Background: an optimization exercise with open tools, aiming at small area. Do not read the settings as production practice. Function was checked by simulation only, so behaviour that the tests miss may differ from the original. The series may have gaps, and a smaller design here may also do less where the tests do not look. In runs 5 to 8 the design's own scripts or RTL, not TritonCTS, make the clock network. The clock input has no modelled driver; a real chip could not lean on it and would need a root buffer or a full tree.

==> config.mk <==
export PLATFORM = sky130hd
export DESIGN_NAME = DigitalWatch
export DESIGN_NICKNAME = DigitalWatch
export VERILOG_FILES = /design/flow/design.v
export SDC_FILE = /design/flow/constraint.sdc
export NUM_CORES = 4
export LEC_CHECK = 0
export ABC_AREA = 1
export CAP_MARGIN = 20
export CORE_MARGIN = 2
export CORE_UTILIZATION = 40
export SLEW_MARGIN = 20
==> constraint.sdc <==
create_clock -name core_clock -period 40.0 [get_ports {clk}]
set_input_delay 8.0000 -clock core_clock [delete_from_list [all_inputs] [get_ports {clk}]]
set_output_delay 8.0000 -clock core_clock [all_outputs]
set_load 0.01 [all_outputs]
==> design.v <==
module detect_module (
	input CLK,
	input rst,
	input Pin_In,
	output H2L_Sig,
	output L2H_Sig
);
parameter T100US = 13'd4_999;
reg [12:0]Count1;
reg isEn;
always @ ( posedge CLK )
	if( rst )
		isEn <= 1'b0;
	else
		isEn <= 1'b1;
reg H2L_F1;
reg H2L_F2;
reg L2H_F1;
reg L2H_F2;
always @ ( posedge CLK )
	if( rst ) begin
		H2L_F1 <= 1'b0;
		H2L_F2 <= 1'b0;
		L2H_F1 <= 1'b0;
		L2H_F2 <= 1'b0;
	end
	else begin
		H2L_F1 <= Pin_In;
		H2L_F2 <= H2L_F1;
		L2H_F1 <= Pin_In;
		L2H_F2 <= L2H_F1;
	end
assign H2L_Sig = isEn ? ( H2L_F2 & !H2L_F1 ) : 1'b0;
assign L2H_Sig = isEn ? ( !L2H_F2 & L2H_F1 ) : 1'b0;
endmodule
module delay_module(
	input CLK,
	input rst,
	input H2L_Sig,
	input L2H_Sig,
	output Pin_Out
);
parameter T1MS = 3'd5;
reg isCount;
reg [2:0]Count1;
always @ ( posedge CLK )
	if( rst )
		Count1 <= 3'd0;
	else if( isCount && Count1 == T1MS )
		Count1 <= 3'd0;
	else if( isCount )
		Count1 <= Count1 + 1'b1;
	else if( !isCount )
		Count1 <= 3'd0;
reg [3:0]Count_MS;
always @ ( posedge CLK )
	if( rst )
		Count_MS <= 4'd0;
	else if( isCount && Count1 == T1MS )
		Count_MS <= Count_MS + 1'b1;
	else if( !isCount )
		Count_MS <= 4'd0;
reg rPin_Out;
reg [1:0]i;
always @ ( posedge CLK )
	if( rst ) begin
		isCount <= 1'b0;
		rPin_Out <= 1'b0;
		i <= 2'd0;
	end
	else
	case ( i )
		2'd0 :
			if( H2L_Sig ) i <= 2'd1;
		else if( L2H_Sig ) i <= 2'd2;
		2'd1 :
			if( Count_MS == 4'd10 ) begin isCount <= 1'b0; rPin_Out <= 1'b1; i <= 2'd0; end
			else	isCount <= 1'b1;
		2'd2 :
			if( Count_MS == 4'd10 ) begin isCount <= 1'b0; rPin_Out <= 1'b0; i <= 2'd0; end
			else	isCount <= 1'b1;
		default: ;
	endcase
assign Pin_Out = rPin_Out;
endmodule
module debounce_module(
	input CLK,
	input rst,
	input Pin_In,
	output Pin_Out
);
wire H2L_Sig;
wire L2H_Sig;
detect_module U1
(
	.CLK( CLK ),
	.rst( rst ),
	.Pin_In( Pin_In ),    
	.H2L_Sig( H2L_Sig ),  
	.L2H_Sig( L2H_Sig )   
);
delay_module U2
(
	.CLK( CLK ),
	.rst( rst ),
	.H2L_Sig( H2L_Sig ),  
	.L2H_Sig( L2H_Sig ),  
	.Pin_Out( Pin_Out )   
);
endmodule
module debounce_module2(
	input clk_32_768K,
	input rst,
	input key,
	output reg key_out
);
reg state;
reg state_q;
reg[14:0] cnt;
always@(*)
begin
	if(key == 0)
		state = 1;  
	else if(cnt==15'd1_7000)
		state = 0;
	else
		state = state_q;
end
always@(posedge clk_32_768K)
begin
	if(rst)
		state_q <= 1'b0;
	else
		state_q <= state;
end
always@(posedge clk_32_768K)
begin
	if(rst)
		cnt<=15'd0;
	else if(state == 1)
		cnt<=cnt+1'b1;
	else
		cnt<=0;
end
always@(posedge clk_32_768K)
begin
	if(rst)
		key_out <=1'b0;
	else if(state == 1)
		key_out <=1'b1;
	else
		key_out <=1'b0;
end
endmodule
module Week (
	input wire [5:0] Day_Date,
	input wire [3:0] Mon_Date,
	input wire [6:0] Year_Date,
	output reg [2:0] Week,
	output reg [31:0] rDay_Date,
	output reg [31:0] rMon_Date,
	output reg [31:0] rYear_Date
);
always @(*) begin
	rDay_Date = Day_Date;
	rMon_Date = Mon_Date;
	rYear_Date = Year_Date+11'd2000;
	if((rMon_Date==4'd1)||(rMon_Date==4'd2)) begin
		rMon_Date = rMon_Date + 4'd12;
		rYear_Date = rYear_Date - 1'b1;
	end
	Week = (rDay_Date + rMon_Date*2 + (rMon_Date+1)*3/5 + rYear_Date 
		+ rYear_Date/4 - rYear_Date/100 + rYear_Date/400) % 7 + 1;
end	
endmodule
module TimeandDate (
	input wire clk_32_768K,  
	input wire rst,
	input wire Mode,
	input wire Button0,
	input wire Button1,
	input wire Button2,
	input wire Button3_Rise,
	output reg [1:0] Blink,
	output reg [5:0] Sec_Time,
	output reg [5:0] Min_Time,
	output reg [4:0] Hr_Time,
	output reg [5:0] Day_Date,
	output reg [3:0] Mon_Date,
	output reg [6:0] Year_Date,
	output reg Display
);
reg [12:0] Count_clk_8192Hz;
reg clk_8192HZ;
reg [2:0] Edit;
reg [1:0] Counter_T;
wire tick_2Hz = (Count_clk_8192Hz == 13'd8191) && !clk_8192HZ;
always @(posedge clk_32_768K) begin
	if (rst) begin
		Count_clk_8192Hz <= 13'd0;
		clk_8192HZ <= 1'b0;
	end
	else if (Count_clk_8192Hz ==  13'd8191) begin
		Count_clk_8192Hz <= 13'd0;
		clk_8192HZ <= ~ clk_8192HZ;
	end
	else begin
		Count_clk_8192Hz <= Count_clk_8192Hz + 1'b1;
	end
end
reg [1:0] ct;
reg [5:0] s;
reg [5:0] m;
reg [4:0] h;
reg [5:0] d;
reg [3:0] mo;
reg [6:0] y;
reg [5:0] ml;
always @(*) begin
	ct = Counter_T;
	s  = Sec_Time;
	m  = Min_Time;
	h  = Hr_Time;
	d  = Day_Date;
	mo = Mon_Date;
	y  = Year_Date;
	ml = 6'd31;
	ct = ct + 1'b1;
	if(ct == 2'd2) begin
		ct = 2'd0;
		s = s + 1'b1;
		if(s == 6'd60) begin
			s = 6'd0;
			m = m + 1'b1;
			if(m == 6'd60) begin
				m = 6'd0;
				h = h + 1'b1;
				if(h == 5'd24) begin
					h = 5'd0;
					d = d + 1'b1;
					case (mo)
						4'd2: ml = (y[1:0] == 2'd0) ? 6'd29 : 6'd28;
						4'd4, 4'd6, 4'd9, 4'd11: ml = 6'd30;
						default: ml = 6'd31;
					endcase
					if(d > ml) begin
						d = 6'd1;
						mo = mo + 1'b1;
						if(mo == 4'd13) begin
							mo = 4'd1;
							y = y + 1'b1;
							if(y == 7'd100) begin
								y = 7'd0;
							end
						end
					end
				end
			end
		end
	end
	if(Mode == 1'd1) begin
		case (Edit)
			3'd0: begin
				if(Button1 || Button2) 
					s = 6'd0; 
			end
			3'd1: begin 
				if(Button1) 
					m = m + 1'b1;
				if(Button2)
					m = 6'd0;
				if(m == 6'd60)
					m = 6'd0;
			end
			3'd2 : begin
				if(Button1) 
					h  = h + 1'b1;
				if(Button2)
					h  = 5'd0;
				if(h == 5'd24)
					h = 5'd0;
			end
			3'd3: begin
				if(Button1) begin
					d  = d + 1'b1;
					case (mo)
						4'd2: ml = (y[1:0] == 2'd0) ? 6'd29 : 6'd28;
						4'd4, 4'd6, 4'd9, 4'd11: ml = 6'd30;
						default: ml = 6'd31;
					endcase
					if(d > ml)
						d = 6'd1;
				end
				if(Button2)
					d = 6'd1;
			end
			3'd4: begin
				if(Button1) 
					mo  = mo + 1'b1;
				if(Button2)
					mo  = 4'd1;
				if(mo == 4'd13)
					mo = 4'd1;
			end
			3'd5: begin
				if(Button1) 
					y = y + 1'b1;
				if(Button2)
					y = y - 1'b1;
				if(y == 7'd100)
					y = 7'd0;
				if(y == 7'b111_1111)
					y = 7'd0;
			end
			default: ;
		endcase
	end
end
always @(posedge clk_32_768K) begin
	if (rst) begin
		Counter_T <= 2'd0;
		Sec_Time  <= 6'd0;
		Min_Time  <= 6'd0;
		Hr_Time   <= 5'd0;
		Day_Date  <= 6'd1;
		Mon_Date  <= 4'd1;
		Year_Date <= 7'd0;
	end
	else if (tick_2Hz) begin
		Counter_T <= ct;
		Sec_Time  <= s;
		Min_Time  <= m;
		Hr_Time   <= h;
		Day_Date  <= d;
		Mon_Date  <= mo;
		Year_Date <= y;
	end
end
always@(*)begin
	if(Mode == 1'd0) begin
		Blink = 2'b00;
		Display = 1'b0;
	end
	else begin
		case (Edit)
			3'd0: begin Blink = 2'b01; Display = 1'b0; end
			3'd1: begin Blink = 2'b10; Display = 1'b0; end
			3'd2 : begin Blink = 2'b11; Display = 1'b0; end
			3'd3: begin Blink = 2'b01; Display = 1'b1; end
			3'd4: begin Blink = 2'b10; Display = 1'b1; end
			3'd5:begin Blink = 2'b11; Display = 1'b1; end
			default : begin Blink = 2'b00; Display = 1'b0; end
		endcase
	end
end
always @(posedge clk_32_768K) begin
	if (rst)
		Edit <= 3'd0;
	else if(Button0) begin
		Edit <= 3'd0;
	end
	else if (Button3_Rise) begin
		if (Edit == 3'd5)
			Edit <=3'd0;
		else
			Edit <= Edit +1'b1;
	end
end
endmodule
module Watch_Control (
 	input wire clk_32_768K,     
	input wire rst,
	input wire Button0_IN,
	input wire Button1_IN,
	input wire Button2_IN,
	input wire Button3_IN,
	output wire [1:0] Blink,
	output wire [7:0] SecBuffer,
	output wire [7:0] MinBuffer,
	output wire [7:0] HrBuffer,
	output wire [3:0] Week
);
wire Button0;
wire Button1;
wire Button2;
wire Button3;
wire Button_SetTaD0;
wire Button_SetTaD1;
wire Button_SetTaD2;
wire Button_SetTaD3;
wire Button_DisplayDate;
wire [5:0] Sec_Time;
wire [5:0] Min_Time;
wire [4:0] Hr_Time;
wire [5:0] Day_Date;
wire [3:0] Mon_Date;
wire [6:0] Year_Date;
wire Display;
reg Mode;
reg StateTime;
reg StateSetTime;
reg BlinkSec;
reg BlinkMin;
reg BlinkHr;
reg Button0_d;
reg Button_SetTaD3_d;
debounce_module   debounce0 (clk_32_768K,rst,Button0_IN,Button0);
debounce_module2  debounce1 (clk_32_768K,rst,Button1_IN,Button1);
debounce_module2  debounce2 (clk_32_768K,rst,Button2_IN,Button2);
debounce_module   debounce3 (clk_32_768K,rst,Button3_IN,Button3);
always @(posedge clk_32_768K) begin
	if (rst) begin
		Button0_d <= 1'b0;
		Mode <= 1'd0;
	end
	else begin
		Button0_d <= Button0;
		if (Button0 && !Button0_d)
			Mode <= ~Mode;
	end
end
always @(*) begin
	case(Mode)
		1'd0: begin
			StateTime     = 1'b1;
			StateSetTime   = 1'b0;
		end
		default: begin
			StateTime     = 1'b0;
			StateSetTime   = 1'b1;
		end
	endcase
end
assign Button_SetTaD0 = StateSetTime & Button0;
assign Button_SetTaD1 = StateSetTime & Button1;
assign Button_SetTaD2 = StateSetTime & Button2;
assign Button_SetTaD3 = StateSetTime & Button3;
always @(posedge clk_32_768K) begin
	if (rst)
		Button_SetTaD3_d <= 1'b0;
	else
		Button_SetTaD3_d <= Button_SetTaD3;
end
assign Button_DisplayDate = StateTime & Button3;
assign SecBuffer=~Button_DisplayDate?(Display?Day_Date:Sec_Time):Day_Date;
assign MinBuffer=~Button_DisplayDate?(Display?Mon_Date:Min_Time):Mon_Date;
assign HrBuffer =~Button_DisplayDate?(Display?Year_Date:Hr_Time):Year_Date;
TimeandDate TaD0 (
	.clk_32_768K(clk_32_768K),
	.rst        (rst),
	.Mode       (Mode),
	.Button0    (Button_SetTaD0),
	.Button1    (Button_SetTaD1),
	.Button2    (Button_SetTaD2),
	.Button3_Rise (Button_SetTaD3 & ~Button_SetTaD3_d),
	.Blink      (Blink),
	.Sec_Time   (Sec_Time),
	.Min_Time   (Min_Time),
	.Hr_Time    (Hr_Time),
	.Day_Date   (Day_Date),
	.Mon_Date   (Mon_Date),
	.Year_Date  (Year_Date),
	.Display    (Display)
);
wire [2:0] Week3;
wire [31:0] rDay_unused;
wire [31:0] rMon_unused;
wire [31:0] rYear_unused;
Week wk0 (
	.Day_Date  (Day_Date),
	.Mon_Date  (Mon_Date),
	.Year_Date (Year_Date),
	.Week      (Week3),
	.rDay_Date (rDay_unused),
	.rMon_Date (rMon_unused),
	.rYear_Date(rYear_unused)
);
assign Week = {1'b0, Week3};
endmodule 
module number_mod_module (
	input CLK,
	input [23:0]Number_Data,
	output [3:0]Ten_Data0,
	output [3:0]One_Data0,
	output [3:0]Ten_Data1,
	output [3:0]One_Data1,
	output [3:0]Ten_Data2,
	output [3:0]One_Data2
);
reg [31:0]rTen0;
reg [31:0]rOne0;
reg [31:0]rTen1;
reg [31:0]rOne1;
reg [31:0]rTen2;
reg [31:0]rOne2;
always @ ( posedge CLK ) begin
	rTen0 <= Number_Data[7:0]   / 10;
	rOne0 <= Number_Data[7:0]   % 10;
	rTen1 <= Number_Data[15:8]  / 10;
	rOne1 <= Number_Data[15:8]  % 10;
	rTen2 <= Number_Data[23:16] / 10;
	rOne2 <= Number_Data[23:16] % 10;
end
assign Ten_Data0 = rTen0[3:0];
assign One_Data0 = rOne0[3:0];
assign Ten_Data1 = rTen1[3:0];
assign One_Data1 = rOne1[3:0];
assign Ten_Data2 = rTen2[3:0];
assign One_Data2 = rOne2[3:0];
endmodule
module smg_encoder_module (
	input CLK,
	input [3:0]Ten_Data,
	input [3:0]One_Data,
	output [7:0]Ten_SMG_Data,
	output [7:0]One_SMG_Data
);
parameter _0 = 8'b1100_0000, _1 = 8'b1111_1001, _2 = 8'b1010_0100,
	_3 = 8'b1011_0000, _4 = 8'b1001_1001, _5 = 8'b1001_0010,
		_6 = 8'b1000_0010, _7 = 8'b1111_1000, _8 = 8'b1000_0000,
			_9 = 8'b1001_0000;
reg [7:0]rTen_SMG_Data;
always @ ( posedge CLK )
	case( Ten_Data )
		4'd0 : rTen_SMG_Data <= _0;
		4'd1 : rTen_SMG_Data <= _1;
		4'd2 : rTen_SMG_Data <= _2;
		4'd3 : rTen_SMG_Data <= _3;
		4'd4 : rTen_SMG_Data <= _4;
		4'd5 : rTen_SMG_Data <= _5;
		4'd6 : rTen_SMG_Data <= _6;
		4'd7 : rTen_SMG_Data <= _7;
		4'd8 : rTen_SMG_Data <= _8;
		4'd9 : rTen_SMG_Data <= _9;
	endcase
	reg [7:0]rOne_SMG_Data;
always @ ( posedge CLK )
	case( One_Data )
		4'd0 : rOne_SMG_Data <= _0;
		4'd1 : rOne_SMG_Data <= _1;
		4'd2 : rOne_SMG_Data <= _2;
		4'd3 : rOne_SMG_Data <= _3;
		4'd4 : rOne_SMG_Data <= _4;
		4'd5 : rOne_SMG_Data <= _5;
		4'd6 : rOne_SMG_Data <= _6;
		4'd7 : rOne_SMG_Data <= _7;
		4'd8 : rOne_SMG_Data <= _8;
		4'd9 : rOne_SMG_Data <= _9;
	endcase
assign Ten_SMG_Data = rTen_SMG_Data;
assign One_SMG_Data = rOne_SMG_Data;
endmodule
module row_scan_module (
	input CLK,
	input rst,
	input [7:0]Ten_SMG_Data0,
	input [7:0]One_SMG_Data0,
	input [7:0]Ten_SMG_Data1,
	input [7:0]One_SMG_Data1,
	input [7:0]Ten_SMG_Data2,
	input [7:0]One_SMG_Data2,
	output [7:0]Row_Scan_Sig
);
parameter T10MS = 6'd54; 
reg [5:0]Count1;
always @ ( posedge CLK )
	if( rst )
		Count1 <= 6'd0;
	else if( Count1 == T10MS )
		Count1 <= 6'd0;
	else
		Count1 <= Count1 + 1'b1;
reg [2:0]t;
always @ ( posedge CLK )
	if( rst )
		t <= 3'd0;
	else if( t == 3'd6 )
		t <= 3'd0;
	else if( Count1 == T10MS )
		t <= t + 1'b1;
reg [7:0]rData;
always @ ( posedge CLK )
	if( rst )
		rData <= 8'b1111_1111;
	else if( Count1 == T10MS )
		case( t )
			3'd0 : rData <= Ten_SMG_Data0;
			3'd1 : rData <= One_SMG_Data0;
			3'd2 : rData <= Ten_SMG_Data1;
			3'd3 : rData <= One_SMG_Data1;
			3'd4 : rData <= Ten_SMG_Data2;
			3'd5 : rData <= One_SMG_Data2;
			default: ;
		endcase
assign Row_Scan_Sig = rData;
endmodule
module column_scan_module (
	input CLK,
	input rst,
	output [5:0]Column_Scan_Sig
);
parameter T10MS = 6'd54;
reg [5:0]Count1;
always @ ( posedge CLK )
	if( rst )
		Count1 <= 6'd0;
	else if( Count1 == T10MS )
		Count1 <= 6'd0;
	else
		Count1 <= Count1 + 1'b1;
reg [2:0]t;
always @ ( posedge CLK )
	if( rst )
		t <= 3'd0;
	else if( t == 3'd6 )
		t <= 3'd0;
	else if( Count1 == T10MS )
		t <= t + 1'b1;
reg [5:0]rColumn_Scan;
always @ ( posedge CLK )
	if( rst )
		rColumn_Scan <= 6'b111111;
	else if( Count1 == T10MS )
		case( t )
			3'd0 : rColumn_Scan <= 6'b111110;
			3'd1 : rColumn_Scan <= 6'b111101;
			3'd2 : rColumn_Scan <= 6'b111011;
			3'd3 : rColumn_Scan <= 6'b110111;
			3'd4 : rColumn_Scan <= 6'b101111;
			3'd5 : rColumn_Scan <= 6'b011111;
			default: ;
		endcase
assign Column_Scan_Sig = rColumn_Scan;
endmodule
module smg_scan_module (
	input CLK,
	input rst,
	input [7:0]Ten_SMG_Data0,
	input [7:0]One_SMG_Data0,
	input [7:0]Ten_SMG_Data1,
	input [7:0]One_SMG_Data1,
	input [7:0]Ten_SMG_Data2,
	input [7:0]One_SMG_Data2,
	output [7:0]Row_Scan_Sig,
	output [5:0]Column_Scan_Sig
);
row_scan_module U1
(
	.CLK( CLK ),
	.rst( rst ),
	.Ten_SMG_Data0( Ten_SMG_Data0),  
	.One_SMG_Data0( One_SMG_Data0),  
	.Ten_SMG_Data1( Ten_SMG_Data1),  
	.One_SMG_Data1( One_SMG_Data1),  
	.Ten_SMG_Data2( Ten_SMG_Data2),  
	.One_SMG_Data2( One_SMG_Data2),  
	.Row_Scan_Sig ( Row_Scan_Sig )   
);
column_scan_module U2
(
	.CLK( CLK ),
	.rst( rst ),
	.Column_Scan_Sig( Column_Scan_Sig )  
);
endmodule
module smg
(
	input CLK,
	input rst,
	input [1:0] Blink,
	input [23:0]Number_Data,
	output [7:0]Row_Scan_Sig,
	output [5:0]Column_Scan_Sig
);
wire [3:0]Ten_Data0;
wire [3:0]One_Data0;
wire [3:0]Ten_Data1;
wire [3:0]One_Data1;
wire [3:0]Ten_Data2;
wire [3:0]One_Data2;
wire [7:0] cRow_Scan_Sig;
number_mod_module U1
(
	.CLK( CLK ),
	.Number_Data(Number_Data),  
	.Ten_Data0(Ten_Data0),  
	.One_Data0(One_Data0),  
	.Ten_Data1(Ten_Data1),  
	.One_Data1(One_Data1),  
	.Ten_Data2(Ten_Data2),  
	.One_Data2(One_Data2)   
);
wire [7:0]Ten_SMG_Data0;
wire [7:0]One_SMG_Data0;
wire [7:0]Ten_SMG_Data1;
wire [7:0]One_SMG_Data1;
wire [7:0]Ten_SMG_Data2;
wire [7:0]One_SMG_Data2;
smg_encoder_module e0
(
	.CLK( CLK ),
	.Ten_Data( Ten_Data0),  
	.One_Data( One_Data0),  
	.Ten_SMG_Data( Ten_SMG_Data0),  
	.One_SMG_Data( One_SMG_Data0)   
);
smg_encoder_module e1
(
	.CLK( CLK ),
	.Ten_Data( Ten_Data1),  
	.One_Data( One_Data1),  
	.Ten_SMG_Data( Ten_SMG_Data1),  
	.One_SMG_Data( One_SMG_Data1)   
);
smg_encoder_module e2
(
	.CLK( CLK ),
	.Ten_Data( Ten_Data2),  
	.One_Data( One_Data2),  
	.Ten_SMG_Data( Ten_SMG_Data2),  
	.One_SMG_Data( One_SMG_Data2)   
);
smg_scan_module U3
(
	.CLK( CLK ),
	.rst( rst ),
	.Ten_SMG_Data0( Ten_SMG_Data0),  
	.One_SMG_Data0( One_SMG_Data0),  
	.Ten_SMG_Data1( Ten_SMG_Data1),  
	.One_SMG_Data1( One_SMG_Data1),  
	.Ten_SMG_Data2( Ten_SMG_Data2),  
	.One_SMG_Data2( One_SMG_Data2),  
	.Row_Scan_Sig( cRow_Scan_Sig),  
	.Column_Scan_Sig(Column_Scan_Sig)  
);
parameter T500MS = 14'd10800; 
reg [13:0]Count1;
reg rblink;
always @(posedge CLK) begin
	if(rst) begin
		Count1 <= 14'd0;
		rblink <= 1'b0;
	end
	else if(Blink) begin
		if( Count1 == T500MS ) begin
			Count1 <= 14'd0;
			rblink <= ~rblink;
		end
		else
			Count1 <= Count1 + 1'b1;
	end
end
reg [7:0] rRow_Scan_Sig;
always @(*) begin
	case (Blink)
		2'b01 : rRow_Scan_Sig = (rblink&&(~(Column_Scan_Sig[1]
	&&Column_Scan_Sig[0])))?8'b1111_1111:cRow_Scan_Sig;
		2'b10 : rRow_Scan_Sig = (rblink&&(~(Column_Scan_Sig[3]
	&&Column_Scan_Sig[2])))?8'b1111_1111:cRow_Scan_Sig;
		2'b11 : rRow_Scan_Sig = (rblink&&(~(Column_Scan_Sig[5]
	&&Column_Scan_Sig[4])))?8'b1111_1111:cRow_Scan_Sig;
		2'b00 : rRow_Scan_Sig = cRow_Scan_Sig;
	endcase
end
assign Row_Scan_Sig = rRow_Scan_Sig;
endmodule
module DigitalWatch (
	input clk,     
	input wire rst,  
	input wire Button0_IN,
	input wire Button1_IN,
	input wire Button2_IN,
	input wire Button3_IN,
	output wire [7:0]Row_Scan_Sig,
	output wire [5:0]Column_Scan_Sig,
	output [3:0] Week
);
	wire [7:0] SecBuffer;
	wire [7:0] MinBuffer;
	wire [7:0] HrBuffer;
	wire [1:0] Blink;
	wire clk_32_768K;
assign clk_32_768K = clk;
Watch_Control W0 (
	.clk_32_768K(clk_32_768K),
	.rst        (rst),
	.Button0_IN (Button0_IN),
	.Button1_IN (Button1_IN),
	.Button2_IN (Button2_IN),
	.Button3_IN (Button3_IN),
	.Blink      (Blink),
	.SecBuffer  (SecBuffer),
	.MinBuffer  (MinBuffer),
	.HrBuffer   (HrBuffer),
	.Week       (Week)
);
smg smg0 (
	.CLK            (clk_32_768K),
	.rst            (rst),
	.Blink          (Blink),
	.Number_Data    ({HrBuffer,MinBuffer,SecBuffer}),
	.Row_Scan_Sig   (Row_Scan_Sig),
	.Column_Scan_Sig(Column_Scan_Sig)
);
endmodule
==> run.sh <==
#!/bin/bash
# synth_recipe.tcl (not shown) runs the flow's synth.tcl, then flattens the netlist and writes it again
# the make line also repeats each setting of config.mk as NAME=value (left out here)
make -C /OpenROAD-flow-scripts/flow DESIGN_CONFIG=/design/flow/config.mk WORK_HOME=/design/flow/orfs CLKGATE_MAP_FILE= SYNTH_SCRIPT=/design/flow/synth_recipe.tcl finish
run_1/util_map.png
The die is cut into 24 by 24 equal tiles; dark blue is low, red is high, 0 to 100% covered.
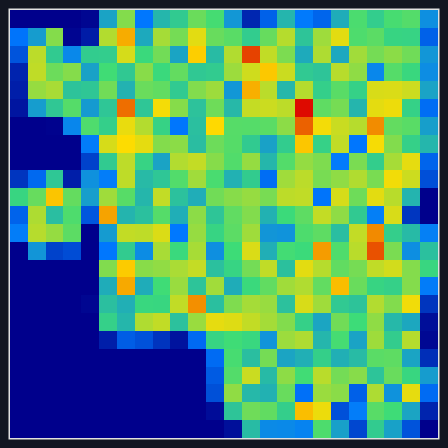
mean over tiles: 41%
fullest tile: 99%
tiles over 75% full: 3.6%
emptiest ninth of the die: lower left
nearly empty tiles: 18%
Layout Utilization: 44.0%
core area: 0.0535 sq mm

run_1/m2.png
Bar = 50 microns.
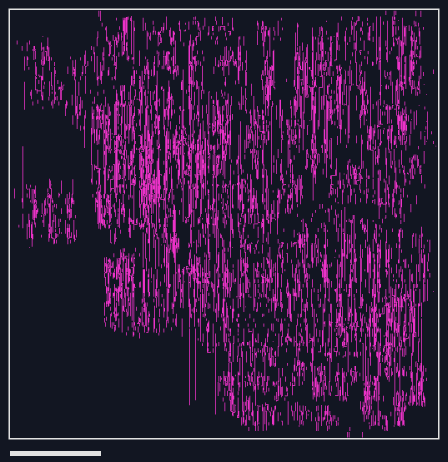
nets with wire on the layer: 2721
wire length on this layer: 21.4 mm

run_1/port_trees.png
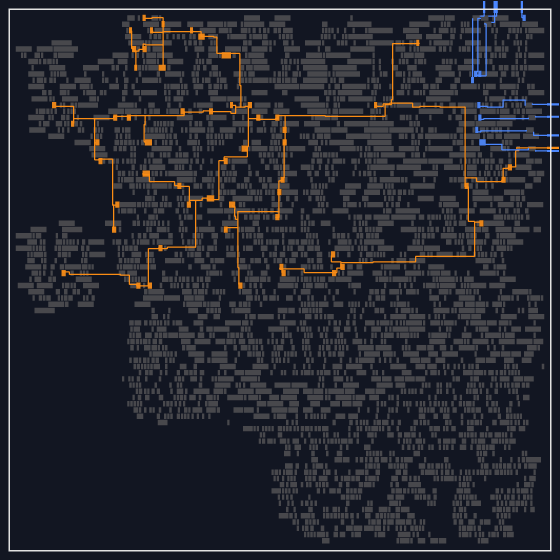
[Row_Scan_Sig] blue | bits: 8 | direction: output | edge: 4 top, 4 right | end cells: 8 | buffers: 7 | wire: 221 microns
[rst] orange | bits: 1 | direction: input | edge: right | end cells: 55 | buffers: 2 | wire: 1020 microns
I/O pins: 24
port bufs: 21

==> reports/results.txt, run 1 <==
Synth Area in Adders = 18.0%
Synth Register Bits = 225
Worst-path clk slew = 0.07 ns
Highest Signal Layer = met4
startpoint types = flip-flop
vias in the first global route = 17700
post-CTS sizing = 0
Max Clk Rate = 31.6 MHz
initial antenna violation count = 0
status = finished clean
H-tree levels = 1
hold_buf cts = 0
Routed wire per std cell = 12.0 microns
non-filler cells, final = 3983
Total GRT Usage = 17.2%
Synthesis Warnings = 11
sequential area share after synthesis = 22.9%
most frequent CP cell = nand2_1
Final Cell Area = 0.0236 sq mm
most frequent cell after synthesis = nand2_1
Post-Synth XOR/XNOR Area = 5.36%
# diodes = 0
top cell type's share of synthesized area = 17.0%
Final setup viols = 0
Slew HR = 35.9%
largest family of logic cells by synthesized area = simple AND/OR/NAND/NOR gates
drt pass-1 iters = 6
slowest CP cell = o21ai_1
M1 WL = 24300 microns
RePlAce Congestion = 0.867
Synth Instances = 3189
Cell Area, Synth = 0.0215 sq mm
GR Layer Usage met2 = 28.6%
compound-cell area share of the yosys netlist = 12.9%
Hold WS = 0.431 ns
synth top area cells = dfxtp_1 (17%), nand2_1 (12%), ha_1 (11%), inv_1 (11%), fa_1 (6.6%)
Synth Area in Simple Gates = 29.0%
first-pass GRT wire length = 82300 microns
DR DRC count = 0
CTS tree = done
routed length on met3 = 1530 microns
die area = 0.0557 sq mm
busiest grt layer = met2
## run 1: flip-flops by register name, indices dropped and copies added, names as in the netlist, 5 cells and up
name / cells
W0.debounce1.cnt: 15
W0.debounce2.cnt: 15
smg0.Count1: 14
W0.TaD0.Count_clk_8192Hz: 13
W0.TaD0.Year_Date: 7
smg0.U3.U1.rData: 7
smg0.e0.rOne_SMG_Data: 7
smg0.e0.rTen_SMG_Data: 7
smg0.e1.rOne_SMG_Data: 7
smg0.e1.rTen_SMG_Data: 7
smg0.e2.rOne_SMG_Data: 7
smg0.e2.rTen_SMG_Data: 7
W0.TaD0.Day_Date: 6
W0.TaD0.Min_Time: 6
W0.TaD0.Sec_Time: 6
smg0.U3.U1.Count1: 6
smg0.U3.U2.Count1: 6
smg0.U3.U2.rColumn_Scan: 6
W0.TaD0.Hr_Time: 5
## run 1: worst max-delay path: cells and delay by family, from the launching register on
kind | cells | cell delay [ns]
XOR/XNOR | 6 | 0.90
adder cells (fa/ha/maj) | 10 | 3.03
flip-flops | 1 | 0.53
buffers and inverters | 26 | 3.33
AO/OA/AOI/OAI | 24 | 4.19
AND/OR/NAND/NOR | 105 | 11.13
## run 1: layout by cell type, fill, tap and decap left out, drive strengths merged, types with 57 or more instances in the layout
cell type	synthesis	layout
conb	2	57
nor3	76	76
a21oi	171	171
nand3	151	151
xor2	97	97
ha	197	197
fa	71	71
inv	640	641
nor2	333	333
nand4	60	60
o21ai	174	174
nand2	728	728
dfxtp	183	183
## run 1: final timing paths
kind	startpoint	endpoint	slack, ns	cells past startpoint
worst max-delay path	W0.TaD0.Mon_Date[0]	Week[2]	8.33	171
worst min-delay path	W0.TaD0.Counter_T[1]	W0.TaD0.Counter_T[1]	0.43	2
worst max register to register	W0.TaD0.Sec_Time[0]	W0.TaD0.Year_Date[6]	33.68	36
worst min register to register	W0.TaD0.Counter_T[1]	W0.TaD0.Counter_T[1]	0.43	2
## run 1: final cells by class
cell class | count | area (sq um)
clock buffers | 34 | 679
clock inverters | 10 | 106
fillers | 5535 | 29900
inverters | 646 | 2430
multi-input cells | 2345 | 14300
flip-flops and latches | 225 | 4920
well taps | 696 | 871
repair buffers | 27 | 251
run_1/congestion_map.png
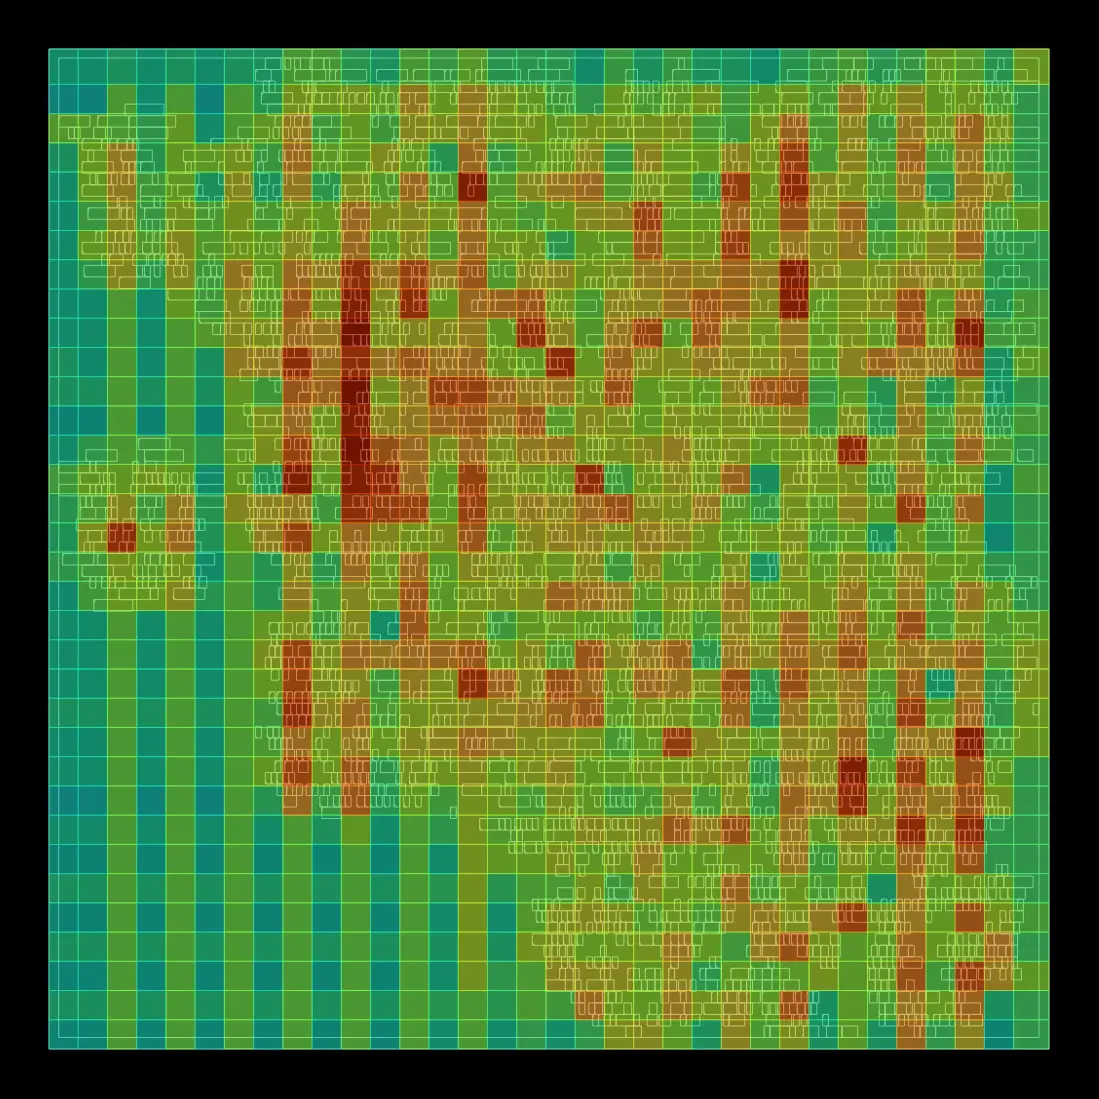

==> run 2: a larger rewrite; changed files in full <==
==> design.v <==
module debounce_module (
	input clk,
	input rst,
	input pin,
	output reg out
);
reg f1, f2;
reg [5:0] k;
reg dir;
wire h2l = f2 & ~f1;
wire l2h = ~f2 & f1;
wire idle = (k == 6'd0);
wire fin = (k == 6'b110000);
always @(posedge clk) begin
	if (rst) begin
		f1 <= 1'b0;
		f2 <= 1'b0;
		out <= 1'b0;
	end
	else begin
		f1 <= pin;
		f2 <= f1;
		if (fin)
			out <= dir;
	end
	if (rst | fin)
		k <= 6'd0;
	else
		k <= {k[4:0], (k[5] ^ k[4]) | (idle & (h2l | l2h))};
	if (idle)
		dir <= h2l;
end
endmodule
module debounce_module2 (
	input clk,
	input rst,
	input key,
	output reg key_out
);
reg [14:0] cnt;
wire state = ~key | (key_out & (cnt != 15'b100000111111101));
always @(posedge clk) begin
	if (rst) begin
		key_out <= 1'b0;
		cnt <= 15'd0;
	end
	else begin
		key_out <= state;
		cnt <= state ? {cnt[13:0], cnt[14] ^ cnt[13] ^ (cnt[13:0] == 14'd0)} : 15'd0;
	end
end
endmodule
module week_calc (
	input [4:0] Day,
	input [3:0] Mon,
	input [6:0] Year,
	output [2:0] Week
);
reg [2:0] t2;
always @(*)
	case ({Mon, Year[1:0]})
		6'd0: t2 = 3'd0;
		6'd1: t2 = 3'd0;
		6'd2: t2 = 3'd0;
		6'd3: t2 = 3'd0;
		6'd4: t2 = 3'd5;
		6'd5: t2 = 3'd6;
		6'd6: t2 = 3'd6;
		6'd7: t2 = 3'd6;
		6'd8: t2 = 3'd1;
		6'd9: t2 = 3'd2;
		6'd10: t2 = 3'd2;
		6'd11: t2 = 3'd2;
		6'd12: t2 = 3'd2;
		6'd13: t2 = 3'd2;
		6'd14: t2 = 3'd2;
		6'd15: t2 = 3'd2;
		6'd16: t2 = 3'd5;
		6'd17: t2 = 3'd5;
		6'd18: t2 = 3'd5;
		6'd19: t2 = 3'd5;
		6'd20: t2 = 3'd0;
		6'd21: t2 = 3'd0;
		6'd22: t2 = 3'd0;
		6'd23: t2 = 3'd0;
		6'd24: t2 = 3'd3;
		6'd25: t2 = 3'd3;
		6'd26: t2 = 3'd3;
		6'd27: t2 = 3'd3;
		6'd28: t2 = 3'd5;
		6'd29: t2 = 3'd5;
		6'd30: t2 = 3'd5;
		6'd31: t2 = 3'd5;
		6'd32: t2 = 3'd1;
		6'd33: t2 = 3'd1;
		6'd34: t2 = 3'd1;
		6'd35: t2 = 3'd1;
		6'd36: t2 = 3'd4;
		6'd37: t2 = 3'd4;
		6'd38: t2 = 3'd4;
		6'd39: t2 = 3'd4;
		6'd40: t2 = 3'd6;
		6'd41: t2 = 3'd6;
		6'd42: t2 = 3'd6;
		6'd43: t2 = 3'd6;
		6'd44: t2 = 3'd2;
		6'd45: t2 = 3'd2;
		6'd46: t2 = 3'd2;
		6'd47: t2 = 3'd2;
		6'd48: t2 = 3'd4;
		6'd49: t2 = 3'd4;
		6'd50: t2 = 3'd4;
		6'd51: t2 = 3'd4;
		6'd52: t2 = 3'd0;
		6'd53: t2 = 3'd0;
		6'd54: t2 = 3'd0;
		6'd55: t2 = 3'd0;
		6'd56: t2 = 3'd0;
		6'd57: t2 = 3'd0;
		6'd58: t2 = 3'd0;
		6'd59: t2 = 3'd0;
		6'd60: t2 = 3'd0;
		6'd61: t2 = 3'd0;
		6'd62: t2 = 3'd0;
		6'd63: t2 = 3'd0;
		default: t2 = 3'd0;
	endcase
wire s0, k0;
assign {k0, s0} = Day[0] + Day[3] + Year[0];
wire s1, k1;
assign {k1, s1} = Year[2] + Year[3] + Year[5];
wire s2, k2;
assign {k2, s2} = Day[1] + Day[4] + Year[1];
wire s3, k3;
assign {k3, s3} = Year[3] + Year[4] + Year[6];
wire s4, k4;
assign {k4, s4} = Day[2] + Year[2] + Year[4];
wire s5, k5;
assign {k5, s5} = s0 + s1 + Year[6];
wire s6, k6;
assign {k6, s6} = k0 + k1 + s2;
wire s7, k7;
assign {k7, s7} = k2 + k3 + s4;
wire s8, k8;
assign {k8, s8} = s5 + t2[0] + k4;
wire s9, k9;
assign {k9, s9} = k5 + s6 + s3;
wire s10, k10;
assign {k10, s10} = k6 + s7 + Year[5];
wire s11, k11;
assign {k11, s11} = s8 + k7 + k10;
wire s12, k12;
assign {k12, s12} = k8 + s9 + t2[1];
wire s13, k13;
assign {k13, s13} = k9 + s10 + t2[2];
wire [3:0] u = {k12,k11,s11} + {s13,s12,k13};
wire [2:0] r = u[2:0] + u[3];
assign Week = (r == 3'd0) ? 3'd7 : r;
endmodule
module time_next (
	input tick,             
	input adv,              
	input Mode,
	input [2:0] Edit,
	input Button1,
	input Button2,
	input [5:0] Sec,
	input [5:0] Min,
	input [4:0] Hr,
	input [4:0] Day,
	input [3:0] Mon,
	input [6:0] Year,
	output [5:0] sec_n,
	output [5:0] min_n,
	output [4:0] hr_n,
	output [4:0] day_n,
	output [3:0] mon_n,
	output [6:0] year_n
);
wire setm = tick & Mode;
wire sel0 = setm & (Edit == 3'd0);
wire sel1 = setm & (Edit == 3'd1);
wire sel2 = setm & (Edit == 3'd2);
wire sel3 = setm & (Edit == 3'd3);
wire sel4 = setm & (Edit == 3'd4);
wire sel5 = setm & (Edit == 3'd5);
wire s59 = (Sec == 6'd59);
wire c_m = adv & s59;
assign sec_n = (sel0 & (Button1 | Button2)) ? 6'd0 :
                   adv ? (s59 ? 6'd0 : Sec + 1'b1) : Sec;
wire m59 = (Min == 6'd59);
wire c_h = c_m & m59;
wire [6:0] m_sum = Min + c_m + (sel1 & Button1);
assign min_n = (sel1 & Button2) ? 6'd0 :
                   (m_sum >= 7'd60) ? {5'd0, m_sum[0]} : m_sum[5:0];
wire h23 = (Hr == 5'd23);
wire c_d = c_h & h23;
wire [5:0] h_sum = Hr + c_h + (sel2 & Button1);
assign hr_n = (sel2 & Button2) ? 5'd0 :
                  (h_sum >= 6'd24) ? {4'd0, h_sum[0]} : h_sum[4:0];
reg [4:0] ml1;  
always @(*)
	case (Mon)
		4'd2: ml1 = (Year[1:0] == 2'd0) ? 5'd28 : 5'd27;
		4'd4, 4'd6, 4'd9, 4'd11: ml1 = 5'd29;
		default: ml1 = 5'd30;
	endcase
wire d_end  = (Day > ml1);        
wire d_end1 = (Day >= ml1);       
wire d_inc  = sel3 & Button1;
wire [1:0] d_n = c_d + d_inc;
wire [5:0] d_sum = Day + d_n;
wire c_mo = c_d & d_end;
assign day_n = (sel3 & Button2) ? 5'd1 :
                   (d_n != 2'd0 && d_end) ? {3'd0, d_n} :
                   (d_n == 2'd2 && d_end1) ? 5'd1 : d_sum[4:0];
wire mo12 = (Mon == 4'd12);
wire c_y = c_mo & mo12;
wire [4:0] mo_sum = Mon + c_mo + (sel4 & Button1);
assign mon_n = (sel4 & Button2) ? 4'd1 :
                   (mo_sum > 5'd12) ? mo_sum[3:0] - 4'd12 : mo_sum[3:0];
wire y99 = (Year == 7'd99);
wire y_up = sel5 & Button1 & ~Button2;
wire y_dn = sel5 & Button2 & ~Button1;
wire [6:0] y_delta = y_dn ? ((c_y & ~y99) ? 7'd0 : (c_y ? 7'd1 : 7'h7f)) : {5'd0, c_y & y_up, c_y ^ y_up};
wire [6:0] y_sum = Year + y_delta;
assign year_n = (y_sum == 7'h7f) ? 7'd0 :
                    (y_sum >= 7'd100) ? {6'd0, y_sum[0]} : y_sum;
endmodule
module DigitalWatch (
	input clk,     
	input wire rst,  
	input wire Button0_IN,
	input wire Button1_IN,
	input wire Button2_IN,
	input wire Button3_IN,
	output wire [7:0]Row_Scan_Sig,
	output wire [5:0]Column_Scan_Sig,
	output [3:0] Week
);
wire Button0, Button1, Button2, Button3;
debounce_module  db0 (.clk(clk), .rst(rst), .pin(Button0_IN), .out(Button0));
debounce_module  db3 (.clk(clk), .rst(rst), .pin(Button3_IN), .out(Button3));
debounce_module2 db1 (.clk(clk), .rst(rst), .key(Button1_IN), .key_out(Button1));
debounce_module2 db2 (.clk(clk), .rst(rst), .key(Button2_IN), .key_out(Button2));
reg Mode;
reg Button0_d;
reg SetB3_d;
reg [2:0] Edit;
wire SetB3 = Mode & Button3;
always @(posedge clk) begin
	if (rst) begin
		Button0_d <= 1'b0;
		Mode <= 1'b0;
		SetB3_d <= 1'b0;
		Edit <= 3'd0;
	end
	else begin
		Button0_d <= Button0;
		if (Button0 && !Button0_d)
			Mode <= ~Mode;
		SetB3_d <= SetB3;
		if (Mode & Button0)
			Edit <= 3'd0;
		else if (SetB3 & ~SetB3_d)
			Edit <= (Edit == 3'd5) ? 3'd0 : Edit + 1'b1;
	end
end
reg [14:0] Div;
wire tick = (Div[13:0] == 14'b11111110000000);
wire adv  = tick & Div[14];
always @(posedge clk) begin
	if (rst)
		Div <= 15'b000011100000001;
	else
		Div <= {Div[13:0], Div[14] ^ Div[13] ^ (Div[13:0] == 14'd0)};
end
reg [5:0] Sec;
reg [5:0] Min;
reg [4:0] Hr;
reg [4:0] Day;
reg [3:0] Mon;
reg [6:0] Year;
wire [5:0] sec_n;
wire [5:0] min_n;
wire [4:0] hr_n;
wire [4:0] day_n;
wire [3:0] mon_n;
wire [6:0] year_n;
time_next tn0 (
	.tick(tick), .adv(adv), .Mode(Mode), .Edit(Edit),
	.Button1(Button1), .Button2(Button2),
	.Sec(Sec), .Min(Min), .Hr(Hr), .Day(Day), .Mon(Mon), .Year(Year),
	.sec_n(sec_n), .min_n(min_n), .hr_n(hr_n), .day_n(day_n), .mon_n(mon_n), .year_n(year_n)
);
always @(posedge clk) begin
	if (rst) begin
		Sec  <= 6'd0;
		Min  <= 6'd0;
		Hr   <= 5'd0;
		Day  <= 5'd1;
		Mon  <= 4'd1;
		Year <= 7'd0;
	end
	else begin
		Sec  <= sec_n;
		Min  <= min_n;
		Hr   <= hr_n;
		Day  <= day_n;
		Mon  <= mon_n;
		Year <= year_n;
	end
end
wire [2:0] wd;
week_calc wk0 (.Day(Day), .Mon(Mon), .Year(Year), .Week(wd));
assign Week = {1'b0, wd};
wire ShowDate = Mode ? (Edit >= 3'd3) : Button3;
wire [1:0] Field = (Edit >= 3'd3) ? Edit - 3'd3 : Edit[1:0];
reg [13:0] BlinkCnt;
reg rblink;
wire bwrap = (BlinkCnt == 14'd10800);
always @(posedge clk) begin
	if (rst | (Mode & bwrap))
		BlinkCnt <= 14'd0;
	else
		BlinkCnt <= BlinkCnt + Mode;
	if (rst)
		rblink <= 1'b0;
	else if (Mode & bwrap)
		rblink <= ~rblink;
end
reg [5:0] Scan;
wire scan_take = (Scan == 6'b101001);
wire scan_show = (Scan == 6'b100111);
always @(posedge clk) begin
	if (rst)
		Scan <= 6'b000111;
	else
		Scan <= {Scan[4:3], Scan[2] & ~scan_show, Scan[1:0], Scan[5] ^ Scan[4]};
end
reg [2:0] Digit;     
reg [3:0] NextBCD;   
reg [3:0] ShowBCD;   
wire [2:0] NextDigit = (Digit[2] & Digit[0]) ? 3'd0 : Digit + 1'b1;
always @(posedge clk) begin
	if (rst)
		Digit <= 3'd7;
	else if (scan_show)
		Digit <= NextDigit;
end
reg [6:0] val;
always @(*) begin
	case ({ShowDate, NextDigit[2:1]})
		3'b000: val = {1'b0, Sec};
		3'b001: val = {1'b0, Min};
		3'b010: val = {2'b0, Hr};
		3'b100: val = {2'b0, Day};
		3'b101: val = {3'b0, Mon};
		3'b110: val = Year;
		default: val = 7'd0;
	endcase
end
wire [3:0] tens = val / 10;
wire [3:0] ones = val % 10;
always @(posedge clk) begin
	if (scan_take)
		NextBCD <= NextDigit[0] ? ones : tens;
	if (scan_show)
		ShowBCD <= NextBCD;
end
reg [6:0] seg;
always @(*) begin
	case (ShowBCD)
		4'd0: seg = 7'b100_0000;
		4'd1: seg = 7'b111_1001;
		4'd2: seg = 7'b010_0100;
		4'd3: seg = 7'b011_0000;
		4'd4: seg = 7'b001_1001;
		4'd5: seg = 7'b001_0010;
		4'd6: seg = 7'b000_0010;
		4'd7: seg = 7'b111_1000;
		4'd8: seg = 7'b000_0000;
		4'd9: seg = 7'b001_0000;
		default: seg = 7'b111_1111;
	endcase
end
wire blank = (Digit == 3'd7) | (rblink & Mode & (Digit[2:1] == Field));
assign Row_Scan_Sig = {1'b1, blank ? 7'h7f : seg};
assign Column_Scan_Sig = ~(6'b1 << Digit);
endmodule
run_2/congestion_map.png
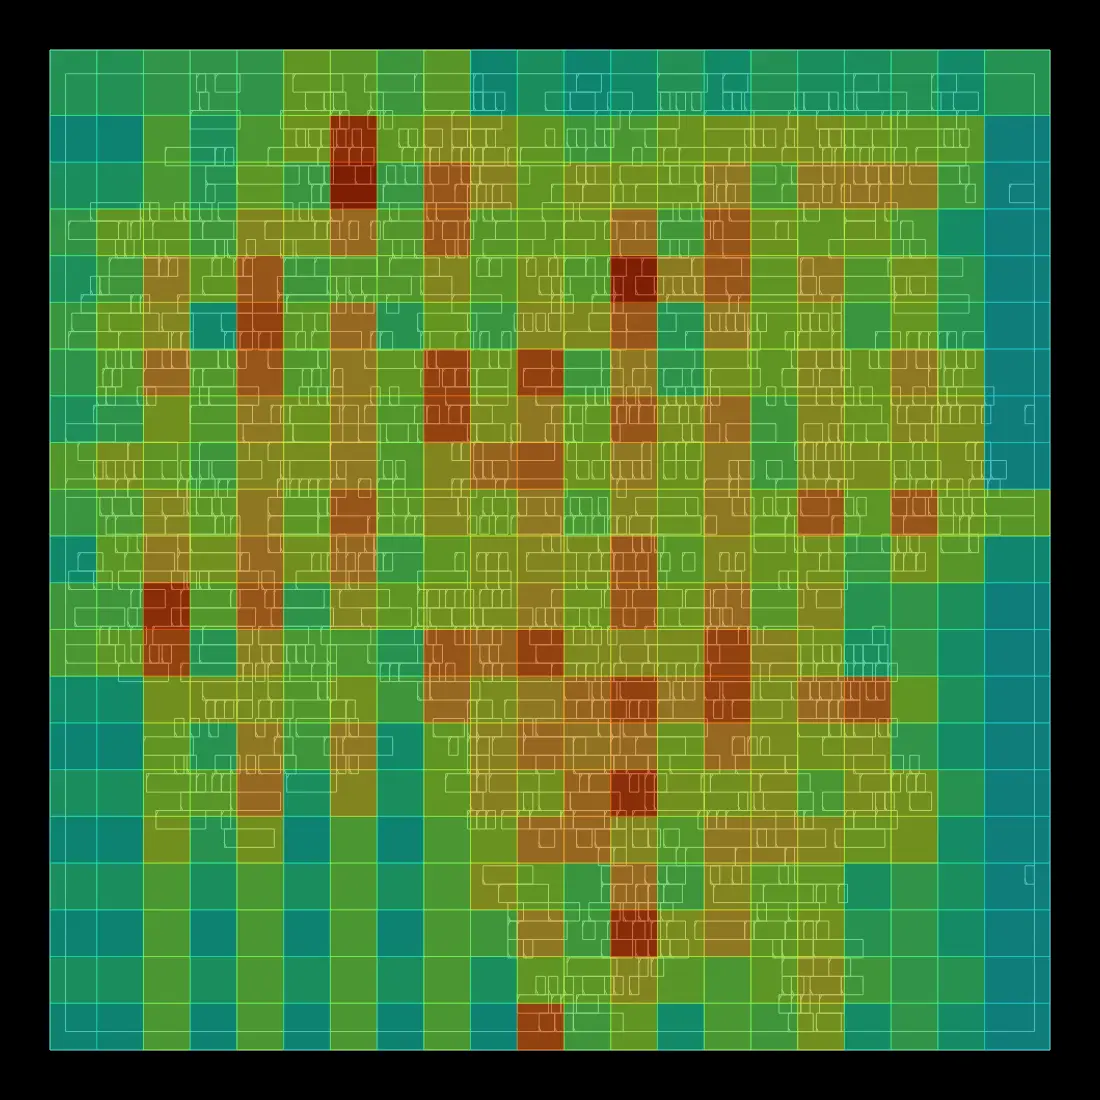
Total GRT Usage: 15.1%
routing usage on met3: 2.59%

run_2/m1.png
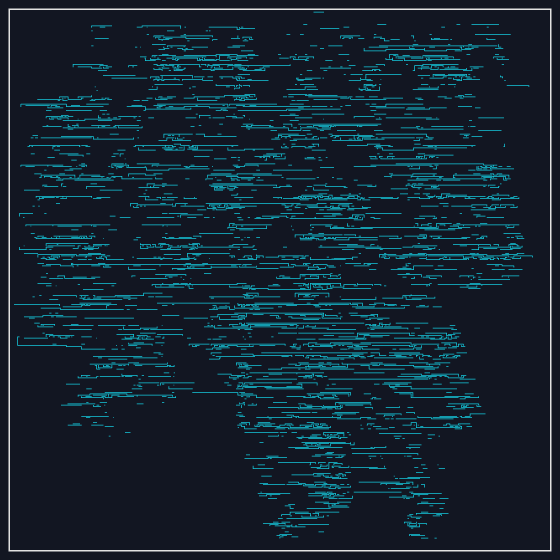
wire length on this layer: 7840 microns
nets with wire on the layer: 1120
longest straight run: 46.5 microns
share of all routed wire: 50%
M1 GR Usage: 20.1%
WL final: 15500 microns
Vias: 6477

==> run 2 against run 1 <==
- non-clock buffer count is 4 lower
- critical path depth is 156 lower
- largest cell class unchanged
- final cell count is 65% lower
- synthesized area is 62% lower
- sequential cell count is 80 lower
- fmax is 150% higher
- die area is 61% lower
==> reports/results.txt, run 2 <==
status = finished clean
Clk Latency, worst-skew pair = 0.42 ns
reg2reg end = Year[1]
EDFF count, synth = 10
Slew HR = 35.4%
die area = 0.0218 sq mm
Synth Instances = 1071
most frequent cells in the layout = inv_1 (209), nand2_1 (147), nor2_1 (143)
CTS tree = done
drt pass-1 iters = 5
I/O pins = 24
RePlAce Congestion = 0.843
R2R Path Start = Div[1]
sequential area share after synthesis = 36.4%
H-tree levels = 4
Worst-path clk slew = 0.06 ns
Die Span Y = 148 microns
# diodes = 0
nets = 1185
Max Clk Rate = 78.5 MHz
R2R cell count = 31
worst hold path class = reg -> reg
commonest non-fill, non-tap cell in the layout = inv_1
most frequent cell after synthesis = inv_1
port bufs = 21
DR DRC count = 0
synth top area cells = dfxtp_1 (33%), inv_1 (9.5%), ha_1 (8.8%), nand2_1 (6.7%), nor2_1 (6.5%)
startpoint types = flip-flop
Root Buffer = clkbuf_16
top cell type's share of synthesized area = 32.7%
fraction of registers with async set or reset after synthesis = 0%
Synthesis Warnings = 5
hold_buf cts = 0
Routed wire per std cell = 11.2 microns
post-CTS sizing = 0
non-filler cells, final = 1384
Critical Path End = Week[0]
Final setup viols = 0
initial antenna violation count = 0
vias in the first global route = 6215
Regs by FF count = Div: 15 flops, db1.cnt: 15 flops, db2.cnt: 15 flops
Synth Register Bits = 145
core area = 0.0202 sq mm
Primary FF master, synth = dfxtp_1
first-pass GRT wire length = 27600 microns
WHS Path Cells = 2
reg-to-reg slack, setup = 34.72 ns
crit path launch = Day[2]
Cell Area, Synth = 0.00826 sq mm
Worst Skew = 0.00963 ns
==> run 2: worst min path at each step <==
stage | from | to
floorplan | Div[2] | Div[3]
global placement | Div[4] | Div[5]
detailed placement | Div[5] | Div[6]
CTS | Div[5] | Div[6]
global route | db0.k[1] | db0.k[2]
finish | Div[5] | Div[6]
==> run 2: kinds of logic after synthesis <==
logic type / after synthesis / share of synthesized area [%]
fa+ha+maj: 78 / 13.6
simple gates: 478 / 28.0
xor+xnor: 28 / 2.97
other cells: 2 / 0.0910
flops: 145 / 36.4
buf+inv: 229 / 10.7
compound gates: 111 / 8.18
==> run 2: layer usage <==
metal  up-vias  global-route usage (%)  share of wire, %
li1       3466                       -                 -
met1      2942                    20.1                50
met2        54                    25.3                46
met3        15                    2.59               2.1
met4         0                    4.71               1.1
met5         -                       0                 0
==> run 2: through the flow <==
stage	hold slack [ns]	area [sq um]	util [%]
5_1_grt	0.450	9310	46.0
6_report	0.423	9310	46.0
3_3_place_gp	0.414	8750	43.2
2_1_floorplan	0.403	8260	-
4_1_cts	0.426	9310	46.0
3_5_place_dp	0.415	8750	43.2
==> run 2: cell type report <==
cell class | count | area (sq um)
Fill cell | 1984 | 10900
Multi-Input combinational cell | 697 | 4370
Sequential cell | 145 | 3000
Inverter | 217 | 820
Clock buffer | 21 | 462
Tap cell | 270 | 338
Timing Repair Buffer | 23 | 225
Clock inverter | 11 | 101
==> run 2: critical path: stages (launching register included) <==
cell	delay, ns
dfxtp_1	0.40
fa_1	0.56
inv_1	0.05
fa_1	0.53
inv_1	0.05
fa_1	0.49
fa_1	0.41
ha_1	0.35
a21oi_1	0.15
nand2_1	0.06
ha_1	0.19
ha_1	0.18
xor2_1	0.19
nand3_1	0.11
nand2_1	0.07
clkdlybuf4s50_1	0.52
run_2/port_trees.png
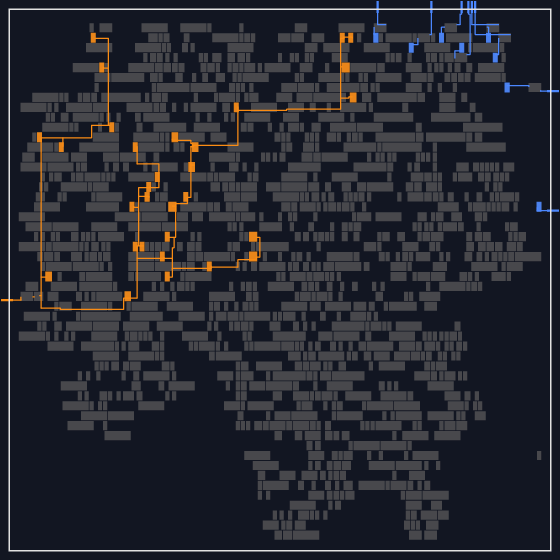

==> inputs of run 3 (changes only) <==
==> flow/run.sh (new file) <==
#!/bin/bash
# Layout flow: the standard flow (standard.sh) with
#  - synth_area.tcl: the standard synthesis, but ABC maps for area (area.abc)
#    and adders are not extracted into adder cells;
#  - a clock tree of clkbuf_8 buffers without dummy loads;
#  - buf_1 cells as the port buffers.
# The make run's full output goes to standard.log in the work folder; the
# tools' own logs stay under orfs/logs.
set -euo pipefail
W=$PWD
CTS="-sink_clustering_enable -sink_clustering_size 50 -sink_clustering_max_diameter 500 -sink_clustering_levels 1 -dont_use_dummy_load -buf_list {sky130_fd_sc_hd__clkbuf_8}"
bash standard.sh SYNTH_SCRIPT="$W/flow/synth_area.tcl" CTS_ARGS="$CTS" \
  BUFFER_PORTS_ARGS="-buffer_cell sky130_fd_sc_hd__buf_1" finish > "$W/standard.log" 2>&1
==> flow/area.abc (new file) <==
strash
&get -n
&deepsyn -I 4 -J 50
&put
dch -f
amap
topo
==> flow/synth_area.tcl (new file) <==
# Area-oriented synthesis: the standard ORFS synthesis (synth_recipe.tcl's
# steps, without Yosys's fsm and share passes), except that full/half adders
# are left to ABC instead of being extracted into adder cells, and ABC maps
# with the area-recovery script in area.abc.
set ::area_abc [file join [file dirname [file normalize [info script]]] area.abc]
proc synth {args} { yosys synth -nofsm -noshare {*}$args }
proc extract_fa {args} { }
proc abc {args} {
  set i [lsearch -exact $args -script]
  if { $i >= 0 } {
    set args [lreplace $args [expr {$i + 1}] [expr {$i + 1}] $::area_abc]
  }
  yosys abc {*}$args
}
source $::env(SCRIPTS_DIR)/synth.tcl
# left out here: clear keep_hierarchy, flatten, clean up, hide names made inside functions, write 1_2_yosys.v
==> standard.sh (new file) <==
#!/bin/bash
# synth_recipe.tcl (not shown) runs the flow's synth.tcl, then flattens the netlist and writes it again
# the make line also repeats each setting of config.mk as NAME=value (left out here)
make -C /OpenROAD-flow-scripts/flow DESIGN_CONFIG=/design/flow/config.mk WORK_HOME=/design/flow/orfs CLKGATE_MAP_FILE= SYNTH_SCRIPT=/design/flow/synth_recipe.tcl "${@:-finish}"
--- a/config.mk
+++ b/config.mk
@@ -8,5 +8,6 @@
 export ABC_AREA = 1
 export CAP_MARGIN = 20
 export CORE_MARGIN = 2
-export CORE_UTILIZATION = 40
+export CORE_UTILIZATION = 75
+export PLACE_DENSITY = 0.85
 export SLEW_MARGIN = 20
removed: run.sh
run_3/port_trees.png
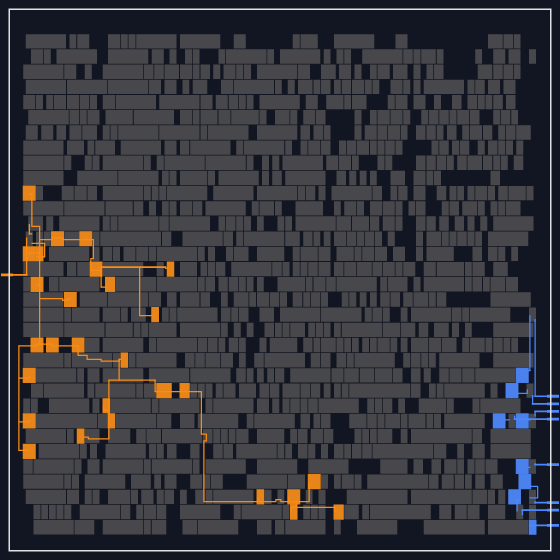
[Row_Scan_Sig] blue | bits: 8 | direction: output | edge: right | end cells: 8 | buffers: 7 | wire: 63.9 microns
[rst] orange | bits: 1 | direction: input | edge: left | end cells: 28 | buffers: 2 | wire: 244 microns

run_3/util_map.png
The die is cut into 10 by 10 equal tiles; dark blue is low, red is high, 0 to 100% covered.
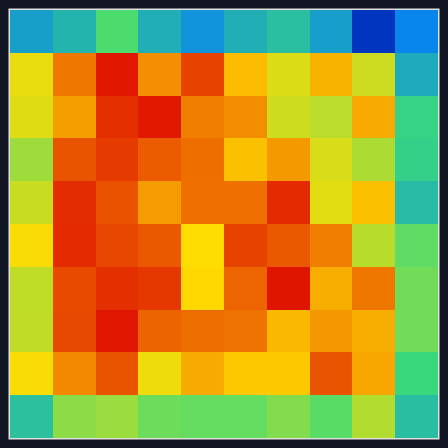
tiles over 75% full: 54%
fullest tile: 98%
emptiest ninth of the die: upper right
mean over tiles: 73%
Initial Util: 78.1%
core area: 0.00826 sq mm

==> run 3 against run 2 <==
- clock skew increased by 0.025 ns
- non-clock buffer count increased by 3
- sequential cell count unchanged
- register-to-register slack got worse by 1.7 ns
- highest routed layer unchanged
- count of clock-buffer cells in the layout decreased by 4
- die area decreased by 57%
- critical endpoint unchanged
- first-iteration DRC count increased by 63%
- global-route usage increased by 18 points
- still clean
- utilization increased by 38 points
==> reports/results.txt, run 3 <==
sequential area share after synthesis = 46.6%
H-tree levels = 4
EDFF count, synth = 10
# diodes = 0
Synth Instances = 839
RePlAce Congestion = 0.985
GR Layer Usage met2 = 58.9%
WL final = 15100 microns
Cell Area, Synth = 0.00645 sq mm
reg-to-reg slack, setup = 32.98 ns
Worst path max stage delay = 0.44 ns
R2R cell count = 29
layout filler cell count = 525
status = finished clean
Root Buffer = clkbuf_8
vias in the first global route = 5793
most frequent CP cell = nand2_1
delay-heaviest family, CP = compound AO/OA/AOI/OAI gates
Vias = 6140
most frequent cell after synthesis = nor2_1
CTS tree = done
placed cell area = 0.00668 sq mm
Clk Latency, worst-skew pair = 0.46 ns
slowest CP cell = dfxtp_1
Max Clk Rate = 80.0 MHz
Worst-path clk slew = 0.09 ns
first-pass GRT wire length = 25600 microns
Total GRT Usage = 32.8%
WHS Path Cells = 2
Synth Register Bits = 145
Synthesis Warnings = 5
run 3: per-layer routing:
layer / vias up / wire length [microns]
li1: 2978 / -
met1: 2851 / 6070
met2: 254 / 7600
met3: 57 / 923
met4: 0 / 493
met5: - / 0
run 3: final cells by class:
class	count	area, sq um	area share (%)
clock buffer	17	234	3.38
multi-input combinational	581	3020	43.6
inverter	111	417	6.02
tap	105	131	1.90
timing repair buffer	26	116	1.68
sequential	145	3000	43.4
run 3: logic make-up (layout without fill, tap and decap cells):
family | after synthesis | count (layout) | share of synthesized area (%)
flops | 145 | 145 | 46.6
simple gates | 370 | 370 | 26.6
other cells | 2 | 2 | 0.116
buf+inv | 113 | 154 | 6.69
xor+xnor | 1 | 1 | 0.136
compound gates | 208 | 208 | 19.9
run 3: worst min-delay path, stage by stage (launching register included):
cell and delay, ns:
dfxtp_1 0.31, clkinv_1 0.06, nor2_1 0.04
run 3: per-stage QoR:
stage,instances,setup WS (ns),util (%)
finish,985,27.50,83.8
global route,985,26.91,83.8
CTS,985,27.68,83.8
detailed placement,968,28.12,80.9
global placement,968,28.42,80.9
floorplan,839,28.71,-
run 3: path summary, 6_finish.rpt:
kind                 from      end
setup / recovery  Year[5]  Week[0]
hold / removal     Div[4]   Div[5]
setup reg to reg   Div[0]  Year[6]
hold reg to reg    Div[4]   Div[5]
run_3/m2.png
Bar = 20 microns.
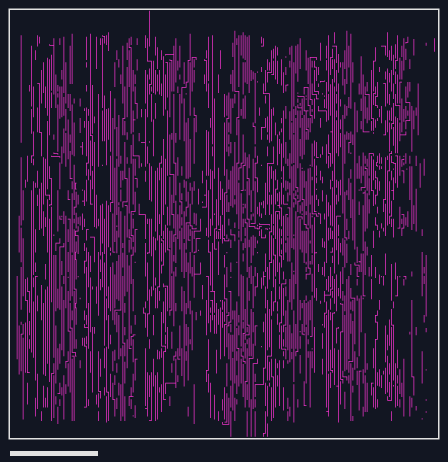

==> inputs of run 4 (changes only) <==
--- a/design.v
+++ b/design.v
@@ -56,6 +56,7 @@
 	input [6:0] Year,
 	output [2:0] Week
 );
+wire [6:0] ny = ~Year;
 reg [2:0] t2;
 always @(*)
 	case ({Mon, Year[1:0]})
@@ -63,54 +64,54 @@
 		6'd1: t2 = 3'd0;
 		6'd2: t2 = 3'd0;
 		6'd3: t2 = 3'd0;
-		6'd4: t2 = 3'd5;
-		6'd5: t2 = 3'd6;
-		6'd6: t2 = 3'd6;
-		6'd7: t2 = 3'd6;
-		6'd8: t2 = 3'd1;
-		6'd9: t2 = 3'd2;
-		6'd10: t2 = 3'd2;
-		6'd11: t2 = 3'd2;
-		6'd12: t2 = 3'd2;
-		6'd13: t2 = 3'd2;
-		6'd14: t2 = 3'd2;
-		6'd15: t2 = 3'd2;
-		6'd16: t2 = 3'd5;
-		6'd17: t2 = 3'd5;
-		6'd18: t2 = 3'd5;
-		6'd19: t2 = 3'd5;
-		6'd20: t2 = 3'd0;
-		6'd21: t2 = 3'd0;
-		6'd22: t2 = 3'd0;
-		6'd23: t2 = 3'd0;
-		6'd24: t2 = 3'd3;
-		6'd25: t2 = 3'd3;
-		6'd26: t2 = 3'd3;
-		6'd27: t2 = 3'd3;
-		6'd28: t2 = 3'd5;
-		6'd29: t2 = 3'd5;
-		6'd30: t2 = 3'd5;
-		6'd31: t2 = 3'd5;
-		6'd32: t2 = 3'd1;
-		6'd33: t2 = 3'd1;
-		6'd34: t2 = 3'd1;
-		6'd35: t2 = 3'd1;
-		6'd36: t2 = 3'd4;
-		6'd37: t2 = 3'd4;
-		6'd38: t2 = 3'd4;
-		6'd39: t2 = 3'd4;
-		6'd40: t2 = 3'd6;
-		6'd41: t2 = 3'd6;
-		6'd42: t2 = 3'd6;
-		6'd43: t2 = 3'd6;
-		6'd44: t2 = 3'd2;
-		6'd45: t2 = 3'd2;
-		6'd46: t2 = 3'd2;
-		6'd47: t2 = 3'd2;
-		6'd48: t2 = 3'd4;
-		6'd49: t2 = 3'd4;
-		6'd50: t2 = 3'd4;
-		6'd51: t2 = 3'd4;
+		6'd4: t2 = 3'd6;
+		6'd5: t2 = 3'd0;
+		6'd6: t2 = 3'd0;
+		6'd7: t2 = 3'd0;
+		6'd8: t2 = 3'd2;
+		6'd9: t2 = 3'd3;
+		6'd10: t2 = 3'd3;
+		6'd11: t2 = 3'd3;
+		6'd12: t2 = 3'd3;
+		6'd13: t2 = 3'd3;
+		6'd14: t2 = 3'd3;
+		6'd15: t2 = 3'd3;
+		6'd16: t2 = 3'd6;
+		6'd17: t2 = 3'd6;
+		6'd18: t2 = 3'd6;
+		6'd19: t2 = 3'd6;
+		6'd20: t2 = 3'd1;
+		6'd21: t2 = 3'd1;
+		6'd22: t2 = 3'd1;
+		6'd23: t2 = 3'd1;
+		6'd24: t2 = 3'd4;
+		6'd25: t2 = 3'd4;
+		6'd26: t2 = 3'd4;
+		6'd27: t2 = 3'd4;
+		6'd28: t2 = 3'd6;
+		6'd29: t2 = 3'd6;
+		6'd30: t2 = 3'd6;
+		6'd31: t2 = 3'd6;
+		6'd32: t2 = 3'd2;
+		6'd33: t2 = 3'd2;
+		6'd34: t2 = 3'd2;
+		6'd35: t2 = 3'd2;
+		6'd36: t2 = 3'd5;
+		6'd37: t2 = 3'd5;
+		6'd38: t2 = 3'd5;
+		6'd39: t2 = 3'd5;
+		6'd40: t2 = 3'd0;
+		6'd41: t2 = 3'd0;
+		6'd42: t2 = 3'd0;
+		6'd43: t2 = 3'd0;
+		6'd44: t2 = 3'd3;
+		6'd45: t2 = 3'd3;
+		6'd46: t2 = 3'd3;
+		6'd47: t2 = 3'd3;
+		6'd48: t2 = 3'd5;
+		6'd49: t2 = 3'd5;
+		6'd50: t2 = 3'd5;
+		6'd51: t2 = 3'd5;
 		6'd52: t2 = 3'd0;
 		6'd53: t2 = 3'd0;
 		6'd54: t2 = 3'd0;
@@ -128,34 +129,94 @@
 wire s0, k0;
 assign {k0, s0} = Day[0] + Day[3] + Year[0];
 wire s1, k1;
-assign {k1, s1} = Year[2] + Year[3] + Year[5];
+assign {k1, s1} = Day[1] + Day[4] + Year[1];
 wire s2, k2;
-assign {k2, s2} = Day[1] + Day[4] + Year[1];
+assign {k2, s2} = ny[2] + ny[5] + t2[1];
 wire s3, k3;
-assign {k3, s3} = Year[3] + Year[4] + Year[6];
+assign {k3, s3} = Day[2] + ny[3] + ny[6];
 wire s4, k4;
-assign {k4, s4} = Day[2] + Year[2] + Year[4];
+assign {k4, s4} = s0 + ny[4] + t2[0];
 wire s5, k5;
-assign {k5, s5} = s0 + s1 + Year[6];
+assign {k5, s5} = k0 + s1 + s2;
 wire s6, k6;
-assign {k6, s6} = k0 + k1 + s2;
+assign {k6, s6} = k1 + k2 + s3;
 wire s7, k7;
-assign {k7, s7} = k2 + k3 + s4;
+assign {k7, s7} = s4 + k3 + k6;
 wire s8, k8;
-assign {k8, s8} = s5 + t2[0] + k4;
+assign {k8, s8} = k5 + s6 + t2[2];
 wire s9, k9;
-assign {k9, s9} = k5 + s6 + s3;
-wire s10, k10;
-assign {k10, s10} = k6 + s7 + Year[5];
-wire s11, k11;
-assign {k11, s11} = s8 + k7 + k10;
-wire s12, k12;
-assign {k12, s12} = k8 + s9 + t2[1];
-wire s13, k13;
-assign {k13, s13} = k9 + s10 + t2[2];
-wire [3:0] u = {k12,k11,s11} + {s13,s12,k13};
-wire [2:0] r = u[2:0] + u[3];
-assign Week = (r == 3'd0) ? 3'd7 : r;
+assign {k9, s9} = k7 + k4 + s5;
+wire [2:0] ra = {k9,s9,s7};
+wire [2:0] rb = {s8,1'b0,k8};
+reg [2:0] w;
+always @(*)
+	case ({ra, rb})
+		6'd0: w = 3'd7;
+		6'd1: w = 3'd1;
+		6'd2: w = 3'd2;
+		6'd3: w = 3'd3;
+		6'd4: w = 3'd4;
+		6'd5: w = 3'd5;
+		6'd6: w = 3'd6;
+		6'd7: w = 3'd7;
+		6'd8: w = 3'd1;
+		6'd9: w = 3'd2;
+		6'd10: w = 3'd3;
+		6'd11: w = 3'd4;
+		6'd12: w = 3'd5;
+		6'd13: w = 3'd6;
+		6'd14: w = 3'd7;
+		6'd15: w = 3'd1;
+		6'd16: w = 3'd2;
+		6'd17: w = 3'd3;
+		6'd18: w = 3'd4;
+		6'd19: w = 3'd5;
+		6'd20: w = 3'd6;
+		6'd21: w = 3'd7;
+		6'd22: w = 3'd1;
+		6'd23: w = 3'd2;
+		6'd24: w = 3'd3;
+		6'd25: w = 3'd4;
+		6'd26: w = 3'd5;
+		6'd27: w = 3'd6;
+		6'd28: w = 3'd7;
+		6'd29: w = 3'd1;
+		6'd30: w = 3'd2;
+		6'd31: w = 3'd3;
+		6'd32: w = 3'd4;
+		6'd33: w = 3'd5;
+		6'd34: w = 3'd6;
+		6'd35: w = 3'd7;
+		6'd36: w = 3'd1;
+		6'd37: w = 3'd2;
+		6'd38: w = 3'd3;
+		6'd39: w = 3'd4;
+		6'd40: w = 3'd5;
+		6'd41: w = 3'd6;
+		6'd42: w = 3'd7;
+		6'd43: w = 3'd1;
+		6'd44: w = 3'd2;
+		6'd45: w = 3'd3;
+		6'd46: w = 3'd4;
+		6'd47: w = 3'd5;
+		6'd48: w = 3'd6;
+		6'd49: w = 3'd7;
+		6'd50: w = 3'd1;
+		6'd51: w = 3'd2;
+		6'd52: w = 3'd3;
+		6'd53: w = 3'd4;
+		6'd54: w = 3'd5;
+		6'd55: w = 3'd6;
+		6'd56: w = 3'd7;
+		6'd57: w = 3'd1;
+		6'd58: w = 3'd2;
+		6'd59: w = 3'd3;
+		6'd60: w = 3'd4;
+		6'd61: w = 3'd5;
+		6'd62: w = 3'd6;
+		6'd63: w = 3'd7;
+	endcase
+assign Week = w;
 endmodule
 module time_next (
 	input tick,             
@@ -243,29 +304,29 @@
 debounce_module  db3 (.clk(clk), .rst(rst), .pin(Button3_IN), .out(Button3));
 debounce_module2 db1 (.clk(clk), .rst(rst), .key(Button1_IN), .key_out(Button1));
 debounce_module2 db2 (.clk(clk), .rst(rst), .key(Button2_IN), .key_out(Button2));
-reg Mode;
+reg [2:0] Sel;
 reg Button0_d;
 reg SetB3_d;
-reg [2:0] Edit;
+wire Mode = (Sel[1:0] != 2'b11);
 wire SetB3 = Mode & Button3;
 always @(posedge clk) begin
 	if (rst) begin
 		Button0_d <= 1'b0;
-		Mode <= 1'b0;
 		SetB3_d <= 1'b0;
-		Edit <= 3'd0;
+		Sel <= 3'b011;
 	end
 	else begin
 		Button0_d <= Button0;
-		if (Button0 && !Button0_d)
-			Mode <= ~Mode;
 		SetB3_d <= SetB3;
-		if (Mode & Button0)
-			Edit <= 3'd0;
+		if (Button0 && !Button0_d)
+			Sel <= Mode ? 3'b011 : 3'b000;
+		else if (Mode & Button0)
+			Sel <= 3'b000;
 		else if (SetB3 & ~SetB3_d)
-			Edit <= (Edit == 3'd5) ? 3'd0 : Edit + 1'b1;
+			Sel <= (Sel[1:0] == 2'd2) ? {~Sel[2], 2'd0} : {Sel[2], Sel[1:0] + 2'd1};
 	end
 end
+wire [2:0] Edit = Sel[2] ? {1'b0, Sel[1:0]} + 3'd3 : {1'b0, Sel[1:0]};
 reg [14:0] Div;
 wire tick = (Div[13:0] == 14'b11111110000000);
 wire adv  = tick & Div[14];
@@ -314,8 +375,8 @@
 wire [2:0] wd;
 week_calc wk0 (.Day(Day), .Mon(Mon), .Year(Year), .Week(wd));
 assign Week = {1'b0, wd};
-wire ShowDate = Mode ? (Edit >= 3'd3) : Button3;
-wire [1:0] Field = (Edit >= 3'd3) ? Edit - 3'd3 : Edit[1:0];
+wire ShowDate = Mode ? Sel[2] : Button3;
+wire [1:0] Field = Sel[1:0];
 reg [13:0] BlinkCnt;
 reg rblink;
 wire bwrap = (BlinkCnt == 14'd10800);
run_4/m2.png
Bar = 20 microns.
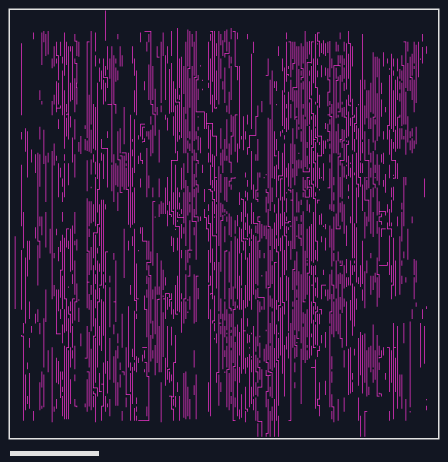
main direction: vertical
longest straight run: 33.0 microns
share of all routed wire: 49%

==> run 4 against run 3 <==
- still clean on timing, DRC and antenna
- sequential share of layout area is 0.66 points higher
- synthesized cell count shrank 2.0%
- count of clock-buffer cells in the layout is the same
- via count fell by 4.8%
- utilization fell by 0.98 points
- final cell count decreased by 1.8%
- critical path depth down 4
- critical path type unchanged
- critical endpoint unchanged
==> reports/results.txt, run 4 <==
Worst-path clk slew = 0.09 ns
port bufs = 21
status = finished clean
Slew HR = 43.9%
first-pass GRT wire length = 23100 microns
delay-heaviest family, CP = compound AO/OA/AOI/OAI gates
DR DRC count = 0
hold_buf cts = 0
Root Buffer = clkbuf_8
M1 GR Usage = 39.0%
Final setup viols = 0
synth top area cells = dfxtp_1 (43%), nor2_1 (9.7%), clkinv_1 (6.8%), edfxtp_1 (4.8%), o21ai_0 (4.2%)
path length in cells of the critical path = 21
Die Span Y = 95.7 microns
core area = 0.00818 sq mm
Critical path buffers and inverters = 3
Initial Util = 77.2%
routing usage on met3 = 7.20%
busiest grt layer = met2
Routed wire per std cell = 14.6 microns
top cell type's share of synthesized area = 42.5%
CTS tree = done
WL final = 14100 microns
Cell Chain, Critical Path = nor2_1 > clkinv_1 > nor3_1 > nor2_1 > o31ai_1 > nand2_1 > o21ai_0 > nand2_1 > o21ai_0 > nand2_1 > o21a_1 > o21ai_0 > nor2_1 > a21oi_1 > nor2_1 > a21oi_1 > nand2_1 > o22ai_1 > clkinv_1 > o221ai_1 > buf_1
reg-to-reg slack, setup = 34.34 ns
sequential area share after synthesis = 47.3%
EDFF count, synth = 10
RePlAce Congestion = 0.948
non-filler cells, final = 967
run_4/port_trees.png
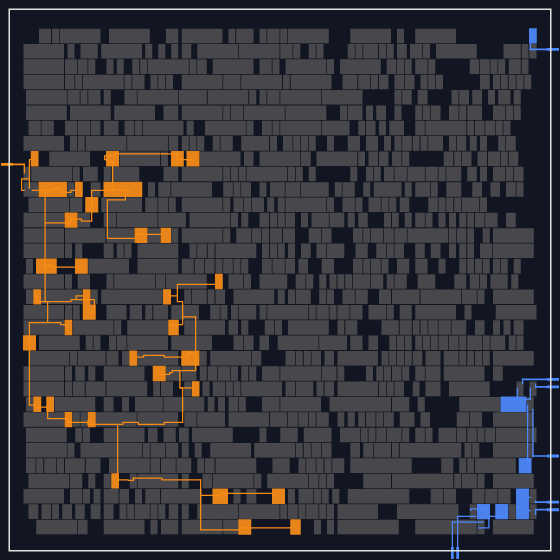
[Row_Scan_Sig] blue | bits: 8 | direction: output | edge: 6 right, 2 bottom | end cells: 8 | buffers: 7 | wire: 75.1 microns
[rst] orange | bits: 1 | direction: input | edge: left | end cells: 40 | buffers: 2 | wire: 321 microns

[run 4: changes by cell type after synthesis, moves of 5 or more]
cell and delta:
a21oi_1 -15, o22ai_1 -11, nand3_1 +9, a2111oi_0 +5, nand2_1 +5, nor2b_1 -5, o21ai_0 -5
[run 4: how the worst max path moves through the flow]
stage	from	to	slack, ns
finish	Mon[2]	Week[0]	28.01
global route	Mon[2]	Week[0]	27.53
floorplan	Mon[2]	Week[0]	29.16
CTS	Mon[2]	Week[0]	28.14
global placement	Year[0]	Week[0]	28.91
detailed placement	Mon[2]	Week[0]	28.58
[run 4: area by class of cell]
class | count | share of cell area (%)
clock buffer | 17 | 3.46
inverter | 114 | 6.32
multi-input combinational | 562 | 42.6
sequential | 144 | 44.1
tap | 105 | 1.94
timing repair buffer | 25 | 1.61
[run 4: kinds of logic after synthesis]
| group | after synthesis | synth area share, % |
|---|---|---|
| simple gates | 379 | 27.4 |
| compound gates | 181 | 18.2 |
| flops | 144 | 47.3 |
| buf+inv | 116 | 7.02 |
| other cells | 2 | 0.119 |
[run 4: worst register-to-register path, delay by kind of cell, from the launching register on]
kind / cells / cell delay, ns
AND/OR/NAND/NOR: 19 / 3.72
buffers and inverters: 3 / 0.31
flip-flops: 1 / 0.31
AO/OA/AOI/OAI: 4 / 1.16
[run 4: metrics by stage]
step                setup slack, ns  hold WS (ns)  cell area (sq um)
finish                        28.01         0.401               6770
floorplan                     29.16         0.400               6310
global placement              28.91         0.408               6540
detailed placement            28.58         0.418               6540
global route                  27.53         0.422               6770
CTS                           28.14         0.403               6770
[run 4: metal layers]
metal / routed length, microns / up-vias
li1: - / 2888
met2: 6950 / 247
met1: 5920 / 2671
met4: 318 / 0
met5: 0 / -
met3: 945 / 42
run_4/util_map.png
The die is cut into 10 by 10 equal tiles; dark blue is low, red is high, 0 to 100% covered.
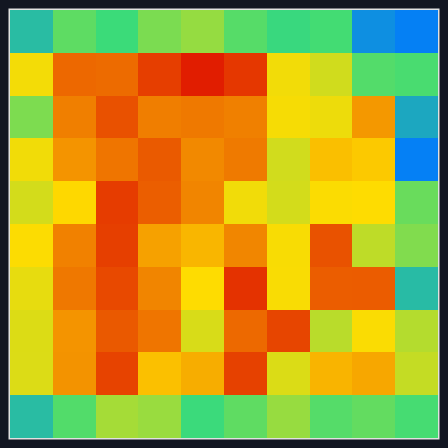

==> inputs of run 5 (changes only) <==
--- a/design.v
+++ b/design.v
@@ -5,7 +5,9 @@
 	output reg out
 );
 reg f1, f2;
-reg [5:0] k;
+localparam [5:0] K_POL = 6'b101010;  
+reg [5:0] ks;
+wire [5:0] k = ks ^ K_POL;
 reg dir;
 wire h2l = f2 & ~f1;
 wire l2h = ~f2 & f1;
@@ -24,9 +26,9 @@
 			out <= dir;
 	end
 	if (rst | fin)
-		k <= 6'd0;
+		ks <= K_POL;
 	else
-		k <= {k[4:0], (k[5] ^ k[4]) | (idle & (h2l | l2h))};
+		ks <= {k[4:0], (k[5] ^ k[4]) | (idle & (h2l | l2h))} ^ K_POL;
 	if (idle)
 		dir <= h2l;
 end
@@ -37,17 +39,14 @@
 	input key,
 	output reg key_out
 );
-reg [14:0] cnt;
+localparam [14:0] CNT_POL = 15'b010101010101010;
+reg [14:0] cs;
+wire [14:0] cnt = cs ^ CNT_POL;
 wire state = ~key | (key_out & (cnt != 15'b100000111111101));
+wire run = state & ~rst;
 always @(posedge clk) begin
-	if (rst) begin
-		key_out <= 1'b0;
-		cnt <= 15'd0;
-	end
-	else begin
-		key_out <= state;
-		cnt <= state ? {cnt[13:0], cnt[14] ^ cnt[13] ^ (cnt[13:0] == 14'd0)} : 15'd0;
-	end
+	key_out <= run;
+	cs <= (run ? {cnt[13:0], cnt[14] ^ cnt[13] ^ (cnt[13:0] == 14'd0)} : 15'd0) ^ CNT_POL;
 end
 endmodule
 module week_calc (
@@ -327,21 +326,29 @@
 	end
 end
 wire [2:0] Edit = Sel[2] ? {1'b0, Sel[1:0]} + 3'd3 : {1'b0, Sel[1:0]};
-reg [14:0] Div;
+localparam [14:0] DIV_POL = 15'b010101010101010;
+reg [14:0] DivS;
+wire [14:0] Div = DivS ^ DIV_POL;
 wire tick = (Div[13:0] == 14'b11111110000000);
 wire adv  = tick & Div[14];
 always @(posedge clk) begin
 	if (rst)
-		Div <= 15'b000011100000001;
+		DivS <= 15'b000011100000001 ^ DIV_POL;
 	else
-		Div <= {Div[13:0], Div[14] ^ Div[13] ^ (Div[13:0] == 14'd0)};
+		DivS <= {Div[13:0], Div[14] ^ Div[13] ^ (Div[13:0] == 14'd0)} ^ DIV_POL;
 end
-reg [5:0] Sec;
-reg [5:0] Min;
-reg [4:0] Hr;
-reg [4:0] Day;
-reg [3:0] Mon;
-reg [6:0] Year;
+reg [5:0] SecN;
+reg [5:0] MinN;
+reg [4:0] HrN;
+reg [4:0] DayN;
+reg [3:0] MonN;
+reg [6:0] YearN;
+wire [5:0] Sec = ~SecN;
+wire [5:0] Min = ~MinN;
+wire [4:0] Hr = ~HrN;
+wire [4:0] Day = ~DayN;
+wire [3:0] Mon = ~MonN;
+wire [6:0] Year = ~YearN;
 wire [5:0] sec_n;
 wire [5:0] min_n;
 wire [4:0] hr_n;
@@ -356,20 +363,20 @@
 );
 always @(posedge clk) begin
 	if (rst) begin
-		Sec  <= 6'd0;
-		Min  <= 6'd0;
-		Hr   <= 5'd0;
-		Day  <= 5'd1;
-		Mon  <= 4'd1;
-		Year <= 7'd0;
+		SecN  <= ~6'd0;
+		MinN  <= ~6'd0;
+		HrN   <= ~5'd0;
+		DayN  <= ~5'd1;
+		MonN  <= ~4'd1;
+		YearN <= ~7'd0;
 	end
 	else begin
-		Sec  <= sec_n;
-		Min  <= min_n;
-		Hr   <= hr_n;
-		Day  <= day_n;
-		Mon  <= mon_n;
-		Year <= year_n;
+		SecN  <= ~sec_n;
+		MinN  <= ~min_n;
+		HrN   <= ~hr_n;
+		DayN  <= ~day_n;
+		MonN  <= ~mon_n;
+		YearN <= ~year_n;
 	end
 end
 wire [2:0] wd;
@@ -390,14 +397,16 @@
 	else if (Mode & bwrap)
 		rblink <= ~rblink;
 end
-reg [5:0] Scan;
+localparam [5:0] SCAN_POL = 6'b101010;  
+reg [5:0] ScanS;
+wire [5:0] Scan = ScanS ^ SCAN_POL;
 wire scan_take = (Scan == 6'b101001);
 wire scan_show = (Scan == 6'b100111);
 always @(posedge clk) begin
 	if (rst)
-		Scan <= 6'b000111;
+		ScanS <= 6'b000111 ^ SCAN_POL;
 	else
-		Scan <= {Scan[4:3], Scan[2] & ~scan_show, Scan[1:0], Scan[5] ^ Scan[4]};
+		ScanS <= {Scan[4:3], Scan[2] & ~scan_show, Scan[1:0], Scan[5] ^ Scan[4]} ^ SCAN_POL;
 end
 reg [2:0] Digit;     
 reg [3:0] NextBCD;   
==> flow/run.sh (replaced) <==
#!/bin/bash
# Layout flow: the standard flow (standard.sh) with
#  - synth_area.tcl: the standard synthesis, but ABC maps for area (area.abc)
#    and adders are not extracted into adder cells;
#  - pre_cts.tcl: a two-level clock tree (1 + 6 buffers) in place of
#    TritonCTS's H-tree;
#  - buf_1 cells as the port buffers.
# The make run's full output goes to standard.log in the work folder; the
# tools' own logs stay under orfs/logs.
set -euo pipefail
W=$PWD
bash standard.sh SYNTH_SCRIPT="$W/flow/synth_area.tcl" PRE_CTS_TCL="$W/flow/pre_cts.tcl" \
  BUFFER_PORTS_ARGS="-buffer_cell sky130_fd_sc_hd__buf_1" finish > "$W/standard.log" 2>&1
==> flow/pre_cts.tcl (new file) <==
# Clock distribution (PRE_CTS_TCL hook of ORFS's cts.tcl): the flip-flops
# are split by position into 6 groups of equal size (recursive halving along
# the longer side); each group is driven by one clkbuf_16 placed at its
# centre, and the clock port drives one clkbuf_8 that drives those six.
# This replaces TritonCTS's H-tree, which for this small design builds 17
# buffers. Every flip-flop is two buffers from the clock port.
set ngrp 6
set bufm sky130_fd_sc_hd__clkbuf_16
set rootm sky130_fd_sc_hd__clkbuf_8
set block [ord::get_db_block]
set clknet [$block findNet clk]
set pts {}
foreach it [$clknet getITerms] {
  if { [$it isInputSignal] } {
    set b [[$it getInst] getBBox]
    lappend pts [list $it [expr {([$b xMin] + [$b xMax]) / 2}] [expr {([$b yMin] + [$b yMax]) / 2}]]
  }
}
proc split_groups {pts n} {
  if {$n <= 1} { return [list $pts] }
  set xs [lmap p $pts {lindex $p 1}]
  set ys [lmap p $pts {lindex $p 2}]
  set w [expr {[tcl::mathfunc::max {*}$xs] - [tcl::mathfunc::min {*}$xs]}]
  set h [expr {[tcl::mathfunc::max {*}$ys] - [tcl::mathfunc::min {*}$ys]}]
  set idx [expr {$w >= $h ? 1 : 2}]
  set s [lsort -integer -index $idx $pts]
  set n1 [expr {$n / 2}]
  set cut [expr {int(round([llength $s] * double($n1) / $n))}]
  return [concat [split_groups [lrange $s 0 [expr {$cut - 1}]] $n1] \
                 [split_groups [lrange $s $cut end] [expr {$n - $n1}]]]
}
set master [[ord::get_db] findMaster $bufm]
# the port drives one root buffer, at the centre of all flip-flops, that
# drives the groups' buffers
set rm [[ord::get_db] findMaster $rootm]
set root [odb::dbInst_create $block $rm "clkbuf_root"]
set srcnet [odb::dbNet_create $block "clknet_root"]
$srcnet setSigType CLOCK
[$root findITerm A] connect $clknet
[$root findITerm X] connect $srcnet
set sx 0; set sy 0
foreach p $pts { incr sx [lindex $p 1]; incr sy [lindex $p 2] }
$root setLocation [expr {$sx / [llength $pts]}] [expr {$sy / [llength $pts]}]
$root setPlacementStatus PLACED
set k 0
set sizes {}
foreach g [split_groups $pts $ngrp] {
  set inst [odb::dbInst_create $block $master "clkbuf_grp_$k"]
  set net [odb::dbNet_create $block "clknet_grp_$k"]
  $net setSigType CLOCK
  [$inst findITerm A] connect $srcnet
  [$inst findITerm X] connect $net
  set sx 0; set sy 0
  foreach p $g {
    set it [lindex $p 0]
    $it disconnect
    $it connect $net
    incr sx [lindex $p 1]; incr sy [lindex $p 2]
  }
  set m [llength $g]
  set x [expr {$sx / $m - [$master getWidth] / 2}]
  set y [expr {$sy / $m - [$master getHeight] / 2}]
  $inst setLocation $x $y
  $inst setPlacementStatus PLACED
  lappend sizes $m
  incr k
}
puts "pre_cts: [llength $pts] clock sinks in $k groups of $sizes, each driven by $bufm"
# The groups' buffers are the whole clock tree: clock_tree_synthesis, which
# cts.tcl calls next, only marks the clocks propagated.
rename clock_tree_synthesis ""
proc clock_tree_synthesis {args} {
  puts "clock_tree_synthesis: clock buffers already placed by pre_cts.tcl"
  set_propagated_clock [all_clocks]
}
run_5/util_map.png
The die is cut into 9 by 9 equal tiles; dark blue is low, red is high, 0 to 100% covered.
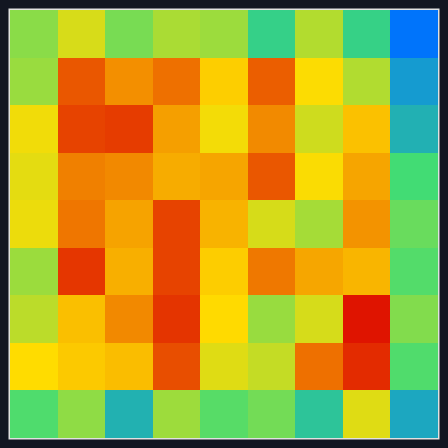
emptiest ninth of the die: upper right
tiles over 75% full: 48%
mean over tiles: 72%
Layout Utilization: 80.7%
core area: 0.00809 sq mm
Initial Util: 76.1%

run_5/congestion_map.png
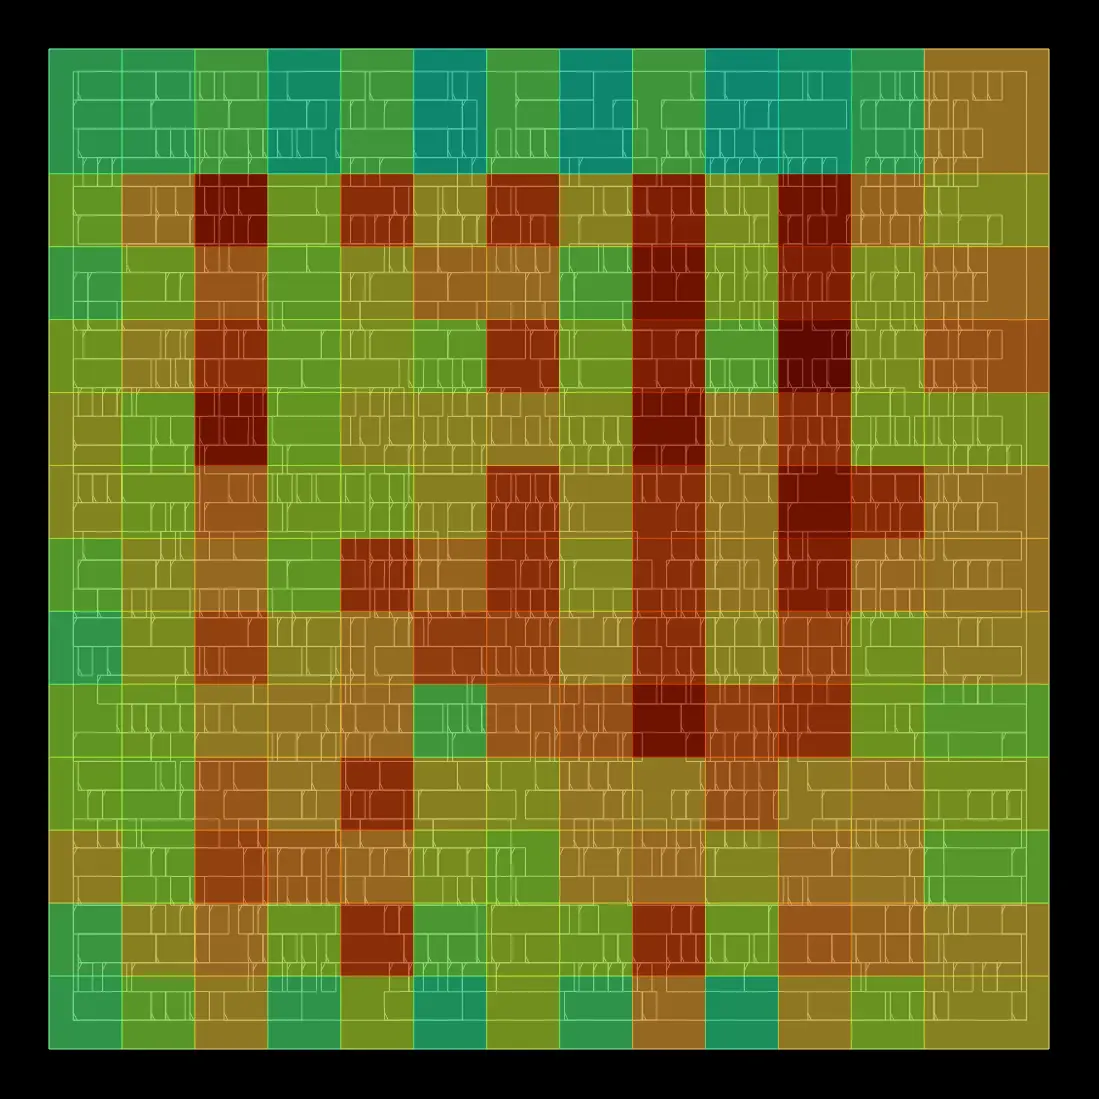
M1 GR Usage: 39.3%
Total GRT Usage: 30.6%
Routed wire per std cell: 15.0 microns
routing usage on met3: 2.47%
GR Layer Usage met2: 55.5%

==> run 5 against run 4 <==
- sequential share of layout area rose by 1.6 points
- synthesized area is 2.4% lower
- die area shrank 2.3%
- clock skew fell by 0.020 ns
- highest routed layer unchanged
- still clean
- fmax decreased by 0.47%
==> reports/results.txt, run 5 <==
status = finished clean
Clk Latency, worst-skew pair = 0.40 ns
fraction of registers with async set or reset after synthesis = 0%
hold_buf cts = 0
largest family of logic cells by synthesized area = simple AND/OR/NAND/NOR gates
slack of the critical path = 27.96 ns
Synth Register Bits = 144
compound-cell area share of the yosys netlist = 18.3%
DR DRC count = 0
Final Cell Area = 0.00653 sq mm
Regs by FF count = DivS: 15 flops, db1.cs: 15 flops, db2.cs: 15 flops
post-CTS sizing = 0
non-filler cells, final = 918
Critical path buffers and inverters = 3
EDFF count, synth = 10
Synth Instances = 785
WL final = 13800 microns
delay-heaviest family, CP = simple AND/OR/NAND/NOR gates
placed cell area = 0.00637 sq mm
Worst Skew = 0.0149 ns
Final setup viols = 0
Vias = 5703
# diodes = 0
die area = 0.00895 sq mm
vias in the first global route = 5235
RePlAce Congestion = 0.941
Max Clk Rate = 83.0 MHz
Worst-path clk slew = 0.10 ns
nets = 821
most frequent cell after synthesis = nor2_1
Synth Area in Simple Gates = 27.8%
Post-Synth XOR/XNOR Area = 0.142%
sequential area share after synthesis = 48.5%
DP Cell Count = 911
top cell type's share of synthesized area = 43.6%
Primary FF master, synth = dfxtp_1
most frequent cells in the layout = nor2_1 (152), dfxtp_1 (134), nand2_1 (91)
Synthesis Warnings = 5
-- run 5: cell count changes after synthesis, moves of 4 or more --
cell	delta
nor2_1	-11
nand2_1	+26
a2111oi_0	-6
nand3_1	-5
or3_1	+4
nand4_1	-9
nand4b_1	+5
a211oi_1	-6
nor2b_1	-15
clkinv_1	-34
-- run 5: through the flow --
stage          hold slack [ns]
6_report                 0.383
5_1_grt                  0.394
4_1_cts                  0.393
3_5_place_dp             0.372
3_3_place_gp             0.362
2_1_floorplan            0.358
-- run 5: layout make-up --
type / instances / area, sq um / area share (%)
buffer: 7 / 164 / 2.51
multi-input combinational: 559 / 2860 / 43.8
timing repair buffer: 23 / 93.8 / 1.44
sequential: 144 / 2980 / 45.7
inverter: 80 / 300 / 4.60
tap: 105 / 131 / 2.01
-- run 5: cells by family after synthesis --
family          after synthesis
xor+xnor                      1
buf+inv                      82
compound gates              179
simple gates                377
flops                       144
other cells                   2
-- run 5: path summary, 6_finish.rpt --
check                                 from  cells after the start  slack [ns]          to
worst max-delay path               MonN[1]                     18       27.96     Week[2]
worst min-delay path            db1.cs[10]                      1        0.38  db1.cs[11]
worst max register to register     DivS[6]                     28       33.99    YearN[4]
worst min register to register  db1.cs[10]                      1        0.38  db1.cs[11]
-- run 5: worst reg2reg max path, delay by kind of cell, from the launching register on --
family	cells	cell delay, ns
buffers and inverters	3	0.31
and+or+nand+nor	19	4.15
AOI/OAI and AO/OA	6	1.17
DFF	1	0.34
-- run 5: metal layers --
metal	global-route usage, %	up-vias	routed length, microns
met5	0	-	0
met4	8.57	0	450
met3	2.47	43	818
met2	55.5	245	6860
met1	39.3	2621	5620
li1	-	2794	-
run_5/m2.png
Bar = 20 microns.
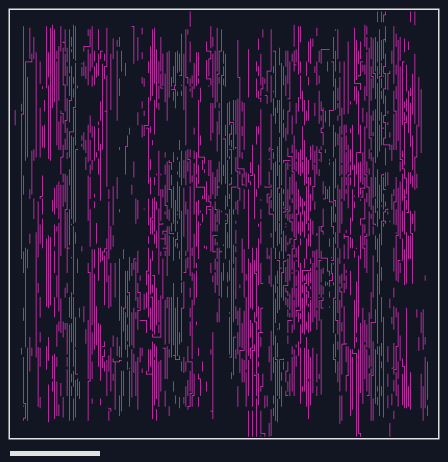

==> inputs of run 6 (changes only) <==
--- a/flow/run.sh
+++ b/flow/run.sh
@@ -1,6 +1,7 @@
 #!/bin/bash
 # Layout flow: the standard flow (standard.sh) with
-#  - synth_area.tcl: the standard synthesis, but ABC maps for area (area.abc)
+#  - synth_area.tcl: the standard synthesis, but ABC maps for area (the best
+#    of a few area scripts)
 #    and adders are not extracted into adder cells;
 #  - pre_cts.tcl: a two-level clock tree (1 + 6 buffers) in place of
 #    TritonCTS's H-tree;
==> flow/synth_area.tcl (replaced) <==
# Area-oriented synthesis: the standard ORFS synthesis (synth_recipe.tcl's
# steps, without Yosys's fsm and share passes), except that
#  - full/half adders are left to ABC instead of being extracted into adder
#    cells, and
#  - ABC maps with area-recovery scripts: each script below is run on the
#    same netlist and the smallest result (by liberty cell area) is kept.
# Only the combinational mapping differs; the flip-flops are mapped before
# ABC exactly as in the standard synthesis.
set ::area_scripts {
  "strash; &get -n; &deepsyn -I 4 -J 50; &put; dch -f; amap; topo"
  "strash; &get -n; &deepsyn -I 4 -J 50; &put; dch -f; amap; topo; strash; dch -f; amap; topo"
  "strash; &get -n; &deepsyn -I 4 -J 50 -S 3; &put; dch -f; amap; topo; strash; dch -f; amap; topo"
  "strash; &get -n; &deepsyn -I 4 -J 50 -S 5; &put; dch -f; amap; topo; strash; dch -f; amap; topo"
  "strash; dc2; dch -f; amap; topo; strash; dch -f; amap; topo"
}
proc synth {args} { yosys synth -nofsm -noshare {*}$args }
proc extract_fa {args} { }
proc abc {args} {
  global lib_args
  set i [lsearch -exact $args -script]
  yosys design -save area_pre_abc
  set best_area 1e30
  set n 0
  foreach s $::area_scripts {
    set f [file join $::env(OBJECTS_DIR) "area_$n.abc"]
    set fh [open $f w]
    puts $fh [join [split $s ";"] "\n"]
    close $fh
    yosys design -load area_pre_abc
    yosys abc {*}[lreplace $args [expr {$i + 1}] [expr {$i + 1}] $f]
    set st [tee -q -s result.string stat {*}$lib_args]
    regexp {Chip area for module[^:]*:\s*([0-9.]+)} $st -> area
    puts "area script $n: $area"
    if { $area < $best_area } {
      set best_area $area
      set best $n
      yosys design -save area_best
    }
    incr n
  }
  yosys design -load area_best
  puts "area scripts: kept script $best ($best_area)"
}
source $::env(SCRIPTS_DIR)/synth.tcl
# left out here: clear keep_hierarchy, flatten, clean up, hide names made inside functions, write 1_2_yosys.v
removed: flow/area.abc
run_6/m2.png
Bar = 20 microns.
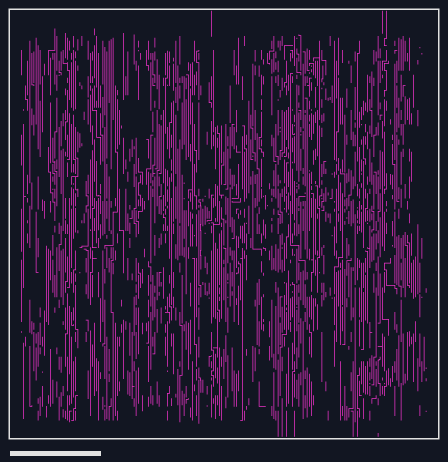
longest straight run: 37.9 microns
main direction: vertical
wire length on this layer: 6980 microns

==> run 6 against run 5 <==
- synthesized cell count fell by 0.38%
- via count rose by 1.8%
- design area fell by 0.48%
- setup slack improved by 0.29 ns
- still clean on timing, DRC and antenna
- die area fell by 0.42%
- critical path type unchanged
- utilization rose by 2.5 points
==> reports/results.txt, run 6 <==
Synthesis Warnings = 5
most frequent cell after synthesis = nor2_1
startpoint types = flip-flop
initial antenna violation count = 0
# diodes = 0
port bufs = 21
register area = 0.00298 sq mm
most frequent cells in the layout = nor2_1 (154), dfxtp_1 (134), nand2_1 (87)
Slew HR = 32.8%
Routed wire per std cell = 15.6 microns
synth top area cells = dfxtp_1 (44%), nor2_1 (9.4%), nand2_1 (5.3%), edfxtp_1 (4.9%), clkinv_1 (4.7%)
Worst Skew = 0.0165 ns
core area = 0.00781 sq mm
Hold WS = 0.392 ns
Highest Signal Layer = met4
RePlAce Congestion = 0.966
met2 WL = 6980 microns
Synth Register Bits = 144
Primary FF master, synth = dfxtp_1
Vias = 5804
nets = 818
Final Cell Area = 0.00650 sq mm
status = finished clean
Max Clk Rate = 85.1 MHz
multi-input logic area = 0.00285 sq mm
vias in the first global route = 5301
first-pass GRT wire length = 23400 microns
die area = 0.00891 sq mm
Layout Utilization = 83.2%
post-CTS sizing = 0
Final setup viols = 0
Setup WS pre-CTS = 28.79 ns
Initial Util = 78.5%
Total GRT Usage = 32.0%
I/O pins = 24
Worst-path clk slew = 0.10 ns
Synth Instances = 782
routed length on met3 = 1090 microns
fraction of registers with async set or reset after synthesis = 0%
top cell type's share of synthesized area = 43.8%
placed cell area = 0.00633 sq mm
commonest non-fill, non-tap cell in the layout = nor2_1
run_6/m1.png
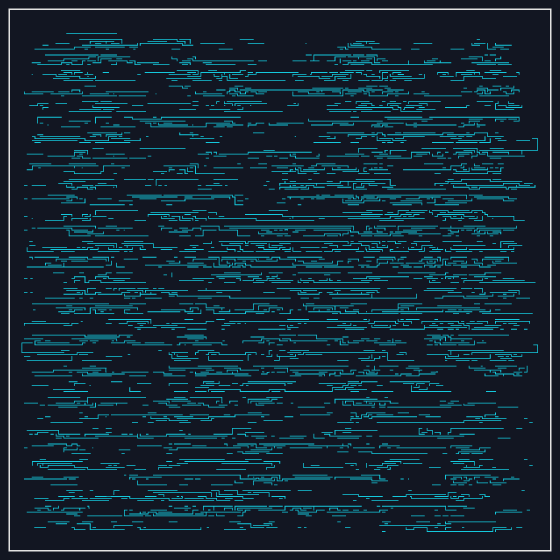
nets with wire on the layer: 774
longest straight run: 24.4 microns
share of all routed wire: 41%
main direction: horizontal
wire length on this layer: 5870 microns

[run 6: cell types whose count changed in the layout (fill, tap and decap cells not counted), moves of 3 or more]
cell | before | now
or2_0 | 26 | 20
a21oi_1 | 33 | 38
clkinv_1 | 80 | 76
nand2_1 | 91 | 87
nor3_1 | 37 | 41
or3_1 | 7 | 11
nand3_1 | 20 | 17
nand4_1 | 0 | 3
[run 6: routing by layer]
layer  up-vias  GRT usage (%)
met5         -              0
met4         0           7.61
met3        39           3.11
met2       270           58.3
met1      2700           41.0
li1       2795              -
[run 6: critical path, stage by stage, from the launching register on]
cell	delay (ns)
dfxtp_1	0.43
clkinv_1	0.22
nor2_1	0.30
nor3_1	0.11
nor2_1	0.12
nor2_1	0.06
a31oi_1	0.24
nor2_1	0.07
a21oi_1	0.22
nor2_1	0.08
a21oi_1	0.17
nor2_1	0.09
a21o_1	0.17
nor2_1	0.12
nor2_1	0.07
nor2_1	0.24
o21a_1	0.19
and2_0	0.17
o22a_1	0.14
buf_1	0.14
[run 6: layout make-up]
class / count / area share (%)
plain buffers: 7 / 2.52
well taps: 102 / 1.96
inverters: 76 / 4.39
flip-flops and latches: 144 / 45.9
repair buffers: 23 / 1.44
multi-input cells: 560 / 43.8
[run 6: path summary, 6_finish.rpt]
kind                    from         end  slack, ns  depth (start not counted)
hold reg to reg   db2.cs[10]  db2.cs[11]       0.39                          1
setup reg to reg     DivS[0]    YearN[4]      33.51                         25
hold / removal    db2.cs[10]  db2.cs[11]       0.39                          1
setup / recovery     MonN[3]     Week[2]      28.25                         19
[run 6: cell families after synthesis]
| family | share of synthesized area [%] |
|---|---|
| AOI/OAI and AO/OA | 18.5 |
| buffers and inverters | 4.90 |
| DFF | 48.7 |
| other | 0.123 |
| and+or+nand+nor | 27.8 |
[run 6: through the flow]
step | cells
2_1_floorplan | 782
3_3_place_gp | 905
5_1_grt | 912
6_report | 912
4_1_cts | 912
3_5_place_dp | 905
run_6/util_map.png
The die is cut into 9 by 9 equal tiles; dark blue is low, red is high, 0 to 100% covered.
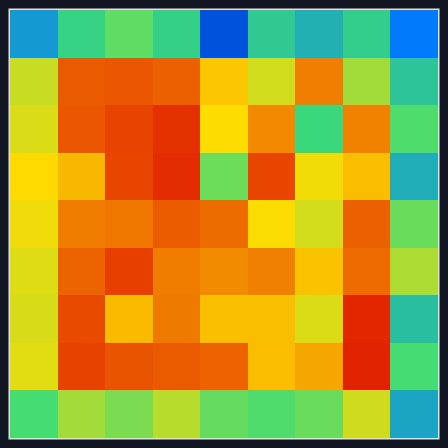

==> inputs of run 7 (changes only) <==
--- a/flow/pre_cts.tcl
+++ b/flow/pre_cts.tcl
@@ -1,12 +1,12 @@
 # Clock distribution (PRE_CTS_TCL hook of ORFS's cts.tcl): the flip-flops
 # are split by position into 6 groups of equal size (recursive halving along
 # the longer side); each group is driven by one clkbuf_16 placed at its
-# centre, and the clock port drives one clkbuf_8 that drives those six.
+# centre, and the clock port drives one clkbuf_4 that drives those six.
 # This replaces TritonCTS's H-tree, which for this small design builds 17
 # buffers. Every flip-flop is two buffers from the clock port.
 set ngrp 6
 set bufm sky130_fd_sc_hd__clkbuf_16
-set rootm sky130_fd_sc_hd__clkbuf_8
+set rootm sky130_fd_sc_hd__clkbuf_4
 set block [ord::get_db_block]
 set clknet [$block findNet clk]
 set pts {}
--- a/flow/synth_area.tcl
+++ b/flow/synth_area.tcl
@@ -12,6 +12,7 @@
   "strash; &get -n; &deepsyn -I 4 -J 50 -S 3; &put; dch -f; amap; topo; strash; dch -f; amap; topo"
   "strash; &get -n; &deepsyn -I 4 -J 50 -S 5; &put; dch -f; amap; topo; strash; dch -f; amap; topo"
   "strash; dc2; dch -f; amap; topo; strash; dch -f; amap; topo"
+  "strash; &get -n; &deepsyn -I 4 -J 50; &put; resub -K 8; dch -f; amap; topo; strash; dch -f; amap; topo"
 }
 proc synth {args} { yosys synth -nofsm -noshare {*}$args }
 proc extract_fa {args} { }
run_7/util_map.png
The die is cut into 9 by 9 equal tiles; dark blue is low, red is high, 0 to 100% covered.
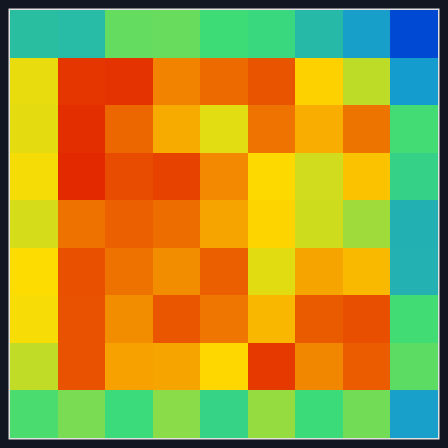
tiles over 75% full: 53%
mean over tiles: 71%
emptiest ninth of the die: upper right
fullest tile: 95%

==> run 7 against run 6 <==
- sequential cell count stayed put
- sequential share of layout area increased by 0.12 points
- still clean
- critical endpoint unchanged
- utilization is 0.21 points lower
- largest cell class unchanged
- via count shrank 2.0%
- register-to-register slack improved by 0.43 ns
==> reports/results.txt, run 7 <==
vias in the first global route = 5319
# diodes = 0
Total GRT Usage = 32.5%
initial antenna violation count = 0
Routed wire per std cell = 15.8 microns
Cell Chain, Critical Path = clkinv_1 > nor2_1 > nor3_1 > nor2_1 > nor2_1 > a31oi_1 > nor2_1 > a21oi_1 > nor2_1 > a21oi_1 > nor2_1 > a21o_1 > nor2_1 > nor2_1 > nor2_1 > o21a_1 > and2_0 > o22a_1 > buf_1
hold_buf cts = 0
Synth Register Bits = 144
Critical path buffers and inverters = 2
top cell type's share of synthesized area = 43.8%
nets = 814
first-pass GRT wire length = 23800 microns
fraction of registers with async set or reset after synthesis = 0%
Setup Buffers After CTS = 0
Synthesis Warnings = 5
Clk Latency, worst-skew pair = 0.49 ns
Final setup viols = 0
worst hold path class = reg -> reg
status = finished clean
most frequent cells in the layout = nor2_1 (150), dfxtp_1 (134), nand2_1 (90)
Slew HR = 27.8%
port bufs = 21
delay-heaviest family, CP = simple AND/OR/NAND/NOR gates
Synth Instances = 778
sequential area share after synthesis = 48.8%
Initial Util = 78.4%
WL final = 14400 microns
I/O pins = 24
post-CTS sizing = 0
Setup WS pre-CTS = 28.74 ns
DR DRC count = 0
Primary FF master, synth = dfxtp_1
Die Span Y = 94.3 microns
EDFF count, synth = 10
RePlAce Congestion = 0.960
most frequent cell after synthesis = nor2_1
Worst Skew = 0.0139 ns
synth top area cells = dfxtp_1 (44%), nor2_1 (9.2%), nand2_1 (5.5%), edfxtp_1 (4.9%), clkinv_1 (4.5%)
Worst path max stage delay = 0.49 ns
slowest CP cell = dfxtp_1
setup total negative slack = 0 ns
drt pass-1 iters = 5
Max Clk Rate = 84.0 MHz
Cell Area, Synth = 0.00612 sq mm
hpwl dp = 10500 microns
die area = 0.00890 sq mm
core area = 0.00781 sq mm
Worst-path clk slew = 0.10 ns
run_7/m1.png
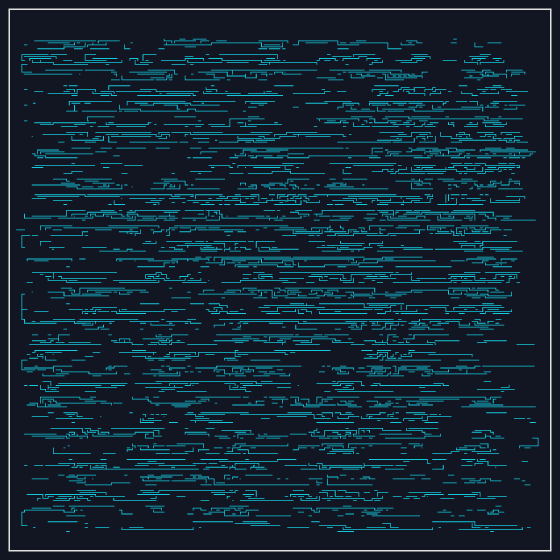
share of all routed wire: 41%
main direction: horizontal
Vias: 5687
M1 GR Usage: 41.4%

## run 7: changes by cell type after synthesis, moves of 2 or more
cell / previous run / this run
nor2_1: 154 / 150
nor4_1: 5 / 9
clkinv_1: 76 / 73
nand2_1: 87 / 90
nor3_1: 41 / 39
o211ai_1: 3 / 1
o32a_1: 0 / 2
or3_1: 11 / 13
## run 7: path summary, 6_finish.rpt
kind,start,endpoint,slack [ns],cells past startpoint
max,MonN[3],Week[2],28.10,19
min,db1.cs[12],db1.cs[13],0.39,1
min reg2reg,db1.cs[12],db1.cs[13],0.39,1
max reg2reg,DivS[0],YearN[1],33.94,25
## run 7: area by class of cell
class	count	area, sq um
inverters	73	274
repair buffers	23	93.8
plain buffers	7	158
multi-input cells	559	2850
well taps	102	128
fillers	510	1330
flip-flops and latches	144	2980
## run 7: kinds of logic (layout without fill, tap and decap cells)
logic type	after synthesis	after routing	share of synthesized area, %
AND/OR/NAND/NOR	378	378	28.1
buffers and inverters	75	103	4.72
flip-flops	144	144	48.8
AO/OA/AOI/OAI	179	179	18.3
other	2	2	0.123
## run 7: metal layers
layer  routed length [microns]  up-vias  track usage (%)
met2                      7200      231             58.9
met5                         0        -                0
li1                          -     2777                -
met4                       357        0             9.66
met1                      5900     2637             41.4
met3                       901       42             2.89
## run 7: through the flow
stage / utilization, % / instance area, sq um / hold WS [ns] / cells
after detailed placement: 81.0 / 6320 / 0.373 / 901
after CTS: 83.0 / 6480 / 0.389 / 908
after global placement: 81.0 / 6320 / 0.362 / 901
final: 83.0 / 6480 / 0.393 / 908
after floorplan: - / 6120 / 0.358 / 778
after global routing: 83.0 / 6480 / 0.396 / 908
run_7/congestion_map.png
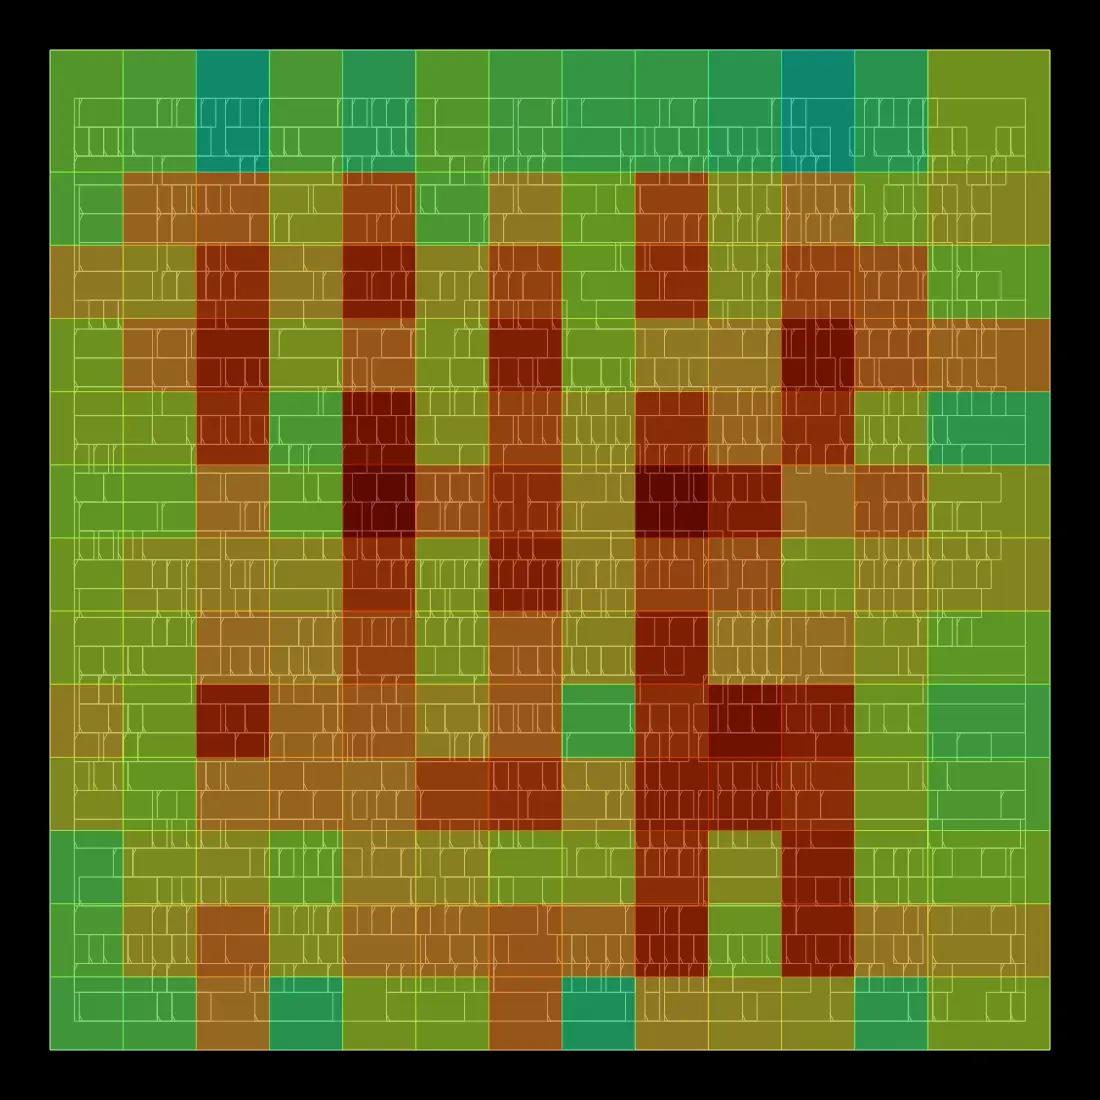

==> inputs of run 8 (changes only) <==
--- a/design.v
+++ b/design.v
@@ -42,11 +42,12 @@
 localparam [14:0] CNT_POL = 15'b010101010101010;
 reg [14:0] cs;
 wire [14:0] cnt = cs ^ CNT_POL;
-wire state = ~key | (key_out & (cnt != 15'b100000111111101));
+wire z = (cnt[13:0] == 14'd0);
+wire state = ~key | (key_out & ~(z & ~cnt[14]));
 wire run = state & ~rst;
 always @(posedge clk) begin
 	key_out <= run;
-	cs <= (run ? {cnt[13:0], cnt[14] ^ cnt[13] ^ (cnt[13:0] == 14'd0)} : 15'd0) ^ CNT_POL;
+	cs <= (run ? {cnt[13:0], cnt[14] ^ cnt[13] ^ z} : 15'b100010001111101) ^ CNT_POL;
 end
 endmodule
 module week_calc (
@@ -329,13 +330,14 @@
 localparam [14:0] DIV_POL = 15'b010101010101010;
 reg [14:0] DivS;
 wire [14:0] Div = DivS ^ DIV_POL;
-wire tick = (Div[13:0] == 14'b11111110000000);
-wire adv  = tick & Div[14];
+wire div_z = (Div[13:7] == 7'd0) & (Div[5:0] == 6'd0);
+wire tick = Div[14] & div_z;
+wire adv  = tick & ~Div[6];
 always @(posedge clk) begin
 	if (rst)
-		DivS <= 15'b000011100000001 ^ DIV_POL;
+		DivS <= 15'b000000010001001 ^ DIV_POL;
 	else
-		DivS <= {Div[13:0], Div[14] ^ Div[13] ^ (Div[13:0] == 14'd0)} ^ DIV_POL;
+		DivS <= {Div[13:0], Div[14] ^ Div[13] ^ (div_z & ~Div[6])} ^ DIV_POL;
 end
 reg [5:0] SecN;
 reg [5:0] MinN;
run_8/congestion_map.png
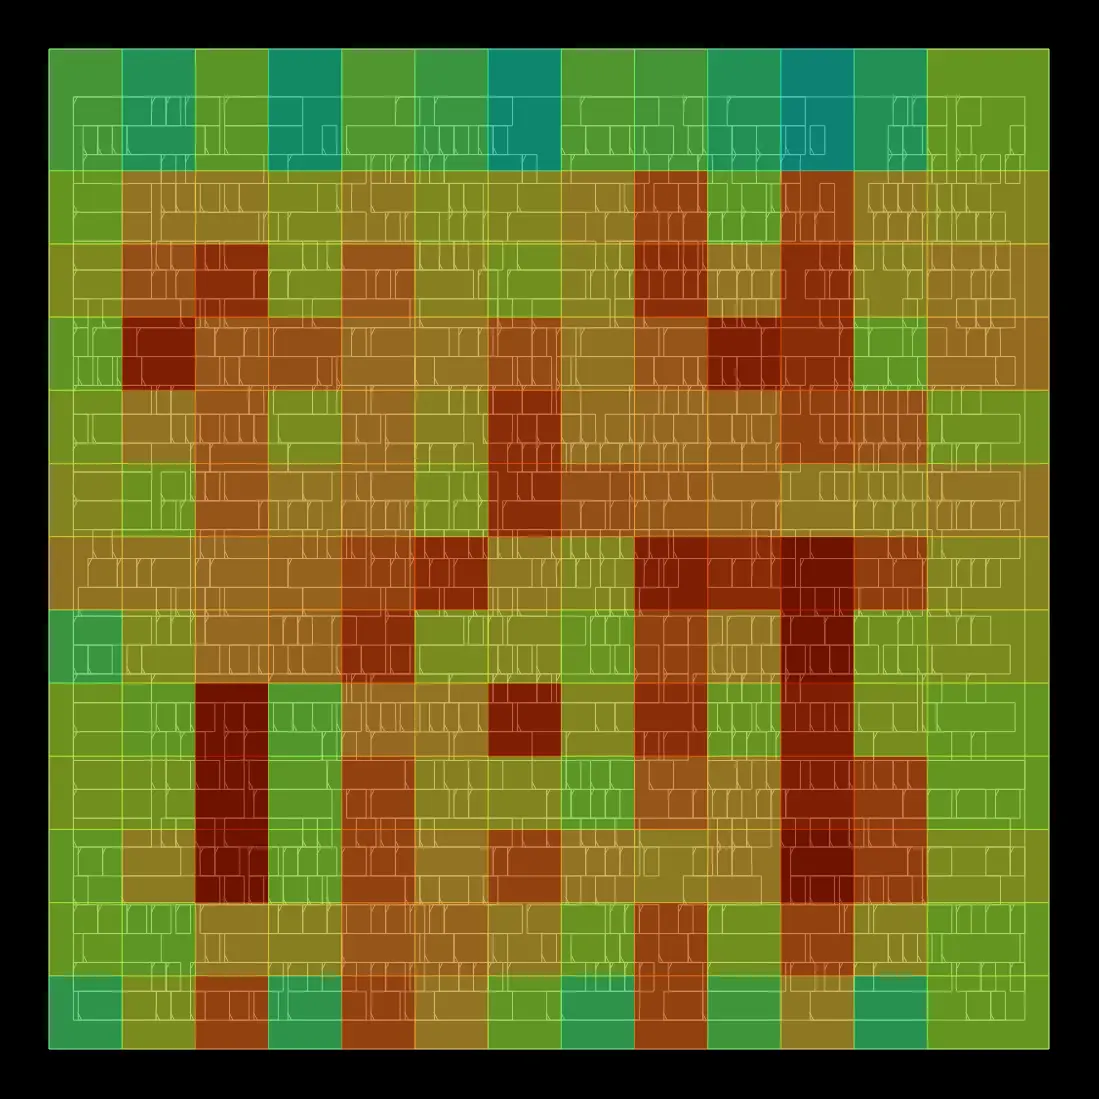
Routed wire per std cell: 16.1 microns
M1 GR Usage: 41.2%
GR Layer Usage met2: 62.5%

run_8/port_trees.png
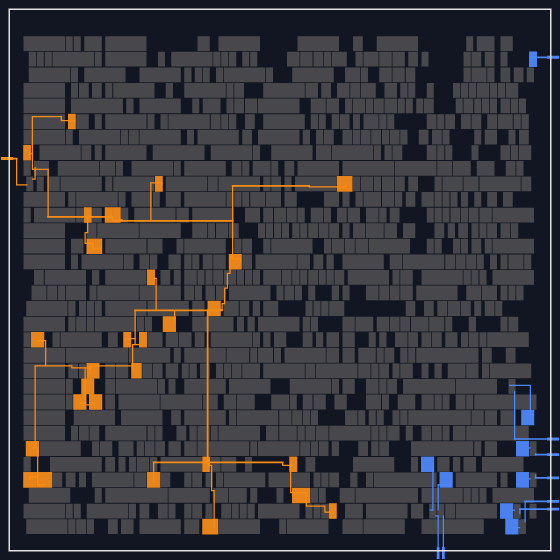
[rst] orange | bits: 1 | direction: input | edge: left | end cells: 30 | buffers: 2 | wire: 316 microns
[Row_Scan_Sig] blue | bits: 8 | direction: output | edge: 6 right, 2 bottom | end cells: 8 | buffers: 7 | wire: 72.8 microns

==> run 8 against run 7 <==
- utilization is 0.080 points lower
- largest cell class unchanged
- clock skew fell by 0.0015 ns
- still clean
- critical path type unchanged
==> reports/results.txt, run 8 <==
DP Cell Count = 900
status = finished clean
hold_buf cts = 0
Synthesis Warnings = 5
slowest CP cell = dfxtp_1
Worst path max stage delay = 0.59 ns
compound-cell area share of the yosys netlist = 18.7%
fraction of registers with async set or reset after synthesis = 0%
Synth Instances = 777
nets = 813
top cell type's share of synthesized area = 43.9%
largest class = registers
sequential portion of the cell area = 46.1%
register area = 0.00298 sq mm
vias in the first global route = 5404
WL final = 14600 microns
Worst-path clk slew = 0.10 ns
Signal inverters = 85
setup total negative slack = 0 ns
hpwl dp = 10400 microns
# diodes = 0
Critical path buffers and inverters = 4
Primary FF master, synth = dfxtp_1
worst hold path class = reg -> reg
delay-heaviest family, CP = compound AO/OA/AOI/OAI gates
Hold WS = 0.384 ns
[run 8: cell types whose count changed in the layout (fill, tap and decap cells not counted), sizes merged, moves of 4 or more]
cell and delta:
o211ai +8, nand2 -11, nor3 -5, nand3 +5, o21a -4, nor4 -4
clkinv +12, or3 -7, nor2 -12, or2 +10, o21ai +9
[run 8: worst paths after layout]
kind                            startpoint   endpoint  slack [ns]  cells after the start
worst min-delay path             db1.cs[1]  db1.cs[2]        0.38                      1
worst min register to register   db1.cs[1]  db1.cs[2]        0.38                      1
worst max register to register    DivS[11]   YearN[1]       32.41                     30
worst max-delay path               MonN[1]    Week[1]       28.07                     16
[run 8: metal layers]
metal  track usage (%)  part of all wire, %
met4              7.97                  2.6
met1              41.2                   40
met5                 0                    0
met3              2.09                  6.5
met2              62.5                   51

==> screenshots <==
Metal 2.
panel A
Bar = 50 microns.
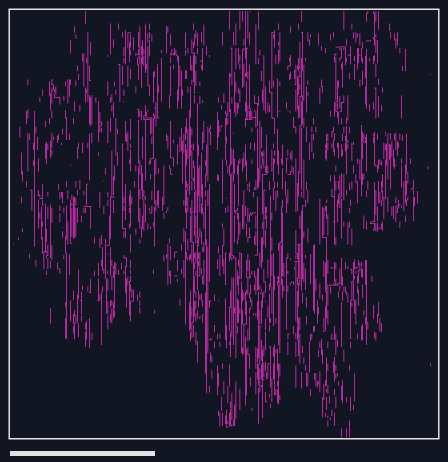
panel B
Bar = 20 microns.
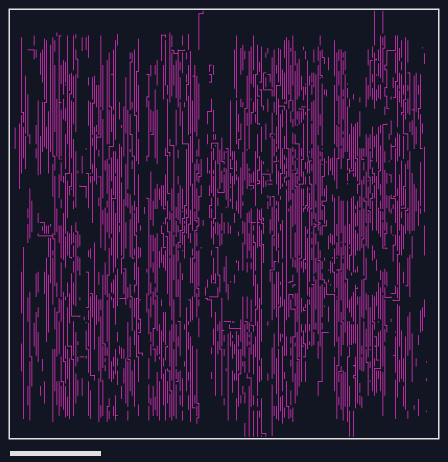
panel C
Bar = 20 microns.
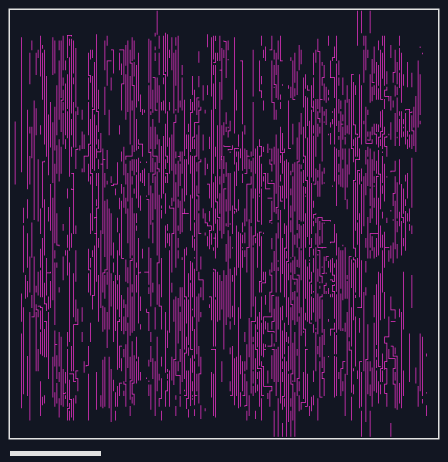
panel C -> run 7
panel A -> run 2
panel B -> run 8
The one with the largest die is panel A.


## Gallery

Metal 1.
Plate I
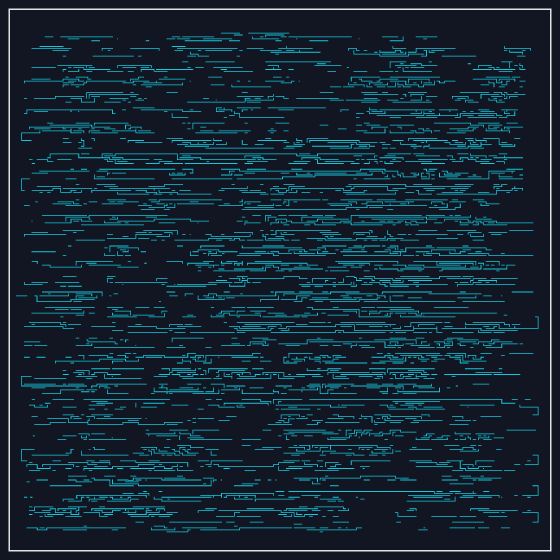
Plate II
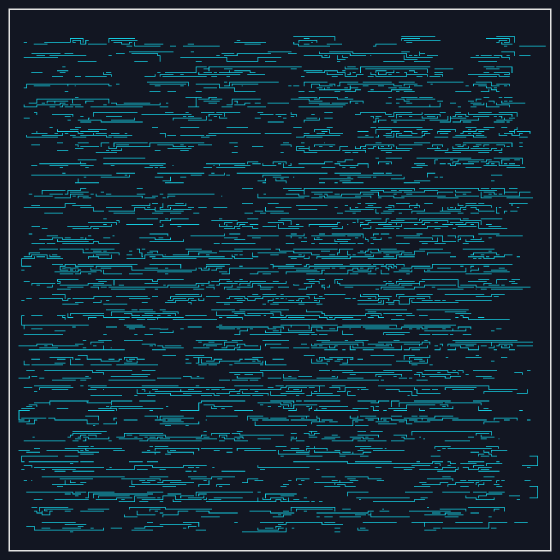
Plate III
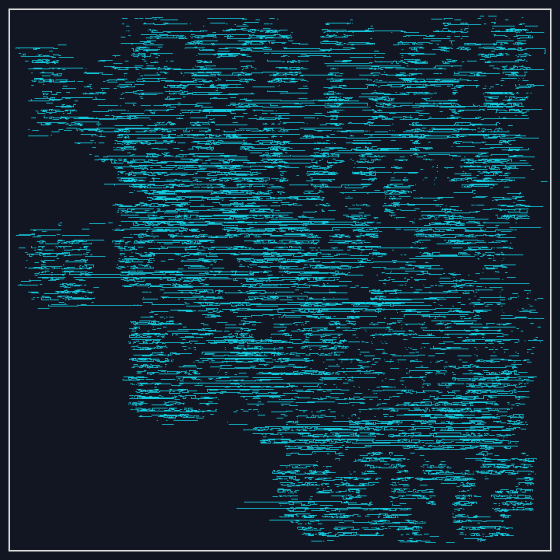
run 1: Plate III
run 3: Plate II
run 4: Plate I

-- separate check: timing with driven ports --
In the flow no input, the clock included, has a driving cell. The finished layouts below were timed again as built, in two steps.
Step 1 sets driving cells, clkbuf_16 on the clock port and buf_2 on the other inputs (assumed; they add their load-dependent delay and slew).
Step 2, shift: input delay + t, output delay - t, t = (earliest + latest rising clock arrival at the registers) / 2. This alone moves slack from input paths to output paths.
a / b / c = ideal ports / drivers / drivers and shift; a / b = the first two.
run | t (ns) | slack for setup (ns) | worst data-port slew with drivers (ns)
run 1 | 0.583 | 8.334 / 8.280 / 8.863 | 0.04
run 2 | 0.454 | 27.261 / 27.219 / 27.673 | 0.03
run 3 | 0.474 | 27.505 / 27.468 / 27.942 | 0.05
run 4 | 0.469 | 28.015 / 27.980 / 28.449 | 0.03
run 5 | 0.418 | 27.958 / 27.929 / 28.347 | 0.03
run 6 | 0.421 | 28.250 / 28.219 / 28.641 | 0.03
run 7 | 0.514 | 28.099 / 28.070 / 28.583 | 0.03
run 8 | 0.521 | 28.074 / 28.042 / 28.563 | 0.03
After both steps every run listed still meets setup and hold.
